This is an optimization exercise on Yosys and OpenROAD, whose aim is small area, not a production implementation. At most, simulation tests tie the RTL to the original design; equivalence was not proved. The series may have gaps, and a smaller design here may also do less where the tests do not look. Function not checked in run 4: the RTL went through the layout flow alone.

==> design/flow/design.v <==
module DinoSprite(input wire [5:0] ps, input wire kv, input wire [6:0] k, input wire [9:0] hc,
                  output wire g, output wire w);
  wire gr, wr;
  assign gr =
      (ps[2] | ps[3] | ps[4]) & (k >= 4) & (k <= 47) & (hc >= 219) & (hc <= 221)
    | ps[0] & (k >= 4) & (k <= 7) & (hc >= 221) & (hc <= 227)
    | ps[0] & (k >= 4) & (k <= 19) & (hc >= 221) & (hc <= 223)
    | (ps[0] | ps[2] | ps[3] | ps[4]) & (k >= 4) & (k <= 19) & (hc >= 221) & (hc <= 221)
    | (ps[0] | ps[2] | ps[3] | ps[4]) & (k >= 4) & (k <= 7) & (hc >= 221) & (hc <= 225)
    | ps[5] & (k >= 4) & (k <= 7) & (hc >= 233) & (hc <= 239)
    | ps[5] & (k >= 4) & (k <= 51) & (hc >= 233) & (hc <= 235)
    | (ps[1] | ps[2] | ps[3]) & (k >= 4) & (k <= 7) & (hc >= 239) & (hc <= 245)
    | (ps[1] | ps[2] | ps[3]) & (k >= 4) & (k <= 85) & (hc >= 239) & (hc <= 241)
    | (ps[2] | ps[3] | ps[4] | ps[5]) & (k >= 12) & (k <= 19) & (hc >= 221) & (hc <= 223)
    | ps[1] & (k >= 12) & (k <= 15) & (hc >= 223) & (hc <= 229)
    | (ps[1] | ps[5]) & (k >= 12) & (k <= 15) & (hc >= 223) & (hc <= 227)
    | ps[0] & (k >= 12) & (k <= 47) & (hc >= 223) & (hc <= 227)
    | (ps[0] | ps[1] | ps[2] | ps[3] | ps[4]) & (k >= 12) & (k <= 47) & (hc >= 223) & (hc <= 225)
    | ps[5] & (k >= 12) & (k <= 51) & (hc >= 233) & (hc <= 239)
    | (ps[0] | ps[5]) & (k >= 14) & (k <= 17) & (hc >= 257) & (hc <= 263)
    | (ps[0] | ps[5]) & (k >= 14) & (k <= 51) & (hc >= 257) & (hc <= 259)
    | (ps[1] | ps[2] | ps[3] | ps[4]) & (k >= 16) & (k <= 47) & (hc >= 219) & (hc <= 225)
    | (ps[0] | ps[2] | ps[3] | ps[4]) & (k >= 16) & (k <= 47) & (hc >= 223) & (hc <= 229)
    | ps[0] & (k >= 16) & (k <= 51) & (hc >= 227) & (hc <= 231)
    | (ps[1] | ps[2] | ps[3] | ps[5]) & (k >= 16) & (k <= 51) & (hc >= 235) & (hc <= 241)
    | ps[4] & (k >= 16) & (k <= 85) & (hc >= 239) & (hc <= 241)
    | ps[0] & (k >= 16) & (k <= 19) & (hc >= 241) & (hc <= 249)
    | (ps[0] | ps[4]) & (k >= 16) & (k <= 19) & (hc >= 241) & (hc <= 247)
    | (ps[0] | ps[5]) & (k >= 16) & (k <= 51) & (hc >= 241) & (hc <= 243)
    | (ps[1] | ps[2] | ps[3] | ps[4]) & (k >= 20) & (k <= 43) & (hc >= 215) & (hc <= 241)
    | (ps[1] | ps[5]) & (k >= 20) & (k <= 47) & (hc >= 223) & (hc <= 241)
    | (ps[0] | ps[5]) & (k >= 20) & (k <= 51) & (hc >= 227) & (hc <= 245)
    | (k >= 20) & (k <= 51) & (hc >= 227) & (hc <= 241)
    | (ps[0] | ps[5]) & (k >= 22) & (k <= 47) & (hc >= 223) & (hc <= 263)
    | (ps[0] | ps[5]) & (k >= 22) & (k <= 51) & (hc >= 227) & (hc <= 259)
    | (ps[1] | ps[2] | ps[3] | ps[4]) & (k >= 24) & (k <= 43) & (hc >= 211) & (hc <= 245)
    | (k >= 24) & (k <= 47) & (hc >= 219) & (hc <= 245)
    | (ps[1] | ps[2] | ps[3] | ps[4]) & (k >= 24) & (k <= 59) & (hc >= 235) & (hc <= 245)
    | (ps[1] | ps[2] | ps[3] | ps[4]) & (k >= 24) & (k <= 85) & (hc >= 239) & (hc <= 245)
    | (ps[0] | ps[5]) & (k >= 24) & (k <= 27) & (hc >= 273) & (hc <= 299)
    | (ps[0] | ps[5]) & (k >= 24) & (k <= 43) & (hc >= 273) & (hc <= 287)
    | (ps[1] | ps[2] | ps[3] | ps[4]) & (k >= 28) & (k <= 43) & (hc >= 207) & (hc <= 249)
    | (k >= 28) & (k <= 43) & (hc >= 215) & (hc <= 249)
    | (ps[0] | ps[5]) & (k >= 28) & (k <= 47) & (hc >= 215) & (hc <= 275)
    | (ps[1] | ps[2] | ps[3] | ps[4]) & (k >= 28) & (k <= 51) & (hc >= 223) & (hc <= 249)
    | (ps[1] | ps[2] | ps[3] | ps[4]) & (k >= 28) & (k <= 75) & (hc >= 239) & (hc <= 249)
    | (ps[1] | ps[2] | ps[3] | ps[4]) & (k >= 32) & (k <= 43) & (hc >= 203) & (hc <= 249)
    | (k >= 32) & (k <= 43) & (hc >= 211) & (hc <= 249)
    | (ps[0] | ps[5]) & (k >= 32) & (k <= 49) & (hc >= 281) & (hc <= 307)
    | (ps[1] | ps[2] | ps[3] | ps[4]) & (k >= 34) & (k <= 55) & (hc >= 229) & (hc <= 253)
    | ps[2] & (k >= 34) & (k <= 59) & (hc >= 235) & (hc <= 253)
    | ps[2] & (k >= 34) & (k <= 75) & (hc >= 239) & (hc <= 253)
    | (ps[1] | ps[3] | ps[4]) & (k >= 34) & (k <= 79) & (hc >= 239) & (hc <= 253)
    | (ps[1] | ps[2] | ps[3] | ps[4]) & (k >= 36) & (k <= 59) & (hc >= 199) & (hc <= 201)
    | (ps[1] | ps[2] | ps[3] | ps[4]) & (k >= 36) & (k <= 47) & (hc >= 199) & (hc <= 209)
    | (k >= 36) & (k <= 43) & (hc >= 207) & (hc <= 253)
    | (ps[0] | ps[5]) & (k >= 40) & (k <= 47) & (hc >= 203) & (hc <= 275)
    | (k >= 40) & (k <= 47) & (hc >= 203) & (hc <= 209)
    | (ps[0] | ps[5]) & (k >= 44) & (k <= 51) & (hc >= 199) & (hc <= 209)
    | (k >= 44) & (k <= 55) & (hc >= 199) & (hc <= 201)
    | (k >= 44) & (k <= 51) & (hc >= 199) & (hc <= 205)
    | (ps[1] | ps[2] | ps[3] | ps[4]) & (k >= 44) & (k <= 51) & (hc >= 259) & (hc <= 261)
    | (ps[1] | ps[2] | ps[3] | ps[4]) & (k >= 48) & (k <= 51) & (hc >= 223) & (hc <= 261)
    | (ps[0] | ps[5]) & (k >= 48) & (k <= 49) & (hc >= 269) & (hc <= 307)
    | (ps[0] | ps[5]) & (k >= 48) & (k <= 53) & (hc >= 273) & (hc <= 303)
    | (ps[1] | ps[2] | ps[3] | ps[4]) & (k >= 60) & (k <= 63) & (hc >= 239) & (hc <= 269)
    | (ps[1] | ps[3] | ps[4]) & (k >= 60) & (k <= 89) & (hc >= 251) & (hc <= 257)
    | ps[2] & (k >= 64) & (k <= 75) & (hc >= 239) & (hc <= 277)
    | (ps[1] | ps[2] | ps[3] | ps[4]) & (k >= 68) & (k <= 85) & (hc >= 255) & (hc <= 277)
    | ps[2] & (k >= 78) & (k <= 81) & (hc >= 249) & (hc <= 251)
    | (ps[1] | ps[2] | ps[3] | ps[4]) & (k >= 84) & (k <= 89) & (hc >= 243) & (hc <= 273);
  assign wr =
      (ps[2] | ps[3] | ps[4]) & (k >= 1) & (k <= 19) & (hc >= 214) & (hc <= 218)
    | ps[0] & (k >= 1) & (k <= 23) & (hc >= 216) & (hc <= 220)
    | (ps[0] | ps[2] | ps[3] | ps[4]) & (k >= 1) & (k <= 3) & (hc >= 216) & (hc <= 230)
    | (ps[0] | ps[2] | ps[3] | ps[4]) & (k >= 1) & (k <= 19) & (hc >= 216) & (hc <= 218)
    | (ps[2] | ps[3] | ps[4]) & (k >= 1) & (k <= 7) & (hc >= 226) & (hc <= 230)
    | ps[5] & (k >= 1) & (k <= 3) & (hc >= 228) & (hc <= 244)
    | (ps[0] | ps[5]) & (k >= 1) & (k <= 15) & (hc >= 228) & (hc <= 232)
    | ps[5] & (k >= 1) & (k <= 7) & (hc >= 240) & (hc <= 244)
    | ps[5] & (k >= 8) & (k <= 23) & (hc >= 216) & (hc <= 220)
    | ps[5] & (k >= 8) & (k <= 23) & (hc >= 216) & (hc <= 220)
    | ps[1] & (k >= 8) & (k <= 15) & (hc >= 218) & (hc <= 222)
    | (ps[1] | ps[5]) & (k >= 8) & (k <= 11) & (hc >= 218) & (hc <= 230)
    | (ps[2] | ps[3] | ps[4]) & (k >= 8) & (k <= 11) & (hc >= 222) & (hc <= 226)
    | (ps[0] | ps[1] | ps[5]) & (k >= 8) & (k <= 11) & (hc >= 224) & (hc <= 230)
    | (k >= 8) & (k <= 11) & (hc >= 224) & (hc <= 226)
    | ps[5] & (k >= 8) & (k <= 11) & (hc >= 236) & (hc <= 240)
    | (ps[0] | ps[5]) & (k >= 10) & (k <= 13) & (hc >= 252) & (hc <= 262)
    | (ps[0] | ps[5]) & (k >= 10) & (k <= 21) & (hc >= 252) & (hc <= 256)
    | (ps[1] | ps[2] | ps[3] | ps[4]) & (k >= 12) & (k <= 19) & (hc >= 214) & (hc <= 218)
    | (ps[1] | ps[5]) & (k >= 12) & (k <= 15) & (hc >= 216) & (hc <= 220)
    | (ps[2] | ps[3] | ps[4]) & (k >= 12) & (k <= 15) & (hc >= 226) & (hc <= 230)
    | (ps[1] | ps[5]) & (k >= 12) & (k <= 19) & (hc >= 230) & (hc <= 232)
    | ps[5] & (k >= 12) & (k <= 15) & (hc >= 240) & (hc <= 244)
    | ps[0] & (k >= 12) & (k <= 15) & (hc >= 240) & (hc <= 256)
    | ps[0] & (k >= 12) & (k <= 21) & (hc >= 250) & (hc <= 256)
    | (ps[0] | ps[5]) & (k >= 14) & (k <= 17) & (hc >= 212) & (hc <= 220)
    | (ps[1] | ps[2] | ps[3] | ps[4]) & (k >= 16) & (k <= 23) & (hc >= 210) & (hc <= 214)
    | ps[5] & (k >= 16) & (k <= 19) & (hc >= 224) & (hc <= 232)
    | (ps[1] | ps[5]) & (k >= 16) & (k <= 19) & (hc >= 226) & (hc <= 232)
    | (ps[2] | ps[3] | ps[4]) & (k >= 16) & (k <= 19) & (hc >= 230) & (hc <= 232)
    | ps[0] & (k >= 16) & (k <= 19) & (hc >= 232) & (hc <= 240)
    | ps[5] & (k >= 16) & (k <= 19) & (hc >= 244) & (hc <= 248)
    | ps[5] & (k >= 18) & (k <= 21) & (hc >= 246) & (hc <= 256)
    | (ps[0] | ps[5]) & (k >= 18) & (k <= 21) & (hc >= 260) & (hc <= 262)
    | (ps[0] | ps[5]) & (k >= 20) & (k <= 23) & (hc >= 216) & (hc <= 222)
    | (ps[0] | ps[5]) & (k >= 20) & (k <= 21) & (hc >= 246) & (hc <= 256)
    | (ps[1] | ps[2] | ps[3] | ps[4]) & (k >= 24) & (k <= 27) & (hc >= 206) & (hc <= 210)
    | (ps[0] | ps[5]) & (k >= 24) & (k <= 27) & (hc >= 210) & (hc <= 218)
    | (ps[0] | ps[5]) & (k >= 24) & (k <= 31) & (hc >= 210) & (hc <= 214)
    | (ps[1] | ps[2] | ps[3] | ps[4]) & (k >= 28) & (k <= 31) & (hc >= 202) & (hc <= 206)
    | (ps[0] | ps[5]) & (k >= 28) & (k <= 35) & (hc >= 206) & (hc <= 210)
    | (ps[1] | ps[2] | ps[3] | ps[4]) & (k >= 32) & (k <= 35) & (hc >= 198) & (hc <= 202)
    | (ps[0] | ps[5]) & (k >= 32) & (k <= 39) & (hc >= 202) & (hc <= 206)
    | (ps[1] | ps[2] | ps[3] | ps[4]) & (k >= 36) & (k <= 59) & (hc >= 195) & (hc <= 198)
    | (ps[0] | ps[5]) & (k >= 36) & (k <= 43) & (hc >= 198) & (hc <= 202)
    | (k >= 36) & (k <= 60) & (hc >= 198) & (hc <= 198)
    | (k >= 40) & (k <= 59) & (hc >= 195) & (hc <= 198)
    | (ps[1] | ps[2] | ps[3] | ps[4]) & (k >= 44) & (k <= 51) & (hc >= 210) & (hc <= 218)
    | (ps[1] | ps[2] | ps[3] | ps[4]) & (k >= 48) & (k <= 51) & (hc >= 206) & (hc <= 222)
    | (k >= 48) & (k <= 51) & (hc >= 210) & (hc <= 222)
    | (ps[0] | ps[5]) & (k >= 48) & (k <= 55) & (hc >= 222) & (hc <= 226)
    | (ps[0] | ps[5]) & (k >= 48) & (k <= 55) & (hc >= 260) & (hc <= 262)
    | (ps[0] | ps[5]) & (k >= 52) & (k <= 55) & (hc >= 202) & (hc <= 214)
    | (k >= 52) & (k <= 60) & (hc >= 202) & (hc <= 206)
    | (ps[1] | ps[2] | ps[3] | ps[4]) & (k >= 52) & (k <= 55) & (hc >= 218) & (hc <= 228)
    | (ps[0] | ps[5]) & (k >= 52) & (k <= 55) & (hc >= 222) & (hc <= 262)
    | (ps[0] | ps[5]) & (k >= 56) & (k <= 60) & (hc >= 195) & (hc <= 206)
    | (ps[0] | ps[5]) & (k >= 56) & (k <= 60) & (hc >= 195) & (hc <= 206)
    | (ps[1] | ps[2] | ps[3] | ps[4]) & (k >= 56) & (k <= 59) & (hc >= 224) & (hc <= 232)
    | (ps[1] | ps[2] | ps[3] | ps[4]) & (k >= 56) & (k <= 63) & (hc >= 230) & (hc <= 232)
    | (ps[0] | ps[5]) & (k >= 60) & (k <= 60) & (hc >= 195) & (hc <= 262)
    | (ps[1] | ps[2] | ps[3] | ps[4]) & (k >= 60) & (k <= 63) & (hc >= 198) & (hc <= 206);
  assign g = kv & gr;
  assign w = kv & wr;
endmodule
module ObstacleSprite(input wire cv, input wire [5:0] c, input wire [9:0] vc,
                      output wire g, output wire w);
  wire gr, wr;
  assign gr =
      (vc <= 389) & (vc >= 326) & (c >= 13) & (c <= 21)
    | (vc <= 389) & (vc >= 324) & (c >= 15) & (c <= 19)
    | (vc <= 367) & (vc >= 362) & (c >= 7) & (c <= 21)
    | (vc <= 365) & (vc >= 340) & (c >= 5) & (c <= 5)
    | (vc <= 365) & (vc >= 342) & (c >= 5) & (c <= 7)
    | (vc <= 363) & (vc >= 342) & (c >= 3) & (c <= 7)
    | (vc <= 359) & (vc >= 354) & (c >= 13) & (c <= 27)
    | (vc <= 357) & (vc >= 334) & (c >= 27) & (c <= 29)
    | (vc <= 357) & (vc >= 332) & (c >= 29) & (c <= 29)
    | (vc <= 355) & (vc >= 334) & (c >= 27) & (c <= 31);
  assign wr =
      (vc <= 390) & (vc >= 390) & (c >= 12) & (c <= 22)
    | (vc <= 390) & (vc >= 368) & (c >= 12) & (c <= 12)
    | (vc <= 390) & (vc >= 264) & (c >= 34) & (c <= 34)
    | (vc <= 389) & (vc >= 368) & (c >= 10) & (c <= 12)
    | (vc <= 389) & (vc >= 360) & (c >= 22) & (c <= 24)
    | (vc <= 369) & (vc >= 368) & (c >= 6) & (c <= 12)
    | (vc <= 367) & (vc >= 366) & (c >= 4) & (c <= 6)
    | (vc <= 365) & (vc >= 364) & (c >= 2) & (c <= 4);
  assign g = cv & gr;
  assign w = cv & wr;
endmodule
module GroundSprite(input wire [11:0] v, input wire [9:0] vc, output wire g);
  assign g =
      (vc <= 389) & (vc >= 388) & (v >= 1) & (v <= 7)
    | (vc <= 389) & (vc >= 388) & (v >= 29) & (v <= 31)
    | (vc <= 389) & (vc >= 388) & (v >= 97) & (v <= 103)
    | (vc <= 389) & (vc >= 388) & (v >= 245) & (v <= 245)
    | (vc <= 389) & (vc >= 388) & (v >= 671) & (v <= 675)
    | (vc <= 389) & (vc >= 388) & (v >= 833) & (v <= 839)
    | (vc <= 389) & (vc >= 388) & (v >= 857) & (v <= 857)
    | (vc <= 389) & (vc >= 388) & (v >= 1049) & (v <= 1051)
    | (vc <= 389) & (vc >= 388) & (v >= 1177) & (v <= 1177)
    | (vc <= 389) & (vc >= 388) & (v >= 1201) & (v <= 1207)
    | (vc <= 389) & (vc >= 388) & (v >= 1229) & (v <= 1231)
    | (vc <= 389) & (vc >= 388) & (v >= 1297) & (v <= 1303)
    | (vc <= 389) & (vc >= 388) & (v >= 1445) & (v <= 1445)
    | (vc <= 389) & (vc >= 388) & (v >= 1871) & (v <= 1875)
    | (vc <= 389) & (vc >= 388) & (v >= 2033) & (v <= 2039)
    | (vc <= 389) & (vc >= 388) & (v >= 2057) & (v <= 2057)
    | (vc <= 389) & (vc >= 388) & (v >= 2249) & (v <= 2251)
    | (vc <= 389) & (vc >= 388) & (v >= 2377) & (v <= 2377)
    | (vc <= 387) & (vc >= 386) & (v >= 83) & (v <= 83)
    | (vc <= 387) & (vc >= 386) & (v >= 141) & (v <= 143)
    | (vc <= 387) & (vc >= 386) & (v >= 181) & (v <= 187)
    | (vc <= 387) & (vc >= 386) & (v >= 275) & (v <= 277)
    | (vc <= 387) & (vc >= 386) & (v >= 357) & (v <= 357)
    | (vc <= 387) & (vc >= 386) & (v >= 377) & (v <= 381)
    | (vc <= 387) & (vc >= 386) & (v >= 525) & (v <= 525)
    | (vc <= 387) & (vc >= 386) & (v >= 533) & (v <= 535)
    | (vc <= 387) & (vc >= 386) & (v >= 565) & (v <= 569)
    | (vc <= 387) & (vc >= 386) & (v >= 929) & (v <= 931)
    | (vc <= 387) & (vc >= 386) & (v >= 1145) & (v <= 1145)
    | (vc <= 387) & (vc >= 386) & (v >= 1283) & (v <= 1283)
    | (vc <= 387) & (vc >= 386) & (v >= 1341) & (v <= 1343)
    | (vc <= 387) & (vc >= 386) & (v >= 1381) & (v <= 1387)
    | (vc <= 387) & (vc >= 386) & (v >= 1475) & (v <= 1477)
    | (vc <= 387) & (vc >= 386) & (v >= 1557) & (v <= 1557)
    | (vc <= 387) & (vc >= 386) & (v >= 1577) & (v <= 1581)
    | (vc <= 387) & (vc >= 386) & (v >= 1725) & (v <= 1725)
    | (vc <= 387) & (vc >= 386) & (v >= 1733) & (v <= 1735)
    | (vc <= 387) & (vc >= 386) & (v >= 1765) & (v <= 1769)
    | (vc <= 387) & (vc >= 386) & (v >= 2129) & (v <= 2131)
    | (vc <= 387) & (vc >= 386) & (v >= 2345) & (v <= 2345)
    | (vc <= 385) & (vc >= 384) & (v >= 463) & (v <= 463)
    | (vc <= 385) & (vc >= 384) & (v >= 599) & (v <= 599)
    | (vc <= 385) & (vc >= 384) & (v >= 821) & (v <= 823)
    | (vc <= 385) & (vc >= 384) & (v >= 983) & (v <= 983)
    | (vc <= 385) & (vc >= 384) & (v >= 1031) & (v <= 1035)
    | (vc <= 385) & (vc >= 384) & (v >= 1663) & (v <= 1663)
    | (vc <= 385) & (vc >= 384) & (v >= 1799) & (v <= 1799)
    | (vc <= 385) & (vc >= 384) & (v >= 2021) & (v <= 2023)
    | (vc <= 385) & (vc >= 384) & (v >= 2183) & (v <= 2183)
    | (vc <= 385) & (vc >= 384) & (v >= 2231) & (v <= 2235)
    | (vc <= 383) & (vc >= 382) & (v >= 13) & (v <= 19)
    | (vc <= 383) & (vc >= 382) & (v >= 171) & (v <= 171)
    | (vc <= 383) & (vc >= 382) & (v >= 205) & (v <= 207)
    | (vc <= 383) & (vc >= 382) & (v >= 365) & (v <= 367)
    | (vc <= 383) & (vc >= 382) & (v >= 431) & (v <= 431)
    | (vc <= 383) & (vc >= 382) & (v >= 493) & (v <= 493)
    | (vc <= 383) & (vc >= 382) & (v >= 643) & (v <= 645)
    | (vc <= 383) & (vc >= 382) & (v >= 725) & (v <= 725)
    | (vc <= 383) & (vc >= 382) & (v >= 763) & (v <= 767)
    | (vc <= 383) & (vc >= 382) & (v >= 877) & (v <= 881)
    | (vc <= 383) & (vc >= 382) & (v >= 995) & (v <= 999)
    | (vc <= 383) & (vc >= 382) & (v >= 1091) & (v <= 1091)
    | (vc <= 383) & (vc >= 382) & (v >= 1099) & (v <= 1101)
    | (vc <= 383) & (vc >= 382) & (v >= 1127) & (v <= 1131)
    | (vc <= 383) & (vc >= 382) & (v >= 1213) & (v <= 1219)
    | (vc <= 383) & (vc >= 382) & (v >= 1371) & (v <= 1371)
    | (vc <= 383) & (vc >= 382) & (v >= 1405) & (v <= 1407)
    | (vc <= 383) & (vc >= 382) & (v >= 1565) & (v <= 1567)
    | (vc <= 383) & (vc >= 382) & (v >= 1631) & (v <= 1631)
    | (vc <= 383) & (vc >= 382) & (v >= 1693) & (v <= 1693)
    | (vc <= 383) & (vc >= 382) & (v >= 1843) & (v <= 1845)
    | (vc <= 383) & (vc >= 382) & (v >= 1925) & (v <= 1925)
    | (vc <= 383) & (vc >= 382) & (v >= 1963) & (v <= 1967)
    | (vc <= 383) & (vc >= 382) & (v >= 2077) & (v <= 2081)
    | (vc <= 383) & (vc >= 382) & (v >= 2195) & (v <= 2199)
    | (vc <= 383) & (vc >= 382) & (v >= 2291) & (v <= 2291)
    | (vc <= 383) & (vc >= 382) & (v >= 2299) & (v <= 2301)
    | (vc <= 383) & (vc >= 382) & (v >= 2327) & (v <= 2331)
    | (vc <= 381) & (vc >= 380) & (v >= 111) & (v <= 115)
    | (vc <= 381) & (vc >= 380) & (v >= 303) & (v <= 309)
    | (vc <= 381) & (vc >= 380) & (v >= 453) & (v <= 457)
    | (vc <= 381) & (vc >= 380) & (v >= 707) & (v <= 713)
    | (vc <= 381) & (vc >= 380) & (v >= 1151) & (v <= 1157)
    | (vc <= 381) & (vc >= 380) & (v >= 1311) & (v <= 1315)
    | (vc <= 381) & (vc >= 380) & (v >= 1503) & (v <= 1509)
    | (vc <= 381) & (vc >= 380) & (v >= 1653) & (v <= 1657)
    | (vc <= 381) & (vc >= 380) & (v >= 1907) & (v <= 1913)
    | (vc <= 381) & (vc >= 380) & (v >= 2351) & (v <= 2357)
    | (vc <= 379) & (vc >= 378) & (v >= 1520) & (v <= 1545)
    | (vc <= 377) & (vc >= 376) & (v >= 1517) & (v <= 1521)
    | (vc <= 377) & (vc >= 376) & (v >= 1544) & (v <= 1548)
    | (vc <= 375) & (vc >= 374) & (v >= 1) & (v <= 1199)
    | (vc <= 375) & (vc >= 374) & (v >= 1201) & (v <= 1459)
    | (vc <= 375) & (vc >= 374) & (v >= 1486) & (v <= 1518)
    | (vc <= 375) & (vc >= 374) & (v >= 1547) & (v <= 2101)
    | (vc <= 375) & (vc >= 374) & (v >= 2128) & (v <= 2149)
    | (vc <= 375) & (vc >= 374) & (v >= 2176)
    | (vc <= 373) & (vc >= 372) & (v >= 1459) & (v <= 1461)
    | (vc <= 373) & (vc >= 372) & (v >= 1482) & (v <= 1486)
    | (vc <= 373) & (vc >= 372) & (v >= 2101) & (v <= 2103)
    | (vc <= 373) & (vc >= 372) & (v >= 2124) & (v <= 2128)
    | (vc <= 373) & (vc >= 372) & (v >= 2149) & (v <= 2151)
    | (vc <= 373) & (vc >= 372) & (v >= 2172) & (v <= 2176)
    | (vc <= 371) & (vc >= 370) & (v >= 1461) & (v <= 1465)
    | (vc <= 371) & (vc >= 370) & (v >= 1480) & (v <= 1482)
    | (vc <= 371) & (vc >= 370) & (v >= 2103) & (v <= 2107)
    | (vc <= 371) & (vc >= 370) & (v >= 2122) & (v <= 2124)
    | (vc <= 371) & (vc >= 370) & (v >= 2151) & (v <= 2155)
    | (vc <= 371) & (vc >= 370) & (v >= 2170) & (v <= 2172)
    | (vc <= 369) & (vc >= 368) & (v >= 1465) & (v <= 1467)
    | (vc <= 369) & (vc >= 368) & (v >= 1478) & (v <= 1480)
    | (vc <= 369) & (vc >= 368) & (v >= 2107) & (v <= 2109)
    | (vc <= 369) & (vc >= 368) & (v >= 2120) & (v <= 2122)
    | (vc <= 369) & (vc >= 368) & (v >= 2155) & (v <= 2157)
    | (vc <= 369) & (vc >= 368) & (v >= 2168) & (v <= 2170)
    | (vc <= 367) & (vc >= 366) & (v >= 1467) & (v <= 1478)
    | (vc <= 367) & (vc >= 366) & (v >= 2109) & (v <= 2120)
    | (vc <= 367) & (vc >= 366) & (v >= 2157) & (v <= 2168);
endmodule
module DigitSprite(input wire [3:0] d, input wire [4:0] cg, input wire [9:0] vc, output wire g);
  assign g =
      ((d == 4'd2)) & (vc >= 77) & (cg <= 6)
    | ((d == 4'd1) | (d == 4'd2)) & (vc >= 80) & (cg >= 2) & (cg <= 16)
    | ((d == 4'd1) | (d == 4'd2) | (d == 4'd3) | (d == 4'd5) | (d == 4'd6) | (d == 4'd8) | (d == 4'd9)) & (vc >= 80) & (cg >= 2) & (cg <= 11)
    | ((d == 4'd7)) & (vc >= 74) & (cg >= 5) & (cg <= 8)
    | ((d == 4'd0) | (d == 4'd1) | (d == 4'd2) | (d == 4'd3) | (d == 4'd5) | (d == 4'd6) | (d == 4'd8) | (d == 4'd9)) & (vc >= 80) & (cg >= 5) & (cg <= 11)
    | ((d == 4'd1)) & (cg >= 7) & (cg <= 11)
    | ((d == 4'd4) | (d == 4'd9)) & (vc >= 77) & (cg >= 10) & (cg <= 11)
    | ((d == 4'd1) | (d == 4'd2) | (d == 4'd3) | (d == 4'd4) | (d == 4'd5) | (d == 4'd6) | (d == 4'd8)) & (vc >= 80) & (cg >= 10) & (cg <= 13)
    | ((d == 4'd8)) & (vc <= 79) & (vc >= 74) & (cg <= 1)
    | ((d == 4'd3) | (d == 4'd5) | (d == 4'd6)) & (vc <= 79) & (vc >= 77) & (cg <= 3)
    | ((d == 4'd0) | (d == 4'd2)) & (vc <= 79) & (vc >= 77) & (cg >= 2) & (cg <= 6)
    | ((d == 4'd0) | (d == 4'd6)) & (vc <= 79) & (vc >= 65) & (cg >= 2) & (cg <= 3)
    | ((d == 4'd5)) & (vc <= 79) & (vc >= 71) & (cg >= 12) & (cg <= 16)
    | ((d == 4'd3) | (d == 4'd5) | (d == 4'd6) | (d == 4'd8)) & (vc <= 79) & (vc >= 74) & (cg >= 12) & (cg <= 16)
    | ((d == 4'd0) | (d == 4'd3) | (d == 4'd4) | (d == 4'd5) | (d == 4'd6) | (d == 4'd9)) & (vc <= 79) & (vc >= 71) & (cg >= 12) & (cg <= 13)
    | ((d == 4'd0) | (d == 4'd4) | (d == 4'd6)) & (vc <= 76) & (vc >= 71) & (cg <= 3)
    | ((d == 4'd2) | (d == 4'd4)) & (vc <= 76) & (vc >= 74) & (cg >= 2) & (cg <= 11)
    | ((d == 4'd8)) & (vc <= 76) & (vc >= 71) & (cg >= 7) & (cg <= 11)
    | ((d == 4'd0) | (d == 4'd9)) & (vc <= 76) & (vc >= 68) & (cg >= 12) & (cg <= 16)
    | ((d == 4'd0) | (d == 4'd3) | (d == 4'd4) | (d == 4'd5) | (d == 4'd6) | (d == 4'd8) | (d == 4'd9)) & (vc <= 76) & (vc >= 74) & (cg >= 12) & (cg <= 16)
    | ((d == 4'd6) | (d == 4'd8) | (d == 4'd9)) & (vc <= 73) & (vc >= 71) & (cg >= 2) & (cg <= 11)
    | ((d == 4'd2) | (d == 4'd3) | (d == 4'd6) | (d == 4'd8) | (d == 4'd9)) & (vc <= 73) & (vc >= 71) & (cg >= 5) & (cg <= 11)
    | ((d == 4'd7)) & (vc <= 73) & (vc >= 71) & (cg >= 7) & (cg <= 11)
    | ((d == 4'd2) | (d == 4'd4)) & (vc <= 73) & (vc >= 68) & (cg >= 10) & (cg <= 13)
    | ((d == 4'd0) | (d == 4'd5) | (d == 4'd6) | (d == 4'd8) | (d == 4'd9)) & (vc <= 70) & (vc >= 68) & (cg <= 3)
    | ((d == 4'd4) | (d == 4'd5) | (d == 4'd8)) & (vc <= 70) & (vc >= 68) & (cg >= 2) & (cg <= 6)
    | ((d == 4'd3) | (d == 4'd5)) & (vc <= 70) & (vc >= 68) & (cg >= 7) & (cg <= 11)
    | ((d == 4'd5) | (d == 4'd7)) & (vc <= 70) & (vc >= 68) & (cg >= 10) & (cg <= 13)
    | ((d == 4'd2) | (d == 4'd9)) & (vc <= 70) & (vc >= 65) & (cg >= 12) & (cg <= 16)
    | ((d == 4'd0) | (d == 4'd2) | (d == 4'd4) | (d == 4'd7) | (d == 4'd8) | (d == 4'd9)) & (vc <= 70) & (vc >= 65) & (cg >= 12) & (cg <= 13)
    | ((d == 4'd5) | (d == 4'd7)) & (vc <= 67) & (cg <= 3)
    | ((d == 4'd2) | (d == 4'd5) | (d == 4'd7) | (d == 4'd8) | (d == 4'd9)) & (vc <= 67) & (vc >= 65) & (cg <= 3)
    | ((d == 4'd6)) & (vc <= 67) & (vc >= 65) & (cg >= 2) & (cg <= 6)
    | ((d == 4'd1) | (d == 4'd4)) & (vc <= 67) & (vc >= 65) & (cg >= 5) & (cg <= 11)
    | ((d == 4'd4)) & (vc <= 67) & (cg >= 7) & (cg <= 13)
    | ((d == 4'd3)) & (vc <= 67) & (cg >= 10) & (cg <= 13)
    | ((d == 4'd0) | (d == 4'd1) | (d == 4'd3) | (d == 4'd4)) & (vc <= 67) & (cg >= 10) & (cg <= 11)
    | ((d == 4'd7)) & (vc <= 67) & (cg >= 12) & (cg <= 16)
    | ((d == 4'd3) | (d == 4'd7)) & (vc <= 64) & (cg >= 2) & (cg <= 16)
    | ((d == 4'd2) | (d == 4'd3) | (d == 4'd5) | (d == 4'd7) | (d == 4'd8) | (d == 4'd9)) & (vc <= 64) & (cg >= 2) & (cg <= 11)
    | ((d == 4'd0) | (d == 4'd2) | (d == 4'd3) | (d == 4'd5) | (d == 4'd6) | (d == 4'd7) | (d == 4'd8) | (d == 4'd9)) & (vc <= 64) & (cg >= 5) & (cg <= 11)
    | ((d == 4'd2) | (d == 4'd3) | (d == 4'd4) | (d == 4'd5) | (d == 4'd6) | (d == 4'd7) | (d == 4'd9)) & (vc <= 64) & (cg >= 7) & (cg <= 13);
endmodule
module TRexTop(
    input  wire       clk,
    input  wire       btnR,
    input  wire       duckButton,
    input  wire       jumpButton,
    input  wire       restart,
    output wire       Hsync,
    output wire       Vsync,
    output wire [2:0] vgaRed,
    output wire [2:0] vgaGreen,
    output wire [1:0] vgaBlue,
    output wire       led,
    output wire       run,
    output wire       dead);
   wire rst = btnR;
   reg [9:0] hc;    
   reg [9:0] vc;    
   wire hend = (hc == 10'd799);
   always @(posedge clk) begin
      if (rst) begin
         hc <= 10'd0;
         vc <= 10'd0;
      end else if (hend) begin
         hc <= 10'd0;
         vc <= (vc == 10'd520) ? 10'd0 : vc + 10'd1;
      end else
         hc <= hc + 10'd1;
   end
   assign Hsync = (hc >= 10'd96);
   assign Vsync = (vc >= 10'd2);
   reg [2:0] q;
   reg [1:0] m3;
   always @(posedge clk) begin
      if (rst) begin
         q  <= 3'd0;
         m3 <= 2'd0;
      end else begin
         if (hend) q <= q + 3'd1;
         m3 <= (m3 == 2'd2) ? 2'd0 : m3 + 2'd1;
      end
   end
   wire anim      = q[0];                                   
   wire released  = q[2];                                   
   wire lo31      = (hc[4:0] == 5'd31);
   wire scoreTick = lo31 & ~(q[0] ^ hc[5]);                  
   wire [1:0] fph = q[1:0] + hc[6:5];
   wire frameTick = lo31 & (fph == 2'd1);                    
   wire moveTick  = (hc[1:0] == 2'd1) & (m3 == 2'd2);        
   reg js0, js1, jump; reg [5:0] jcnt;
   reg ds0, ds1, duck; reg [5:0] dcnt;
   always @(posedge clk) begin
      if (rst) begin
         js0 <= 1'b0; js1 <= 1'b0; ds0 <= 1'b0; ds1 <= 1'b0;
      end else begin
         js0 <= jumpButton; js1 <= js0;
         ds0 <= duckButton; ds1 <= ds0;
      end
   end
   always @(posedge clk) begin
      if (rst) begin
         jcnt <= 6'd0; jump <= 1'b0;
      end else if (js1 == jump)
         jcnt <= 6'd0;
      else begin
         jcnt <= jcnt + 6'd1;
         if (jcnt == 6'h3f) jump <= ~jump;
      end
   end
   always @(posedge clk) begin
      if (rst) begin
         dcnt <= 6'd0; duck <= 1'b0;
      end else if (ds1 == duck)
         dcnt <= 6'd0;
      else begin
         dcnt <= dcnt + 6'd1;
         if (dcnt == 6'h3f) duck <= ~duck;
      end
   end
   reg [1:0] st;      
   reg collided;
   always @(posedge clk) begin
      if (rst)
         st <= 2'b00;
      else case (st)
         2'b00: if (jump) st <= 2'b10;
         2'b10: if (collided) st <= 2'b01;
         2'b01: if (restart) st <= 2'b00;
         default: st <= 2'b00;
      endcase
   end
   assign run  = st[1];
   assign dead = st[0];
   assign led  = collided;
   reg [8:0] dy;
   reg signed [5:0] vel;
   reg isJumping;
   wire onGround = (dy >= 9'd391);
   always @(posedge clk) begin
      if (rst) begin
         dy <= 9'd391; isJumping <= 1'b0; vel <= 6'sd0;
      end else if (frameTick) begin
         case (st)
            2'b00: dy <= 9'd391;
            2'b10: begin
               if (isJumping) begin
                  if (onGround) begin
                     dy <= 9'd391; vel <= 6'sd0; isJumping <= 1'b0;
                  end else begin
                     vel <= vel + 6'sd1;
                     dy <= dy + {{3{vel[5]}}, vel};
                  end
               end else if (jump) begin
                  isJumping <= 1'b1; vel <= -6'sd17; dy <= dy - 9'd17;
               end else
                  dy <= 9'd391;
            end
            default: ;
         endcase
      end
   end
   wire runPose = ~rst & (st == 2'b10) & onGround;
   wire [5:0] pose;
   assign pose[0] = rst | (runPose & ~anim & duck);
   assign pose[1] = runPose & anim & ~duck;
   assign pose[2] = ~rst & (st == 2'b01);
   assign pose[3] = ~rst & ~(st == 2'b01) & ~runPose;
   assign pose[4] = runPose & ~anim & ~duck;
   assign pose[5] = runPose & anim & duck;
   wire [9:0] kd = {1'b0, dy} - vc;
   wire dkv = (kd[9:7] == 3'b000);
   wire dino_g, dino_w;
   DinoSprite dino(.ps(pose), .kv(dkv), .k(kd[6:0]), .hc(hc), .g(dino_g), .w(dino_w));
   reg [10:0] ox;
   wire oxInRange = (ox != 11'd0) && (ox <= 11'd640);
   always @(posedge clk) begin
      if (rst)
         ox <= 11'd680;
      else if (moveTick) begin
         case (st)
            2'b00: ox <= 11'd680;
            2'b10: if (oxInRange || released) ox <= ox - 11'd1;
                   else ox <= 11'd640;
            default: ;
         endcase
      end
   end
   wire [12:0] oc = {3'b000, hc} - 13'd144 - {2'b00, ox};
   wire ocv = (oc[12:6] == 7'd0) & (oc[5:0] != 6'd0);
   wire obs_g, obs_w0;
   ObstacleSprite obs(.cv(ocv), .c(oc[5:0]), .vc(vc), .g(obs_g), .w(obs_w0));
   wire obs_w = obs_w0 & (hc <= 10'd178);    
   reg [11:0] gp;
   always @(posedge clk) begin
      if (rst)
         gp <= 12'd2256;
      else if (moveTick) begin
         case (st)
            2'b10: gp <= (gp == 12'd2399) ? 12'd0 : gp + 12'd1;
            2'b01: ;
            default: gp <= 12'd2256;
         endcase
      end
   end
   wire [12:0] gs = {3'b000, hc} + {1'b0, gp};
   wire gwrap = (gs >= 13'd2400);
   wire [11:0] gv = gwrap ? (gs[11:0] - 12'd2400) : gs[11:0];
   wire gnd_g;
   GroundSprite gnd(.v(gv), .vc(vc), .g(gnd_g));
   reg [3:0] n1, n2, n3, n4;    
   always @(posedge clk) begin
      if (rst) begin
         n1 <= 4'd0; n2 <= 4'd0; n3 <= 4'd0; n4 <= 4'd0;
      end else if (scoreTick & st[1]) begin
         if (n4 == 4'd9) begin
            n4 <= 4'd0;
            if (n3 == 4'd9) begin
               n3 <= 4'd0;
               if (n2 == 4'd9) begin
                  n2 <= 4'd0;
                  n1 <= (n1 == 4'd9) ? 4'd0 : n1 + 4'd1;
               end else n2 <= n2 + 4'd1;
            end else n3 <= n3 + 4'd1;
         end else n4 <= n4 + 4'd1;
      end
   end
   wire [9:0] du = hc - 10'd645;
   wire r1 = (hc >= 10'd675), r2 = (hc >= 10'd705), r3 = (hc >= 10'd735);
   wire [6:0] dcg = du[6:0] - (r3 ? 7'd90 : r2 ? 7'd60 : r1 ? 7'd30 : 7'd0);
   wire [3:0] dsel = r3 ? n4 : r2 ? n3 : r1 ? n2 : n1;
   wire dval = (hc >= 10'd645) & (hc <= 10'd754) & (dcg <= 7'd19) & (vc >= 10'd62) & (vc <= 10'd82);
   wire num_g0;
   DigitSprite num(.d(dsel), .cg(dcg[4:0]), .vc(vc), .g(num_g0));
   wire num_g = dval & num_g0;
   wire inScreen = (hc >= 10'd145) & (hc <= 10'd784) & (vc >= 10'd32) & (vc <= 10'd511);
   wire grey  = dino_g | obs_g | gnd_g | num_g;
   wire white = dino_w | obs_w;
   reg pix;
   always @(posedge clk) begin
      pix <= inScreen & (white | ~grey);
      if (rst) collided <= 1'b0;
      else     collided <= dino_g & obs_g;
   end
   assign vgaRed   = {3{pix}};
   assign vgaGreen = {3{pix}};
   assign vgaBlue  = {2{pix}};
endmodule
==> design/flow/run.sh <==
#!/bin/bash
# synth_recipe.tcl (not shown) runs the flow's synth.tcl, then flattens the netlist and writes it again
# the make line also repeats each setting of config.mk as NAME=value (left out here)
make -C /OpenROAD-flow-scripts/flow DESIGN_CONFIG=/design/flow/config.mk WORK_HOME=/design/flow/orfs CLKGATE_MAP_FILE= SYNTH_SCRIPT=/design/flow/synth_recipe.tcl finish
==> design/flow/config.mk <==
export PLATFORM = sky130hd
export DESIGN_NAME = TRexTop
export DESIGN_NICKNAME = TRexTop
export VERILOG_FILES = /design/flow/design.v
export SDC_FILE = /design/flow/constraint.sdc
export NUM_CORES = 4
export LEC_CHECK = 0
export CAP_MARGIN = 35
export CORE_MARGIN = 2
export CORE_UTILIZATION = 30
export SLEW_MARGIN = 35
==> design/flow/constraint.sdc <==
create_clock -name core_clock -period 40.0 [get_ports {clk}]
set_input_delay 8.0000 -clock core_clock [delete_from_list [all_inputs] [get_ports {clk}]]
set_output_delay 8.0000 -clock core_clock [all_outputs]
set_load 0.01 [all_outputs]
**Run 1: the metal 3 layer**

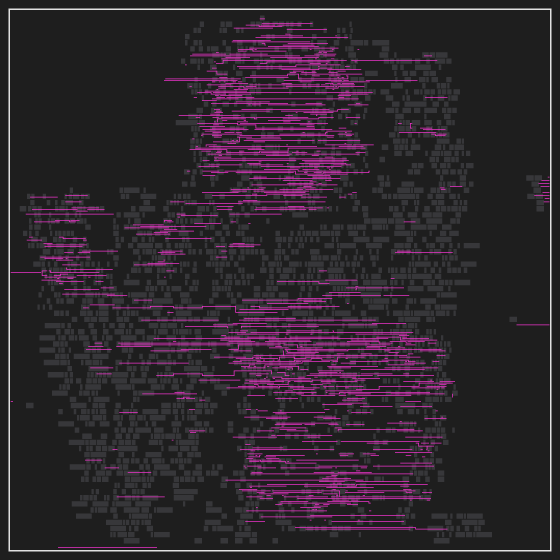
main direction: horizontal
wire length on this layer: 9,010 um
nets with wire on the layer: 411
final wirelength: 77,660 um
via count: 20,860

**Run 1: sequential cells grouped by signal name**

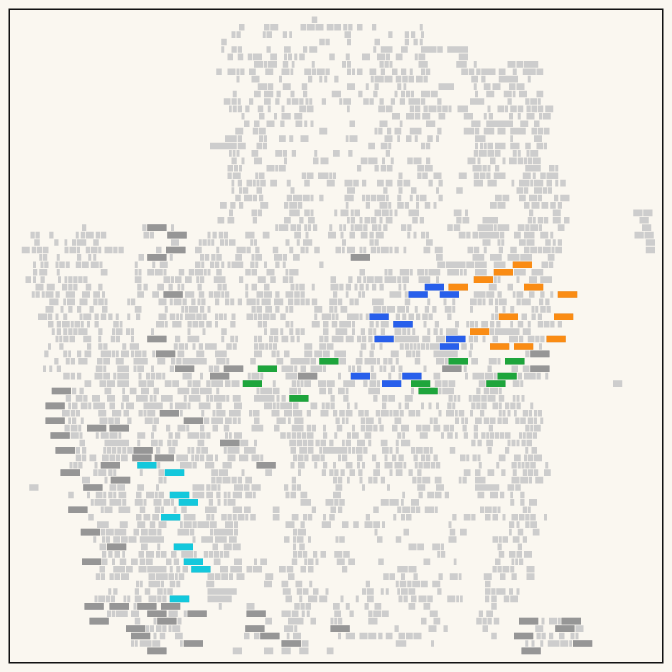
| color | name in the netlist | flops |
|---|---|---|
| orange | `gp` | 12 |
| blue | `ox` | 11 |
| green | `hc` | 10 |
| cyan | `dy` | 9 |
not colored: 60

==> results.toml, run 1 <==
[status]
status = "finished clean"

[clocking]
clk_pin_slew_worst_paths_ps = 70
cts_buffer_depth = 2
cts_inserted_buffers = 9
post_cts_buffers = 0

[cells_and_area]
finalNetCount = 2523
layout-drive-gt1-share_pct = 7.011

[logic_synthesis]
ys_seq_area_share_pct = 12.34
syn-cell-area_mm2 = 0.01655
yosysWarnings = 1
ys_ff_latch = 102

[placement]
hpwl_um = 57620

[timing]
period_minus_slack_ps = 11680
tns_ps = 0
setup_viol = 0
layout_setup_ws_ps = 28320
finalCritPeriodShare_pct = 29.20
rsz0062_at_grt = "no"
finalMaxSlewViolations = 0

[min_path]
hold_path_depth = 1

[routing]
final_antenna_net_count = 0
wl_per_cell_um = 24.71

[critical_path]
path_delay_family = "compound AO/OA/AOI/OAI gates"
worstSetupPathDepth = 15
criticalPathCategory = "in2reg"
crit_required_ps = 40310

[global_routing]
grt_usage_pct = 26.38
grt_pass1_wl_um = 117900
antenna_found_initial = 1

[floorplanning]
ioPinCount = 18
**Run 1: cells colored by class**

Fill, decap, tap and diode cells in gray.
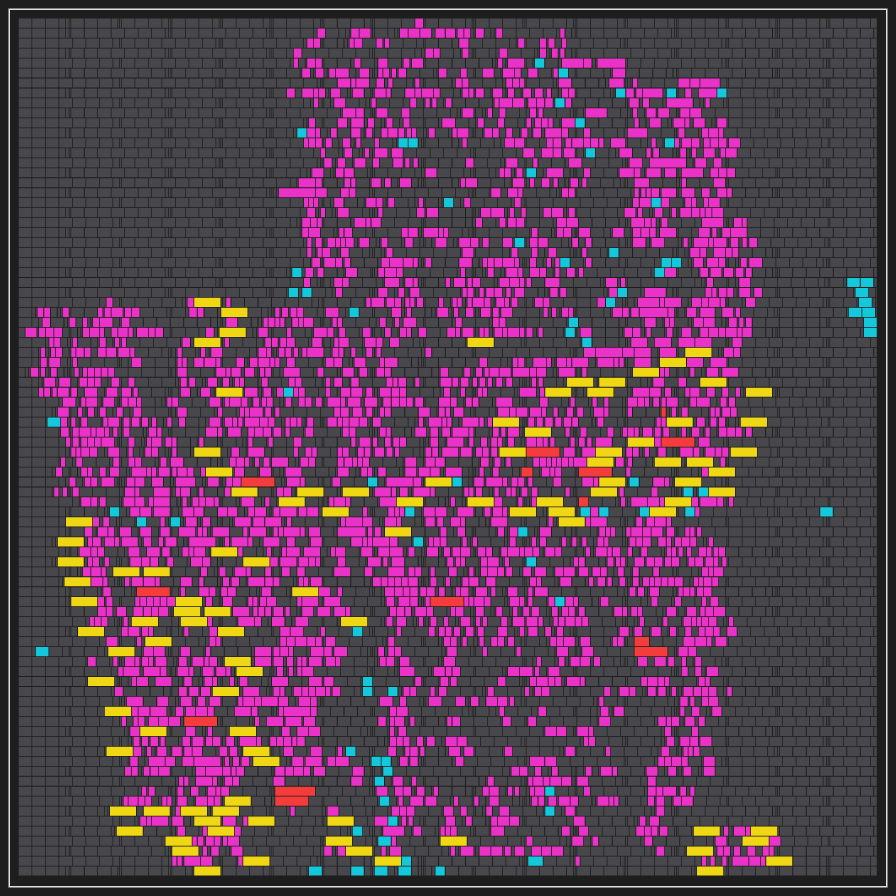
| color | class | cells |
|---|---|---|
| magenta | all other logic | 2,242 |
| yellow | flip-flops | 102 |
| red | clock drivers and dummy loads | 14 |
| cyan | other buffers and delay cells | 81 |
Final Util: 32.47%
row count: 86

==> run 1: sequential cells by signal (all words and copies together) (netlist names), 2 cells and up <==
signal and flops:
n4 4, dcnt 6, q 3, vel 6, jcnt 6, n2 4, vc 10, hc 10
dy 9, gp 12, ox 11, n3 4, n1 4, m3 2, st 2
==> run 1: cells in the final DEF (no fill, tap or decap), types with 53 or more instances in the layout <==
cell type and count:
nand4_1 63, a21oi_1 188, inv_1 79, nand2_1 219, nand3_1 112, a31oi_1 53
dfxtp_1 102, ha_1 77, o21ai_0 187, nor2_1 291, nor3_1 107, buf_4 64
==> run 1: cell families (layout without fill, tap and decap cells) <==
family	after synthesis	after routing	synth area share (%)
xor+xnor	82	82	4.340
mux	27	27	1.747
compound gates	891	891	36.59
flops	102	102	12.34
fa+ha+maj	82	82	6.427
simple gates	1078	1078	32.48
buf+inv	249	177	6.079
==> run 1: layer usage <==
layer	vias up	GRT usage, %	wire length, um
met4	0	11.67	3984
met5	-	0	0
li1	9444	-	-
met2	1385	38.42	31660
met3	331	6.928	9013
met1	9698	36.23	33000
==> run 1: worst paths after layout <==
path / from / slack [ps] / end
worst max-delay path: btnR / 28320 / pix
worst min register to register: m3[0] / 420 / m3[0]
worst min-delay path: m3[0] / 420 / m3[0]
worst max register to register: hc[4] / 32120 / pix
==> run 1: cells in the mapped netlist, drive strengths merged, types with 49 or more instances <==
library cell,count,area share (%)
nor2,294,6.7
ha,77,5.8
nand3,113,3.4
a31oi,55,2.1
a21oi,192,5.9
nor3,120,3.9
dfxtp,102,12
nand4,63,2.4
o21ai,196,5.9
xnor2,49,2.6
inv,80,1.8
nand2,220,5.0
clkbuf,125,2.8
==> run 1: final cells by class <==
class / count / area (um2)
Fill cell: 6043 / 36980
Clock inverter: 4 / 57.56
Tap cell: 704 / 880.8
Multi-Input combinational cell: 2160 / 13620
Inverter: 82 / 307.8
Clock buffer: 10 / 229.0
Sequential cell: 102 / 2042
Timing Repair Buffer: 81 / 651.9
==> run 1: metrics by stage <==
step	std cells
after floorplan	2511
after global placement	3129
after detailed placement	3129
after CTS	3143
after global routing	3143
final	3143
## Run 2: large edit since run 1, in outline
design/flow/design.v: 535 -> 776 lines; modules unchanged: 0
  DinoSprite: edited, 137 -> 210 lines
  ObstacleSprite: edited, 26 -> 66 lines
  GroundSprite: edited, 121 -> 232 lines
  DigitSprite: edited, 45 -> 60 lines
  TRexTop: edited, 206 -> 208 lines
==> module TRexTop as of run 2 <==
module TRexTop(
    input  wire       clk,
    input  wire       btnR,
    input  wire       duckButton,
    input  wire       jumpButton,
    input  wire       restart,
    output wire       Hsync,
    output wire       Vsync,
    output wire [2:0] vgaRed,
    output wire [2:0] vgaGreen,
    output wire [1:0] vgaBlue,
    output wire       led,
    output wire       run,
    output wire       dead);
   wire rst = btnR;
   reg [9:0] hc;    
   reg [9:0] vc;    
   wire hend = (hc == 10'd799);
   always @(posedge clk) begin
      if (rst) begin
         hc <= 10'd0;
         vc <= 10'd0;
      end else if (hend) begin
         hc <= 10'd0;
         vc <= (vc == 10'd520) ? 10'd0 : vc + 10'd1;
      end else
         hc <= hc + 10'd1;
   end
   assign Hsync = (hc >= 10'd96);
   assign Vsync = (vc >= 10'd2);
   reg [2:0] q;
   reg [1:0] m3;
   always @(posedge clk) begin
      if (rst) begin
         q  <= 3'd0;
         m3 <= 2'd0;
      end else begin
         if (hend) q <= q + 3'd1;
         m3 <= (m3 == 2'd2) ? 2'd0 : m3 + 2'd1;
      end
   end
   wire anim      = q[0];                                   
   wire released  = q[2];                                   
   wire lo31      = (hc[4:0] == 5'd31);
   wire scoreTick = lo31 & ~(q[0] ^ hc[5]);                  
   wire [1:0] fph = q[1:0] + hc[6:5];
   wire frameTick = lo31 & (fph == 2'd1);                    
   wire moveTick  = (hc[1:0] == 2'd1) & (m3 == 2'd2);        
   reg js0, js1, jump; reg [5:0] jcnt;
   reg ds0, ds1, duck; reg [5:0] dcnt;
   always @(posedge clk) begin
      if (rst) begin
         js0 <= 1'b0; js1 <= 1'b0; ds0 <= 1'b0; ds1 <= 1'b0;
      end else begin
         js0 <= jumpButton; js1 <= js0;
         ds0 <= duckButton; ds1 <= ds0;
      end
   end
   always @(posedge clk) begin
      if (rst) begin
         jcnt <= 6'd0; jump <= 1'b0;
      end else if (js1 == jump)
         jcnt <= 6'd0;
      else begin
         jcnt <= jcnt + 6'd1;
         if (jcnt == 6'h3f) jump <= ~jump;
      end
   end
   always @(posedge clk) begin
      if (rst) begin
         dcnt <= 6'd0; duck <= 1'b0;
      end else if (ds1 == duck)
         dcnt <= 6'd0;
      else begin
         dcnt <= dcnt + 6'd1;
         if (dcnt == 6'h3f) duck <= ~duck;
      end
   end
   reg [1:0] st;      
   reg collided;
   always @(posedge clk) begin
      if (rst)
         st <= 2'b00;
      else case (st)
         2'b00: if (jump) st <= 2'b10;
         2'b10: if (collided) st <= 2'b01;
         2'b01: if (restart) st <= 2'b00;
         default: st <= 2'b00;
      endcase
   end
   assign run  = st[1];
   assign dead = st[0];
   assign led  = collided;
   reg [8:0] dy;
   reg signed [5:0] vel;
   reg isJumping;
   wire onGround = (dy >= 9'd391);
   always @(posedge clk) begin
      if (rst) begin
         dy <= 9'd391; isJumping <= 1'b0; vel <= 6'sd0;
      end else if (frameTick) begin
         case (st)
            2'b00: dy <= 9'd391;
            2'b10: begin
               if (isJumping) begin
                  if (onGround) begin
                     dy <= 9'd391; vel <= 6'sd0; isJumping <= 1'b0;
                  end else begin
                     vel <= vel + 6'sd1;
                     dy <= dy + {{3{vel[5]}}, vel};
                  end
               end else if (jump) begin
                  isJumping <= 1'b1; vel <= -6'sd17; dy <= dy - 9'd17;
               end else
                  dy <= 9'd391;
            end
            default: ;
         endcase
      end
   end
   wire runPose = ~rst & (st == 2'b10) & onGround;
   wire [5:0] pose;
   assign pose[0] = rst | (runPose & ~anim & duck);
   assign pose[1] = runPose & anim & ~duck;
   assign pose[2] = ~rst & (st == 2'b01);
   assign pose[3] = ~rst & ~(st == 2'b01) & ~runPose;
   assign pose[4] = runPose & ~anim & ~duck;
   assign pose[5] = runPose & anim & duck;
   wire [9:0] kd = {1'b0, dy} - vc;
   wire dkv = (kd[9:7] == 3'b000);
   wire dino_g, dino_w;
   DinoSprite dino(.ps(pose), .kv(dkv), .k(kd[6:0]), .hc(hc), .g(dino_g), .w(dino_w));
   reg [11:0] oz;
   wire ozInRange = (oz >= 12'd145) && (oz <= 12'd784);    
   always @(posedge clk) begin
      if (rst)
         oz <= 12'd824;
      else if (moveTick) begin
         case (st)
            2'b00: oz <= 12'd824;
            2'b10: if (ozInRange || released) oz <= (oz == 12'd144) ? 12'd2191 : oz - 12'd1;
                   else oz <= 12'd784;
            default: ;
         endcase
      end
   end
   wire [12:0] oc = {3'b000, hc} - {1'b0, oz};
   wire ocv = (oc[12:6] == 7'd0) & (oc[5:0] != 6'd0);
   wire obs_g, obs_w0;
   ObstacleSprite obs(.cv(ocv), .c(oc[5:0]), .vc(vc), .g(obs_g), .w(obs_w0));
   wire obs_w = obs_w0 & (hc <= 10'd178);    
   reg        gh;
   reg [10:0] gq;
   always @(posedge clk) begin
      if (rst) begin
         gh <= 1'b1; gq <= 11'd1056;
      end else if (moveTick) begin
         case (st)
            2'b10: if (gq == 11'd1199) begin gq <= 11'd0; gh <= ~gh; end
                   else gq <= gq + 11'd1;
            2'b01: ;
            default: begin gh <= 1'b1; gq <= 11'd1056; end
         endcase
      end
   end
   wire [11:0] gs = {2'b00, hc} + {1'b0, gq};
   wire gwrap = (gs >= 12'd1200);
   wire [10:0] gu = gwrap ? (gs[10:0] - 11'd1200) : gs[10:0];
   wire gnd_g;
   GroundSprite gnd(.u(gu), .h(gh ^ gwrap), .vc(vc), .g(gnd_g));
   reg [3:0] n1, n2, n3, n4;    
   always @(posedge clk) begin
      if (rst) begin
         n1 <= 4'd0; n2 <= 4'd0; n3 <= 4'd0; n4 <= 4'd0;
      end else if (scoreTick & st[1]) begin
         if (n4 == 4'd9) begin
            n4 <= 4'd0;
            if (n3 == 4'd9) begin
               n3 <= 4'd0;
               if (n2 == 4'd9) begin
                  n2 <= 4'd0;
                  n1 <= (n1 == 4'd9) ? 4'd0 : n1 + 4'd1;
               end else n2 <= n2 + 4'd1;
            end else n3 <= n3 + 4'd1;
         end else n4 <= n4 + 4'd1;
      end
   end
   wire [9:0] du = hc - 10'd645;
   wire r1 = (hc >= 10'd675), r2 = (hc >= 10'd705), r3 = (hc >= 10'd735);
   wire [6:0] dcg = du[6:0] - (r3 ? 7'd90 : r2 ? 7'd60 : r1 ? 7'd30 : 7'd0);
   wire [3:0] dsel = r3 ? n4 : r2 ? n3 : r1 ? n2 : n1;
   wire dval = (hc >= 10'd645) & (hc <= 10'd754) & (dcg <= 7'd19) & (vc >= 10'd62) & (vc <= 10'd82);
   wire num_g0;
   DigitSprite num(.d(dsel), .cg(dcg[4:0]), .vc(vc), .g(num_g0));
   wire num_g = dval & num_g0;
   wire inScreen = (hc >= 10'd145) & (hc <= 10'd784) & (vc >= 10'd32) & (vc <= 10'd511);
   wire grey  = dino_g | obs_g | gnd_g | num_g;
   wire white = dino_w | obs_w;
   reg pix;
   always @(posedge clk) begin
      pix <= inScreen & (white | ~grey);
      if (rst) collided <= 1'b0;
      else     collided <= dino_g & obs_g;
   end
   assign vgaRed   = {3{pix}};
   assign vgaGreen = {3{pix}};
   assign vgaBlue  = {2{pix}};
endmodule
==> module DigitSprite as of run 2 <==
module DigitSprite(input wire [3:0] d, input wire [4:0] cg, input wire [9:0] vc, output wire g);
  wire cg_ge10 = (cg[4] | (cg[3] & (cg[2] | cg[1])));
  wire cg_ge12 = (cg[4] | (cg[3] & cg[2]));
  wire cg_ge14 = (cg[4] | (cg[3] & (cg[2] & cg[1])));
  wire cg_ge17 = (cg[4] & (cg[3] | (cg[2] | (cg[1] | cg[0]))));
  wire cg_ge2 = (cg[4] | (cg[3] | (cg[2] | cg[1])));
  wire cg_ge4 = (cg[4] | (cg[3] | cg[2]));
  wire cg_ge5 = (cg[4] | (cg[3] | (cg[2] & (cg[1] | cg[0]))));
  wire cg_ge7 = (cg[4] | (cg[3] | (cg[2] & (cg[1] & cg[0]))));
  wire cg_ge9 = (cg[4] | (cg[3] & (cg[2] | (cg[1] | cg[0]))));
  wire vc_ge65 = (vc[9] | (vc[8] | (vc[7] | (vc[6] & (vc[5] | (vc[4] | (vc[3] | (vc[2] | (vc[1] | vc[0])))))))));
  wire vc_ge68 = (vc[9] | (vc[8] | (vc[7] | (vc[6] & (vc[5] | (vc[4] | (vc[3] | vc[2])))))));
  wire vc_ge71 = (vc[9] | (vc[8] | (vc[7] | (vc[6] & (vc[5] | (vc[4] | (vc[3] | (vc[2] & (vc[1] & vc[0])))))))));
  wire vc_ge74 = (vc[9] | (vc[8] | (vc[7] | (vc[6] & (vc[5] | (vc[4] | (vc[3] & (vc[2] | vc[1]))))))));
  wire vc_ge77 = (vc[9] | (vc[8] | (vc[7] | (vc[6] & (vc[5] | (vc[4] | (vc[3] & (vc[2] & (vc[1] | vc[0])))))))));
  wire vc_ge80 = (vc[9] | (vc[8] | (vc[7] | (vc[6] & (vc[5] | vc[4])))));
  assign g =
      ((d == 4'd2)) & vc_ge77 & ~cg_ge7
    | ((d == 4'd1) | (d == 4'd2)) & vc_ge80 & cg_ge2 & ~cg_ge17
    | ((d == 4'd1) | (d == 4'd2) | (d == 4'd3) | (d == 4'd5) | (d == 4'd6) | (d == 4'd8) | (d == 4'd9)) & vc_ge80 & cg_ge2 & ~cg_ge12
    | ((d == 4'd7)) & vc_ge74 & cg_ge5 & ~cg_ge9
    | ((d == 4'd0) | (d == 4'd1) | (d == 4'd2) | (d == 4'd3) | (d == 4'd5) | (d == 4'd6) | (d == 4'd8) | (d == 4'd9)) & vc_ge80 & cg_ge5 & ~cg_ge12
    | ((d == 4'd1)) & cg_ge7 & ~cg_ge12
    | ((d == 4'd4) | (d == 4'd9)) & vc_ge77 & cg_ge10 & ~cg_ge12
    | ((d == 4'd1) | (d == 4'd2) | (d == 4'd3) | (d == 4'd4) | (d == 4'd5) | (d == 4'd6) | (d == 4'd8)) & vc_ge80 & cg_ge10 & ~cg_ge14
    | ((d == 4'd8)) & ~vc_ge80 & vc_ge74 & ~cg_ge2
    | ((d == 4'd3) | (d == 4'd5) | (d == 4'd6)) & ~vc_ge80 & vc_ge77 & ~cg_ge4
    | ((d == 4'd0) | (d == 4'd2)) & ~vc_ge80 & vc_ge77 & cg_ge2 & ~cg_ge7
    | ((d == 4'd0) | (d == 4'd6)) & ~vc_ge80 & vc_ge65 & cg_ge2 & ~cg_ge4
    | ((d == 4'd5)) & ~vc_ge80 & vc_ge71 & cg_ge12 & ~cg_ge17
    | ((d == 4'd3) | (d == 4'd5) | (d == 4'd6) | (d == 4'd8)) & ~vc_ge80 & vc_ge74 & cg_ge12 & ~cg_ge17
    | ((d == 4'd0) | (d == 4'd3) | (d == 4'd4) | (d == 4'd5) | (d == 4'd6) | (d == 4'd9)) & ~vc_ge80 & vc_ge71 & cg_ge12 & ~cg_ge14
    | ((d == 4'd0) | (d == 4'd4) | (d == 4'd6)) & ~vc_ge77 & vc_ge71 & ~cg_ge4
    | ((d == 4'd2) | (d == 4'd4)) & ~vc_ge77 & vc_ge74 & cg_ge2 & ~cg_ge12
    | ((d == 4'd8)) & ~vc_ge77 & vc_ge71 & cg_ge7 & ~cg_ge12
    | ((d == 4'd0) | (d == 4'd9)) & ~vc_ge77 & vc_ge68 & cg_ge12 & ~cg_ge17
    | ((d == 4'd0) | (d == 4'd3) | (d == 4'd4) | (d == 4'd5) | (d == 4'd6) | (d == 4'd8) | (d == 4'd9)) & ~vc_ge77 & vc_ge74 & cg_ge12 & ~cg_ge17
    | ((d == 4'd6) | (d == 4'd8) | (d == 4'd9)) & ~vc_ge74 & vc_ge71 & cg_ge2 & ~cg_ge12
    | ((d == 4'd2) | (d == 4'd3) | (d == 4'd6) | (d == 4'd8) | (d == 4'd9)) & ~vc_ge74 & vc_ge71 & cg_ge5 & ~cg_ge12
    | ((d == 4'd7)) & ~vc_ge74 & vc_ge71 & cg_ge7 & ~cg_ge12
    | ((d == 4'd2) | (d == 4'd4)) & ~vc_ge74 & vc_ge68 & cg_ge10 & ~cg_ge14
    | ((d == 4'd0) | (d == 4'd5) | (d == 4'd6) | (d == 4'd8) | (d == 4'd9)) & ~vc_ge71 & vc_ge68 & ~cg_ge4
    | ((d == 4'd4) | (d == 4'd5) | (d == 4'd8)) & ~vc_ge71 & vc_ge68 & cg_ge2 & ~cg_ge7
    | ((d == 4'd3) | (d == 4'd5)) & ~vc_ge71 & vc_ge68 & cg_ge7 & ~cg_ge12
    | ((d == 4'd5) | (d == 4'd7)) & ~vc_ge71 & vc_ge68 & cg_ge10 & ~cg_ge14
    | ((d == 4'd2) | (d == 4'd9)) & ~vc_ge71 & vc_ge65 & cg_ge12 & ~cg_ge17
    | ((d == 4'd0) | (d == 4'd2) | (d == 4'd4) | (d == 4'd7) | (d == 4'd8) | (d == 4'd9)) & ~vc_ge71 & vc_ge65 & cg_ge12 & ~cg_ge14
    | ((d == 4'd5) | (d == 4'd7)) & ~vc_ge68 & ~cg_ge4
    | ((d == 4'd2) | (d == 4'd5) | (d == 4'd7) | (d == 4'd8) | (d == 4'd9)) & ~vc_ge68 & vc_ge65 & ~cg_ge4
    | ((d == 4'd6)) & ~vc_ge68 & vc_ge65 & cg_ge2 & ~cg_ge7
    | ((d == 4'd1) | (d == 4'd4)) & ~vc_ge68 & vc_ge65 & cg_ge5 & ~cg_ge12
    | ((d == 4'd4)) & ~vc_ge68 & cg_ge7 & ~cg_ge14
    | ((d == 4'd3)) & ~vc_ge68 & cg_ge10 & ~cg_ge14
    | ((d == 4'd0) | (d == 4'd1) | (d == 4'd3) | (d == 4'd4)) & ~vc_ge68 & cg_ge10 & ~cg_ge12
    | ((d == 4'd7)) & ~vc_ge68 & cg_ge12 & ~cg_ge17
    | ((d == 4'd3) | (d == 4'd7)) & ~vc_ge65 & cg_ge2 & ~cg_ge17
    | ((d == 4'd2) | (d == 4'd3) | (d == 4'd5) | (d == 4'd7) | (d == 4'd8) | (d == 4'd9)) & ~vc_ge65 & cg_ge2 & ~cg_ge12
    | ((d == 4'd0) | (d == 4'd2) | (d == 4'd3) | (d == 4'd5) | (d == 4'd6) | (d == 4'd7) | (d == 4'd8) | (d == 4'd9)) & ~vc_ge65 & cg_ge5 & ~cg_ge12
    | ((d == 4'd2) | (d == 4'd3) | (d == 4'd4) | (d == 4'd5) | (d == 4'd6) | (d == 4'd7) | (d == 4'd9)) & ~vc_ge65 & cg_ge7 & ~cg_ge14;
endmodule
--- a/design/flow/config.mk
+++ b/design/flow/config.mk
@@ -6,6 +6,7 @@
 export NUM_CORES = 4
 export LEC_CHECK = 0
-export CAP_MARGIN = 35
+export CAP_MARGIN = 10
 export CORE_MARGIN = 2
-export CORE_UTILIZATION = 30
-export SLEW_MARGIN = 35
+export CORE_UTILIZATION = 60
+export SLEW_MARGIN = 10
+export SYNTH_HIERARCHICAL = 1
**Run 2: sequential cells grouped by signal name**

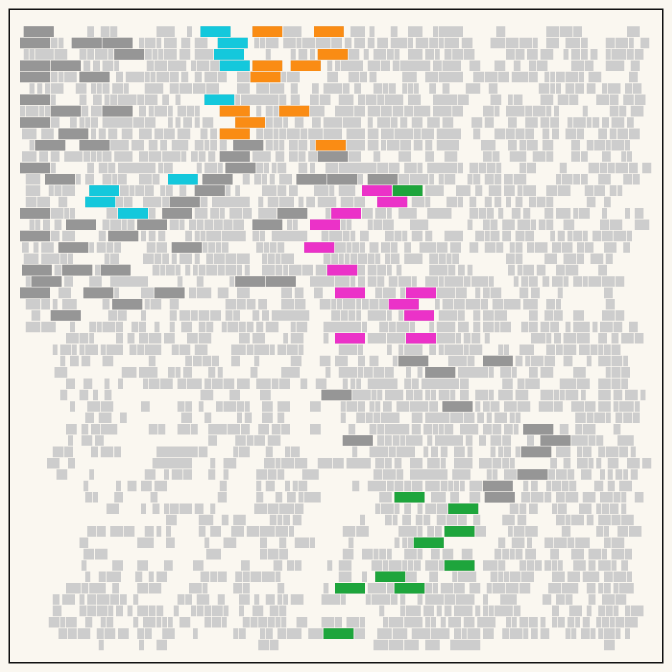
| color | name in the netlist | flops |
|---|---|---|
| cyan | `dy` | 9 |
| magenta | `oz` | 12 |
| green | `hc` | 10 |
| orange | `gq` | 11 |
Seq. cell area: 0.002062 mm2
Final Util: 63.08%

**Run 2: the metal 3 layer**

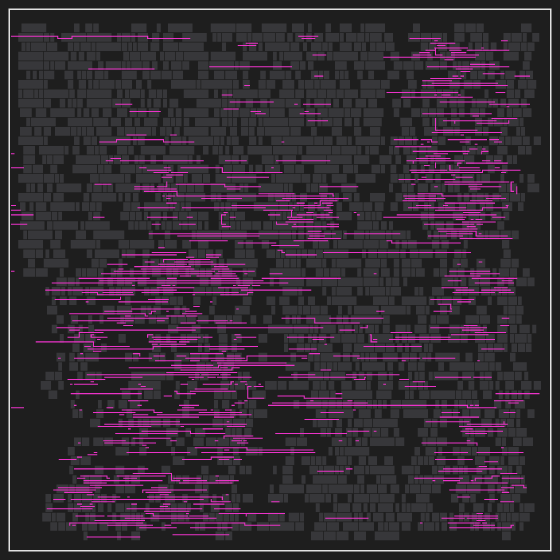
main direction: horizontal
longest straight run: 57.5 um
wire length on this layer: 5,200 um
share of all routed wire: 10%
via count: 16,140
met3 Use GR: 7.611%
final wirelength: 50,380 um

**Run 2: the metal 2 layer**

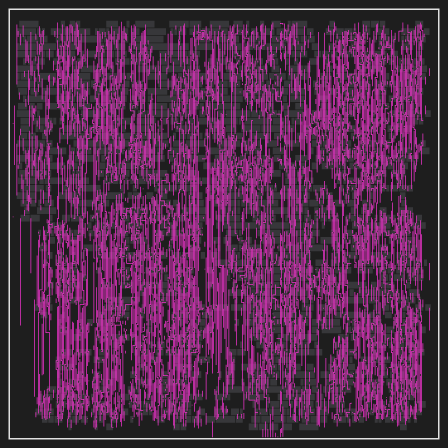
share of all routed wire: 44%
longest straight run: 74.5 um
met2 usage: 63.80%

==> results.toml, run 2 <==
[timing]
tns_ps = 0
period_minus_slack_ps = 11890
finalMaxSlewViolations = 0
skew_ps = 15.35
setup_viol = 0
rsz0062_at_grt = "no"
finalCritPeriodShare_pct = 29.73

[logic_synthesis]
synthTopCellsByArea = "dfxtp_1 (15%), ha_1 (6.1%), nor2_1 (5.7%)"
ys_ff_latch = 103
yosysTopAreaCell = "dfxtp_1"
ys_top_cells_by_count = "nor2_1 (211), a21oi_1 (148), nand2_1 (138), o21ai_0 (107), dfxtp_1 (103)"
yosysMostFrequentCell = "nor2_1"
yosysWarnings = 7
synth_top_cell_area_share_pct = 14.85
ys_seq_area_share_pct = 14.85
syn-cell-area_mm2 = 0.01389

[clocking]
cts_inserted_buffers = 9
post_cts_buffers = 0
clk_pin_slew_worst_paths_ps = 80
cts_buffer_depth = 2

[routing]
wl_per_cell_um = 22.89
via_per_inst = 7.332
final_antenna_net_count = 0
drt_first_pass_iters = 7

[critical_path]
r2r_start = "hc[0]"
critPathLaunch = "btnR"
crit_required_ps = 40300
r2r_slack_ps = 33420
reg2reg_to = "pix"
criticalPathCategory = "in2reg"
cp-endpoint = "pix"

[placement]
port_buffers = 17
hpwl_um = 35960
dp.cells = 2185

[floorplanning]
std_cell_rows = 55
ioPinCount = 18
die-area_mm2 = 0.02438

[cells_and_area]
fill_cells = 2082
final_common_cell = "nor2_1"
multi_input_area_mm2 = 0.01079
top_regs = "oz: 12 flops, gq: 11 flops"
largest-register = "oz"
layout-drive-gt1-share_pct = 6.994
fin_cells = 2201
largest_reg_flops = 12
final_cell_mix = "nor2_1 (211), a21oi_1 (143), nand2_1 (138)"
finalNetCount = 1989

[global_routing]
grt_pass1_wl_um = 80310
grt_usage_pct = 40.66
antenna_found_initial = 0

[run]
maxCapViolCount = 0

[status]
status = "finished clean"

[min_path]
min_from = "m3[0]"
-- run 2: area by class of cell --
| cell class | instances | area share [%] |
|---|---|---|
| tap | 285 | 2.489 |
| clock buffer | 9 | 1.572 |
| timing repair buffer | 55 | 3.144 |
| clock inverter | 7 | 0.5939 |
| multi-input combinational | 1646 | 75.29 |
| sequential | 103 | 14.39 |
| inverter | 96 | 2.516 |
-- run 2: worst max-delay path, cell delays in order --
cell	delay [ps]
buf_2	80
buf_4	570
nor3_1	190
and3_1	340
nor2_1	770
nor2_1	260
a31oi_1	230
o311ai_0	160
a2111oi_0	780
a31oi_1	290
nor3_1	240
o21ai_0	120
a21oi_1	140
-- run 2: cells by family (layout without fill, tap and decap cells) --
group,count (synthesis),count (layout),share of synthesized area (%)
AOI/OAI and AO/OA,598,598,29.86
adders and majority gates,75,75,6.991
muxes,16,16,1.216
xor gates and xnor gates,86,86,5.531
and+or+nand+nor,871,871,33.62
buffers and inverters,237,167,7.937
DFF,103,103,14.85
-- run 2: modules after synthesis, one instance, submodules excluded --
| module | flops+latches | copies in the design | area [um2] | cells inside |
|---|---|---|---|---|
| ObstacleSprite | 0 | 1 | 628.1 | 92 |
| DinoSprite | 0 | 1 | 2599 | 420 |
| TRexTop | 103 | 1 | 7637 | 981 |
| GroundSprite | 0 | 1 | 1891 | 304 |
| DigitSprite | 0 | 1 | 1134 | 189 |
-- run 2: how the worst min path moves through the flow --
stage                        to  slack, ps  cells past startpoint
after CTS                 m3[0]        430                      1
final                     m3[0]        430                      1
after detailed placement  m3[0]        420                      1
after floorplan           m3[0]        400                      1
after global routing      m3[0]        450                      1
after global placement    m3[0]        410                      1
-- run 2: metal layers --
metal,global-route usage (%),up-vias,share of wire [%]
met4,23.81,0,6.5
li1,-,7308,-
met2,63.80,1088,44
met1,52.13,7471,39
met5,0,-,0
met3,7.611,270,10
-- run 2: through the flow --
step | setup WS (ps) | utilization [%]
final | 28110 | 63.08
after global routing | 28050 | 63.08
after CTS | 28450 | 63.08
after detailed placement | 28080 | 61.71
after global placement | 28130 | 61.71
after floorplan | 28850 | -
==> inputs of run 3 (changes only) <==
==> design/flow/config.mk (replaced) <==
export PLATFORM = sky130hd
export DESIGN_NAME = TRexTop
export DESIGN_NICKNAME = TRexTop
export VERILOG_FILES = /design/flow/design.v
export SDC_FILE = /design/flow/constraint.sdc
export NUM_CORES = 4
export LEC_CHECK = 0
export CAP_MARGIN = 35
export CORE_MARGIN = 2
export CORE_UTILIZATION = 30
export SLEW_MARGIN = 35
export SYNTH_HIERARCHICAL = 1
**Run 3: placement view**

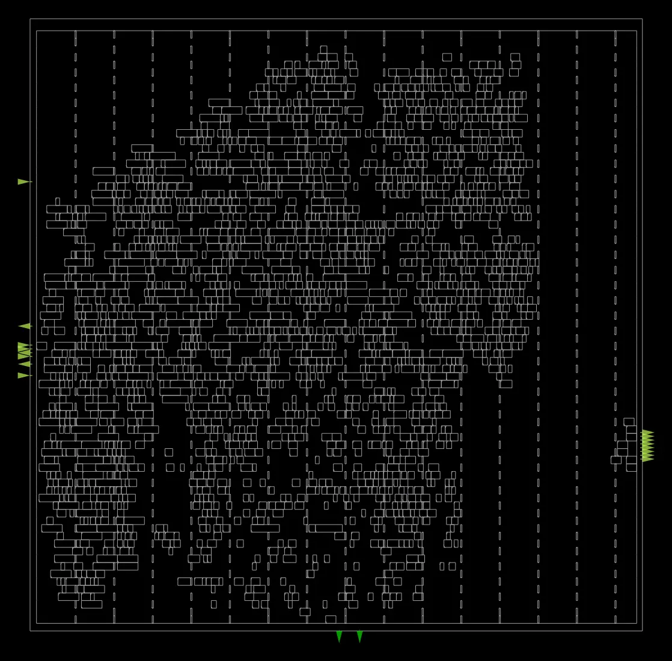
Fill cells: 4,900
row count: 78

**Run 3: the metal 2 layer**

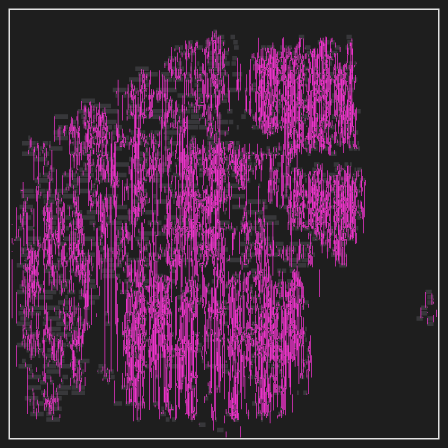
wire length on this layer: 23.2 mm
share of all routed wire: 43%
nets with wire on the layer: 1,634

**Run 3: the metal 3 layer**

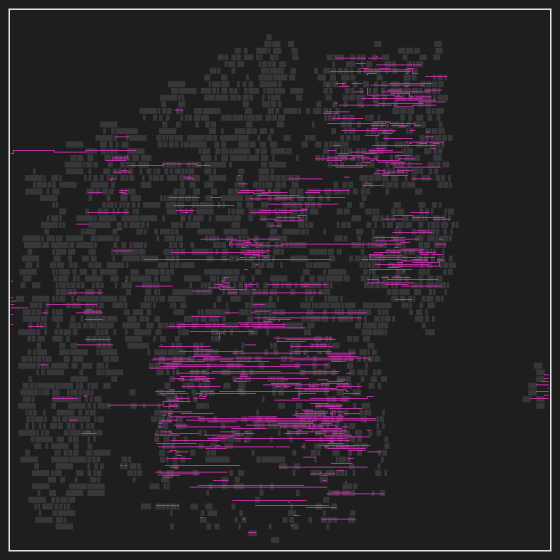
share of all routed wire: 9.1%
longest straight run: 71.8 um
wire length on this layer: 4,880 um
met3 Use GR: 4.158%
via count: 15,860
final wirelength: 53,760 um

==> results.toml, run 3 <==
[clocking]
cts_inserted_buffers = 9
post_cts_buffers = 0
cts_buffer_depth = 2
clk_pin_slew_worst_paths_ps = 80

[routing]
via_per_inst = 6.298
drt_first_pass_iters = 9
final_antenna_net_count = 0
wl_per_cell_um = 21.35

[logic_synthesis]
ys_top_cells_by_count = "nor2_1 (211), a21oi_1 (148), nand2_1 (138), o21ai_0 (107), dfxtp_1 (103)"
yosysTopAreaCell = "dfxtp_1"
synthTopCellsByArea = "dfxtp_1 (15%), ha_1 (6.1%), nor2_1 (5.7%)"
ys_ff_latch = 103
yosysWarnings = 7
ys_seq_area_share_pct = 14.85
yosysMostFrequentCell = "nor2_1"

[cells_and_area]
layout-drive-gt1-share_pct = 7.560
largest_reg_flops = 12
top_regs = "oz: 12 flops, gq: 11 flops"
final_cell_mix = "nor2_1 (209), a21oi_1 (143), nand2_1 (138)"
finalNetCount = 1992

[critical_path]
cp_slowest_cell = "a2111oi_0"
criticalPathCategory = "in2reg"
crit_required_ps = 40290
path_buf_inv = 1
path_delay_family = "compound AO/OA/AOI/OAI gates"
r2r_slack_ps = 33370
slowest_delay_ps = 740
reg2reg_to = "pix"

[floorplanning]
ioPinCount = 18
die-area_mm2 = 0.04803

[run]
maxCapViolCount = 0

[timing]
rsz0062_at_grt = "no"
skew_ps = 19.96
setup_viol = 0
tns_ps = 0
finalMaxSlewViolations = 0

[min_path]
min_to = "m3[0]"
hold_path_depth = 1
min_from = "m3[0]"

[placement]
port_buffers = 17

[global_routing]
grt_usage_pct = 21.97
antenna_found_initial = 0

[status]
status = "finished clean"
==> run 3: cell counts after synthesis <==
No cell type changed its count.
==> run 3: metal layers <==
layer  up-vias  global-route usage [%]  share of wire, %
li1       7315                       -                 -
met1      7486                   30.24                44
met2       902                   34.00                43
met3       156                   4.158               9.1
met4         0                   7.928               3.6
met5         -                       0                 0
==> run 3: cell type report <==
class | instances | area (um2) | area share [%]
Sequential cell | 103 | 2064 | 13.99
Multi-Input combinational cell | 1646 | 10820 | 73.33
Timing Repair Buffer | 58 | 473.0 | 3.204
Inverter | 96 | 360.3 | 2.441
Clock inverter | 5 | 48.80 | 0.3306
Clock buffer | 10 | 239.0 | 1.619
Tap cell | 600 | 750.7 | 5.086
==> run 3: worst reg2reg max path: cells and delay by family (launching register included) <==
kind,cells,cell delay (ps)
compound gates,12,3060
fa+ha+maj,3,790
buf+inv,2,580
xor+xnor,1,240
simple gates,6,1540
flops,1,320
==> run 3: cells by family (layout without fill, tap and decap cells) <==
family | Yosys count | after routing | synth area share [%]
simple gates | 871 | 871 | 33.62
compound gates | 598 | 598 | 29.86
buf+inv | 237 | 169 | 7.937
flops | 103 | 103 | 14.85
xor+xnor | 86 | 86 | 5.531
fa+ha+maj | 75 | 75 | 6.991
mux | 16 | 16 | 1.216
==> run 3: how the worst max path moves through the flow <==
stage	start	end	cells past startpoint
finish	btnR	pix	12
floorplan	btnR	pix	16
global placement	btnR	pix	13
CTS	btnR	pix	12
detailed placement	btnR	pix	12
global route	btnR	pix	12
==> run 3: per-module statistics from Yosys, one instance, submodules excluded <==
| module | cells | area, um2 |
|---|---|---|
| DinoSprite | 420 | 2599 |
| ObstacleSprite | 92 | 628.1 |
| TRexTop | 981 | 7637 |
| DigitSprite | 189 | 1134 |
| GroundSprite | 304 | 1891 |
==> run 3: per-stage QoR <==
step	util [%]	setup slack [ps]	hold slack [ps]	std cells
2_1_floorplan	-	28850	397.5	1986
3_3_place_gp	31.69	28480	405.6	2503
3_5_place_dp	31.71	28580	412.8	2503
4_1_cts	32.35	28910	423.9	2518
5_1_grt	32.39	28860	442.3	2518
6_report	32.39	28970	418.6	2518
## Run 4: large edit since run 3, in outline
design/flow/design.v: 776 -> 753 lines; modules unchanged: 1
  DinoSprite: edited, 210 -> 192 lines
  ObstacleSprite: edited, 66 -> 66 lines
  GroundSprite: edited, 232 -> 232 lines
  DigitSprite: edited, 60 -> 55 lines
==> module ObstacleSprite as of run 4 <==
module ObstacleSprite(input wire cv, input wire [5:0] c, input wire [9:0] vc,
                      output wire g, output wire w);
  wire gr, wr;
  wire c_ge10 = (c[5] | (c[4] | (c[3] & (c[2] | c[1]))));
  wire c_ge12 = (c[5] | (c[4] | (c[3] & c[2])));
  wire c_ge13 = (c[5] | (c[4] | (c[3] & (c[2] & (c[1] | c[0])))));
  wire c_ge15 = (c[5] | (c[4] | (c[3] & (c[2] & (c[1] & c[0])))));
  wire c_ge2 = (c[5] | (c[4] | (c[3] | (c[2] | c[1]))));
  wire c_ge20 = (c[5] | (c[4] & (c[3] | c[2])));
  wire c_ge22 = (c[5] | (c[4] & (c[3] | (c[2] & c[1]))));
  wire c_ge23 = (c[5] | (c[4] & (c[3] | (c[2] & (c[1] & c[0])))));
  wire c_ge25 = (c[5] | (c[4] & (c[3] & (c[2] | (c[1] | c[0])))));
  wire c_ge27 = (c[5] | (c[4] & (c[3] & (c[2] | (c[1] & c[0])))));
  wire c_ge28 = (c[5] | (c[4] & (c[3] & c[2])));
  wire c_ge29 = (c[5] | (c[4] & (c[3] & (c[2] & (c[1] | c[0])))));
  wire c_ge3 = (c[5] | (c[4] | (c[3] | (c[2] | (c[1] & c[0])))));
  wire c_ge30 = (c[5] | (c[4] & (c[3] & (c[2] & c[1]))));
  wire c_ge32 = c[5];
  wire c_ge34 = (c[5] & (c[4] | (c[3] | (c[2] | c[1]))));
  wire c_ge4 = (c[5] | (c[4] | (c[3] | c[2])));
  wire c_ge5 = (c[5] | (c[4] | (c[3] | (c[2] & (c[1] | c[0])))));
  wire c_ge6 = (c[5] | (c[4] | (c[3] | (c[2] & c[1]))));
  wire c_ge7 = (c[5] | (c[4] | (c[3] | (c[2] & (c[1] & c[0])))));
  wire c_ge8 = (c[5] | (c[4] | c[3]));
  wire vc_ge264 = (vc[9] | (vc[8] & (vc[7] | (vc[6] | (vc[5] | (vc[4] | vc[3]))))));
  wire vc_ge321 = (vc[9] | (vc[8] & (vc[7] | (vc[6] & (vc[5] | (vc[4] | (vc[3] | (vc[2] | (vc[1] | vc[0])))))))));
  wire vc_ge324 = (vc[9] | (vc[8] & (vc[7] | (vc[6] & (vc[5] | (vc[4] | (vc[3] | vc[2])))))));
  wire vc_ge326 = (vc[9] | (vc[8] & (vc[7] | (vc[6] & (vc[5] | (vc[4] | (vc[3] | (vc[2] & vc[1]))))))));
  wire vc_ge332 = (vc[9] | (vc[8] & (vc[7] | (vc[6] & (vc[5] | (vc[4] | (vc[3] & vc[2])))))));
  wire vc_ge334 = (vc[9] | (vc[8] & (vc[7] | (vc[6] & (vc[5] | (vc[4] | (vc[3] & (vc[2] & vc[1]))))))));
  wire vc_ge340 = (vc[9] | (vc[8] & (vc[7] | (vc[6] & (vc[5] | (vc[4] & (vc[3] | vc[2])))))));
  wire vc_ge342 = (vc[9] | (vc[8] & (vc[7] | (vc[6] & (vc[5] | (vc[4] & (vc[3] | (vc[2] & vc[1]))))))));
  wire vc_ge354 = (vc[9] | (vc[8] & (vc[7] | (vc[6] & (vc[5] & (vc[4] | (vc[3] | (vc[2] | vc[1]))))))));
  wire vc_ge356 = (vc[9] | (vc[8] & (vc[7] | (vc[6] & (vc[5] & (vc[4] | (vc[3] | vc[2])))))));
  wire vc_ge358 = (vc[9] | (vc[8] & (vc[7] | (vc[6] & (vc[5] & (vc[4] | (vc[3] | (vc[2] & vc[1]))))))));
  wire vc_ge360 = (vc[9] | (vc[8] & (vc[7] | (vc[6] & (vc[5] & (vc[4] | vc[3]))))));
  wire vc_ge362 = (vc[9] | (vc[8] & (vc[7] | (vc[6] & (vc[5] & (vc[4] | (vc[3] & (vc[2] | vc[1]))))))));
  wire vc_ge364 = (vc[9] | (vc[8] & (vc[7] | (vc[6] & (vc[5] & (vc[4] | (vc[3] & vc[2])))))));
  wire vc_ge366 = (vc[9] | (vc[8] & (vc[7] | (vc[6] & (vc[5] & (vc[4] | (vc[3] & (vc[2] & vc[1]))))))));
  wire vc_ge368 = (vc[9] | (vc[8] & (vc[7] | (vc[6] & (vc[5] & vc[4])))));
  wire vc_ge370 = (vc[9] | (vc[8] & (vc[7] | (vc[6] & (vc[5] & (vc[4] & (vc[3] | (vc[2] | vc[1]))))))));
  wire vc_ge390 = (vc[9] | (vc[8] & (vc[7] & (vc[6] | (vc[5] | (vc[4] | (vc[3] | (vc[2] & vc[1]))))))));
  wire vc_ge391 = (vc[9] | (vc[8] & (vc[7] & (vc[6] | (vc[5] | (vc[4] | (vc[3] | (vc[2] & (vc[1] & vc[0])))))))));
  wire vc_ge392 = (vc[9] | (vc[8] & (vc[7] & (vc[6] | (vc[5] | (vc[4] | vc[3]))))));
  assign gr =
      ~vc_ge390 & vc_ge326 & c_ge13 & ~c_ge22
    | ~vc_ge390 & vc_ge324 & c_ge15 & ~c_ge20
    | ~vc_ge368 & vc_ge362 & c_ge7 & ~c_ge22
    | ~vc_ge366 & vc_ge340 & c_ge5 & ~c_ge6
    | ~vc_ge366 & vc_ge362 & c_ge5 & ~c_ge22
    | ~vc_ge364 & vc_ge342 & c_ge3 & ~c_ge8
    | ~vc_ge360 & vc_ge354 & c_ge13 & ~c_ge28
    | ~vc_ge358 & vc_ge334 & c_ge27 & ~c_ge30
    | ~vc_ge358 & vc_ge332 & c_ge29 & ~c_ge30
    | ~vc_ge356 & vc_ge334 & c_ge27 & ~c_ge32;
  assign wr =
      ~vc_ge392 & vc_ge390 & ~c_ge12
    | ~vc_ge392 & vc_ge370 & ~c_ge10
    | ~vc_ge392 & vc_ge264 & ~c_ge2
    | ~vc_ge392 & vc_ge368 & ~c_ge6
    | ~vc_ge392 & vc_ge366 & ~c_ge4
    | ~vc_ge392 & vc_ge390 & c_ge23 & ~c_ge34
    | ~vc_ge392 & vc_ge264 & c_ge25 & ~c_ge34;
  assign g = cv & gr;
  assign w = cv & ~vc_ge391 & vc_ge321 & ~gr & ~wr;    
endmodule
==> design/flow/flow/run.sh (new file) <==
#!/bin/bash
# Own layout flow: the standard ORFS flow, with one change in synthesis:
# the combinational logic is mapped by ABC with an area-oriented script
# (flow/abc.script) instead of ORFS's delay-oriented abc_speed script.
# Everything else (the yosys passes, flip-flop mapping, flattening and
# renaming, floorplan, placement, CTS, routing) is the standard flow.
set -euo pipefail
W=$(pwd)
LOG=$W/own_flow.log
{
  echo "own flow: $(date)"
  # ORFS's synth.tcl with the ABC script argument replaced
  python3 - "$FLOW_HOME/scripts/synth.tcl" "$W/own_synth_orfs.tcl" <<'PY'
import sys
s = open(sys.argv[1]).read()
old = "  log_cmd abc {*}$abc_args\n"
assert s.count(old) == 1, "synth.tcl abc call not found"
new = ("  set abc_args [lreplace $abc_args 1 1 $::env(OWN_ABC_SCRIPT)]\n"
       "  log_cmd abc {*}$abc_args\n")
open(sys.argv[2], "w").write(s.replace(old, new))
PY
  # The standard flow's synthesis script, sourcing the patched synth.tcl
  grep -q 'source $::env(SCRIPTS_DIR)/synth.tcl' synth_recipe.tcl
  sed 's#source $::env(SCRIPTS_DIR)/synth.tcl#source '"$W"'/own_synth_orfs.tcl#' synth_recipe.tcl > own_synth.tcl
  # The standard layout command, with our synthesis script
  grep -q 'SYNTH_SCRIPT=' standard.sh
  sed 's#SYNTH_SCRIPT=[^ ]*#SYNTH_SCRIPT='"$W"'/own_synth.tcl#' standard.sh > own_standard.sh
  cat own_synth.tcl own_standard.sh
} > "$LOG" 2>&1
export OWN_ABC_SCRIPT=$W/flow/abc.script
bash own_standard.sh finish > "$W/own_make.log" 2>&1
echo "own flow done: $(date)" >> "$LOG"
==> design/flow/flow/abc.script (new file) <==
strash
&get -n
&fraig -x
&put
scorr
dc2
dretime
strash
&get -n
&dch -f
&nf -R 1000 -p
&put
strash
dc2
&get -n
&dch -f
&nf -R 1000 -p
&put
strash
dc2
&get -n
&dch -f
&nf -R 1000 -p
&put
strash
dc2
&get -n
&dch -f
&nf -R 1000 -p
&put
==> design/flow/standard.sh (new file) <==
#!/bin/bash
# synth_recipe.tcl (not shown) runs the flow's synth.tcl, then flattens the netlist and writes it again
# the make line also repeats each setting of config.mk as NAME=value (left out here)
make -C /OpenROAD-flow-scripts/flow DESIGN_CONFIG=/design/flow/config.mk WORK_HOME=/design/flow/orfs CLKGATE_MAP_FILE= SYNTH_SCRIPT=/design/flow/synth_recipe.tcl "${@:-finish}"
--- a/design/flow/config.mk
+++ b/design/flow/config.mk
@@ -6,7 +6,7 @@
 export NUM_CORES = 4
 export LEC_CHECK = 0
-export CAP_MARGIN = 35
+export CAP_MARGIN = 10
 export CORE_MARGIN = 2
-export CORE_UTILIZATION = 30
-export SLEW_MARGIN = 35
+export CORE_UTILIZATION = 60
+export SLEW_MARGIN = 10
 export SYNTH_HIERARCHICAL = 1
removed: design/flow/run.sh
**Run 4: sequential cells grouped by signal name**

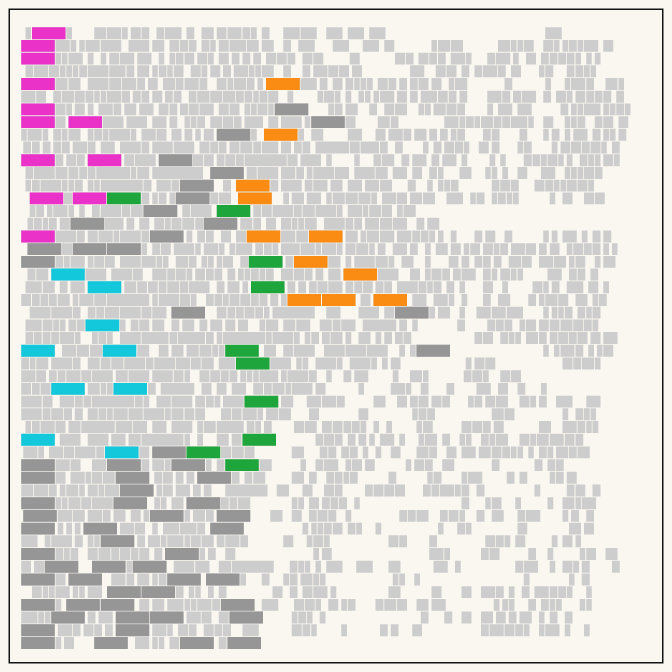
| color | name in the netlist | flops |
|---|---|---|
| magenta | `oz` | 12 |
| green | `hc` | 10 |
| orange | `gq` | 11 |
| cyan | `dy` | 9 |
not colored: 61
Seq area share: 17.14%
Final Util: 66.73%

**Run 4: the metal 3 layer**

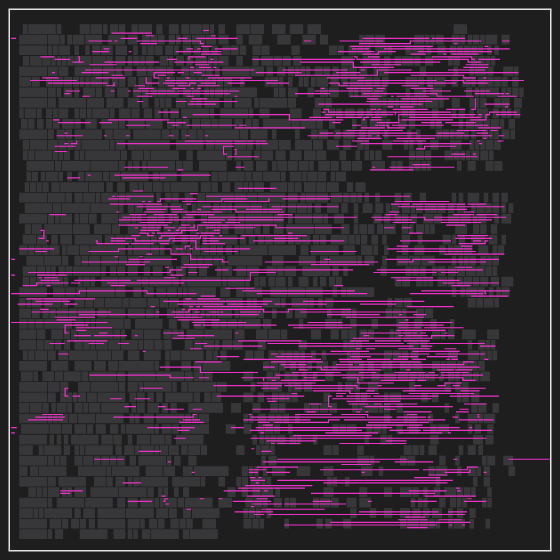
wire length on this layer: 6,420 um
main direction: horizontal
nets with wire on the layer: 362

**Run 4: placement view**

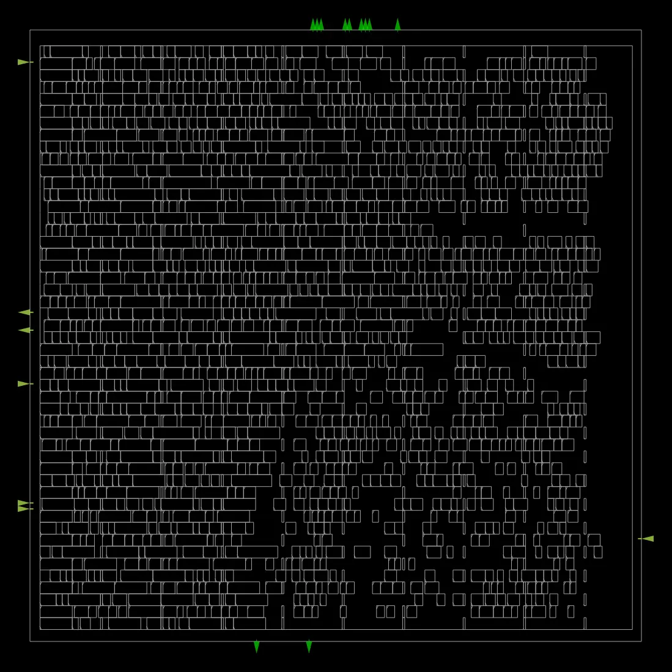
row count: 49
sequential cells: 103
Well Taps: 229

==> results.toml, run 4 <==
[logic_synthesis]
synth_compound_area_share_pct = 29.53
synth-simple-area-share_pct = 34.72
synth-adder-area-share_pct = 8.619
syn-cell-area_mm2 = 0.01103
ys_top_cells_by_count = "nor2_1 (199), a21oi_1 (150), nand2_1 (150), o21ai_0 (132), nor3_1 (109)"
ys_ff_latch = 103
synth_xor_area_share_pct = 5.001
yosysTopAreaCell = "dfxtp_1"
synthMuxAreaShare_pct = 0.6464

[critical_path]
cp_cell_sequence = "buf_2 -> buf_4 -> nor3_1 -> a31o_1 -> nor2_1 -> nor2_1 -> a32o_1 -> a221o_1 -> a2111oi_0 -> nand3_1 -> and2_0 -> nor3_1 -> a21oi_1 -> a21oi_1"
slowest_delay_ps = 690
path_buf_inv = 2
path_delay_family = "compound AO/OA/AOI/OAI gates"
cp_slowest_cell = "nor2_1"
crit_required_ps = 40290

[timing]
tns_ps = 0
period_minus_slack_ps = 12230
finalMaxSlewViolations = 0
finalCritPeriodShare_pct = 30.56
setup_viol = 0

[clocking]
clk_pin_slew_worst_paths_ps = 70
post_cts_buffers = 0
cts_inserted_buffers = 9

[placement]
port_buffers = 17
hpwl_um = 30700

[routing]
drt-total-wl_um = 43350
wl_per_cell_um = 22.78
via_per_inst = 7.470
drt_first_pass_iters = 10
final_antenna_net_count = 0
num_vias = 14220

[global_routing]
grt_usage_pct = 42.81
grt_pass1_wl_um = 68650

[status]
status = "finished clean"

[run]
maxCapViolCount = 0

[cells_and_area]
top_regs = "oz: 12 flops, gq: 11 flops"
final_common_cell = "nor2_1"
largest_reg_flops = 12
layout-drive-gt1-share_pct = 3.228
fin_cells = 1903
-- run 4: per-module statistics from Yosys, one instance, submodules excluded --
| module | cells | cell area [um2] | times used |
|---|---|---|---|
| DinoSprite | 315 | 1684 | 1 |
| DigitSprite | 134 | 733.2 | 1 |
| GroundSprite | 242 | 1300 | 1 |
| ObstacleSprite | 93 | 528.0 | 1 |
| TRexTop | 829 | 6788 | 1 |
-- run 4: area by class of cell --
cell class,instances,area [um2]
Clock inverter,7,97.59
Multi-Input combinational cell,1436,8678
Sequential cell,103,2062
Fill cell,1501,5997
Timing Repair Buffer,52,427.9
Antenna cell,1,2.502
Clock buffer,9,225.2
Inverter,66,247.7
Tap cell,229,286.5
-- run 4: metal layers --
layer	wire (um)	share of wire (%)	GRT usage, %
met3	6419	15	13.76
met5	0	0	0
met4	2723	6.3	22.37
met2	18030	42	64.73
met1	16180	37	54.59
-- run 4: path summary, 6_finish.rpt --
check	startpoint	endpoint	cells after the start
hold reg to reg	hc[0]	hc[0]	1
setup / recovery	btnR	pix	14
setup reg to reg	hc[1]	pix	27
hold / removal	hc[0]	hc[0]	1
-- run 4: logic make-up (layout without fill, tap and decap cells) --
logic type / Yosys count / after routing
compound gates: 523 / 523
xor+xnor: 63 / 63
fa+ha+maj: 73 / 73
buf+inv: 74 / 134
flops: 103 / 103
mux: 7 / 7
other cells: 0 / 1
simple gates: 770 / 770
-- run 4: through the flow --
stage | instance area [um2] | utilization (%) | setup WS (ps) | hold WS (ps)
6_report | 12030 | 66.73 | 27770 | 422.5
5_1_grt | 12030 | 66.72 | 27540 | 447.6
4_1_cts | 12030 | 66.72 | 28020 | 421.9
3_5_place_dp | 11700 | 64.92 | 27660 | 411.6
3_3_place_gp | 11700 | 64.92 | 27720 | 400.8
2_1_floorplan | 11030 | - | 29460 | 406.1

## Gallery

Cells colored by class.
Fill, decap, tap and diode cells in gray.
panel A
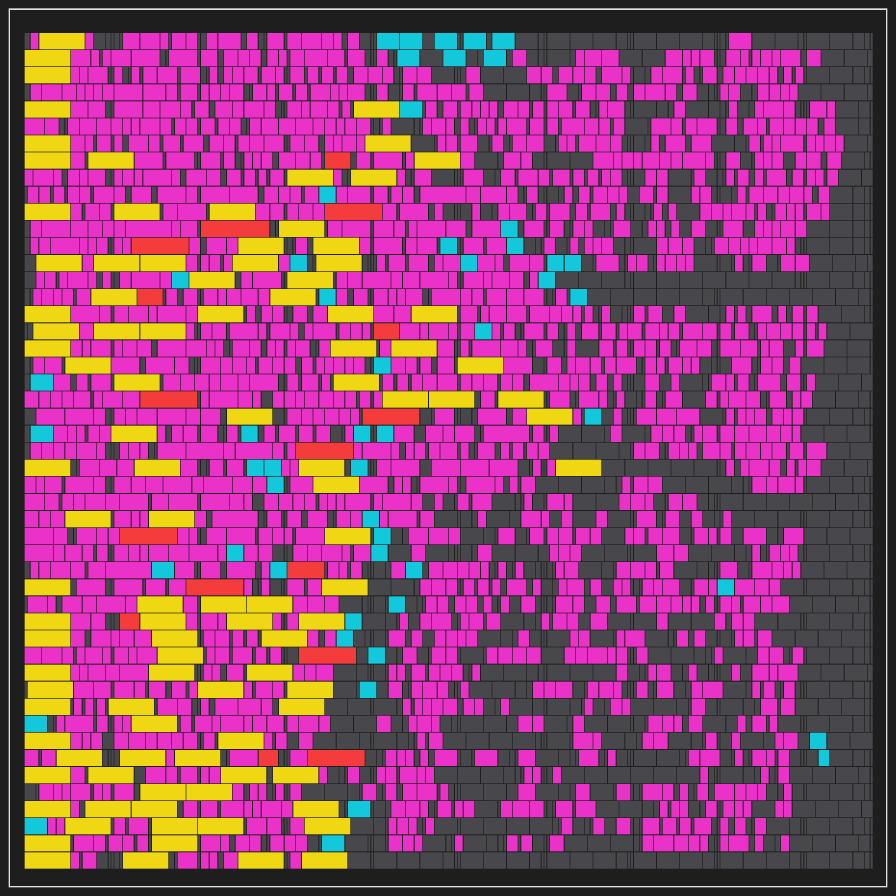
panel B
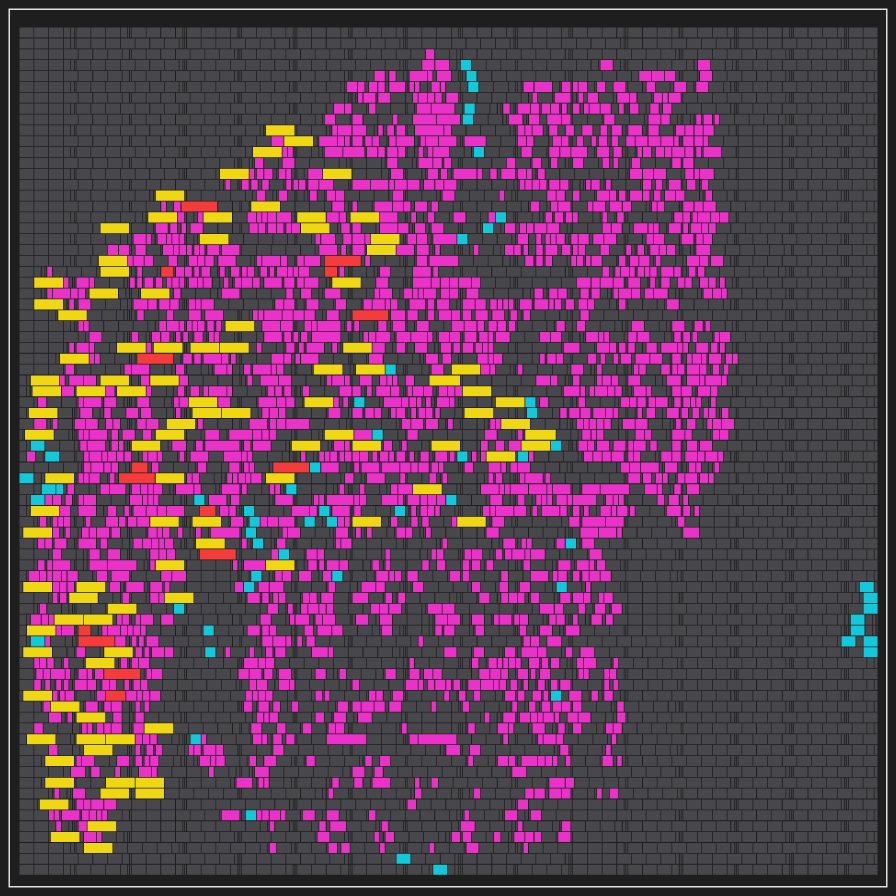
panel C
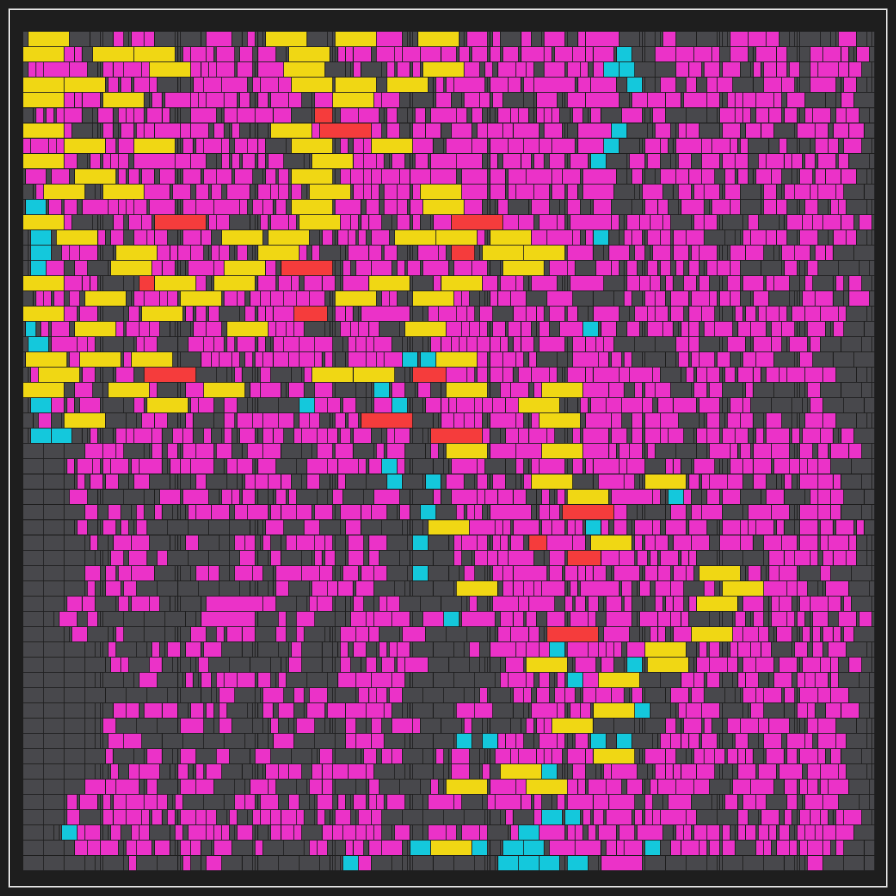
Run 4 is panel A.
Run 3 is panel B.
Run 2 is panel C.

Key to panel A:
| color | class | cells |
|---|---|---|
| magenta | all other logic | 1,502 |
| yellow | flip-flops | 103 |
| red | clock drivers and dummy loads | 16 |
| cyan | other buffers and delay cells | 52 |

## separate check: timing with driven ports
Ports are ideal in the flow. The routed layouts listed here were re-timed in OpenROAD. Step 1 assumes that a clkbuf_16 drives the clock port and a buf_2 every other input. Step 2 also shifts input and output timing later by t, the mid clock arrival at the registers, as if the neighbouring blocks saw the same clock. Slacks: ideal / step 1 / step 2; pairs: ideal / step 1.
run	shift t [ns]	setup slack, ns	slew at the worst register clock pin (ns)	worst data-port slew with drivers (ns)	pins driven straight from the clock port
run 1	0.431	28.321 / 28.347 / 27.916	0.08 / 0.08	0.03	1
run 2	0.403	28.109 / 28.134 / 27.731	0.08 / 0.08	0.04	1
run 3	0.410	28.973 / 28.988 / 28.578	0.09 / 0.09	0.04	1
run 4	0.399	27.774 / 27.793 / 27.394	0.08 / 0.08	0.05	1
After both steps every run listed still meets setup and hold. For run 1, which loses most, drivers alone change the setup slack by +0.026 ns; drivers and shift together by -0.405 ns.
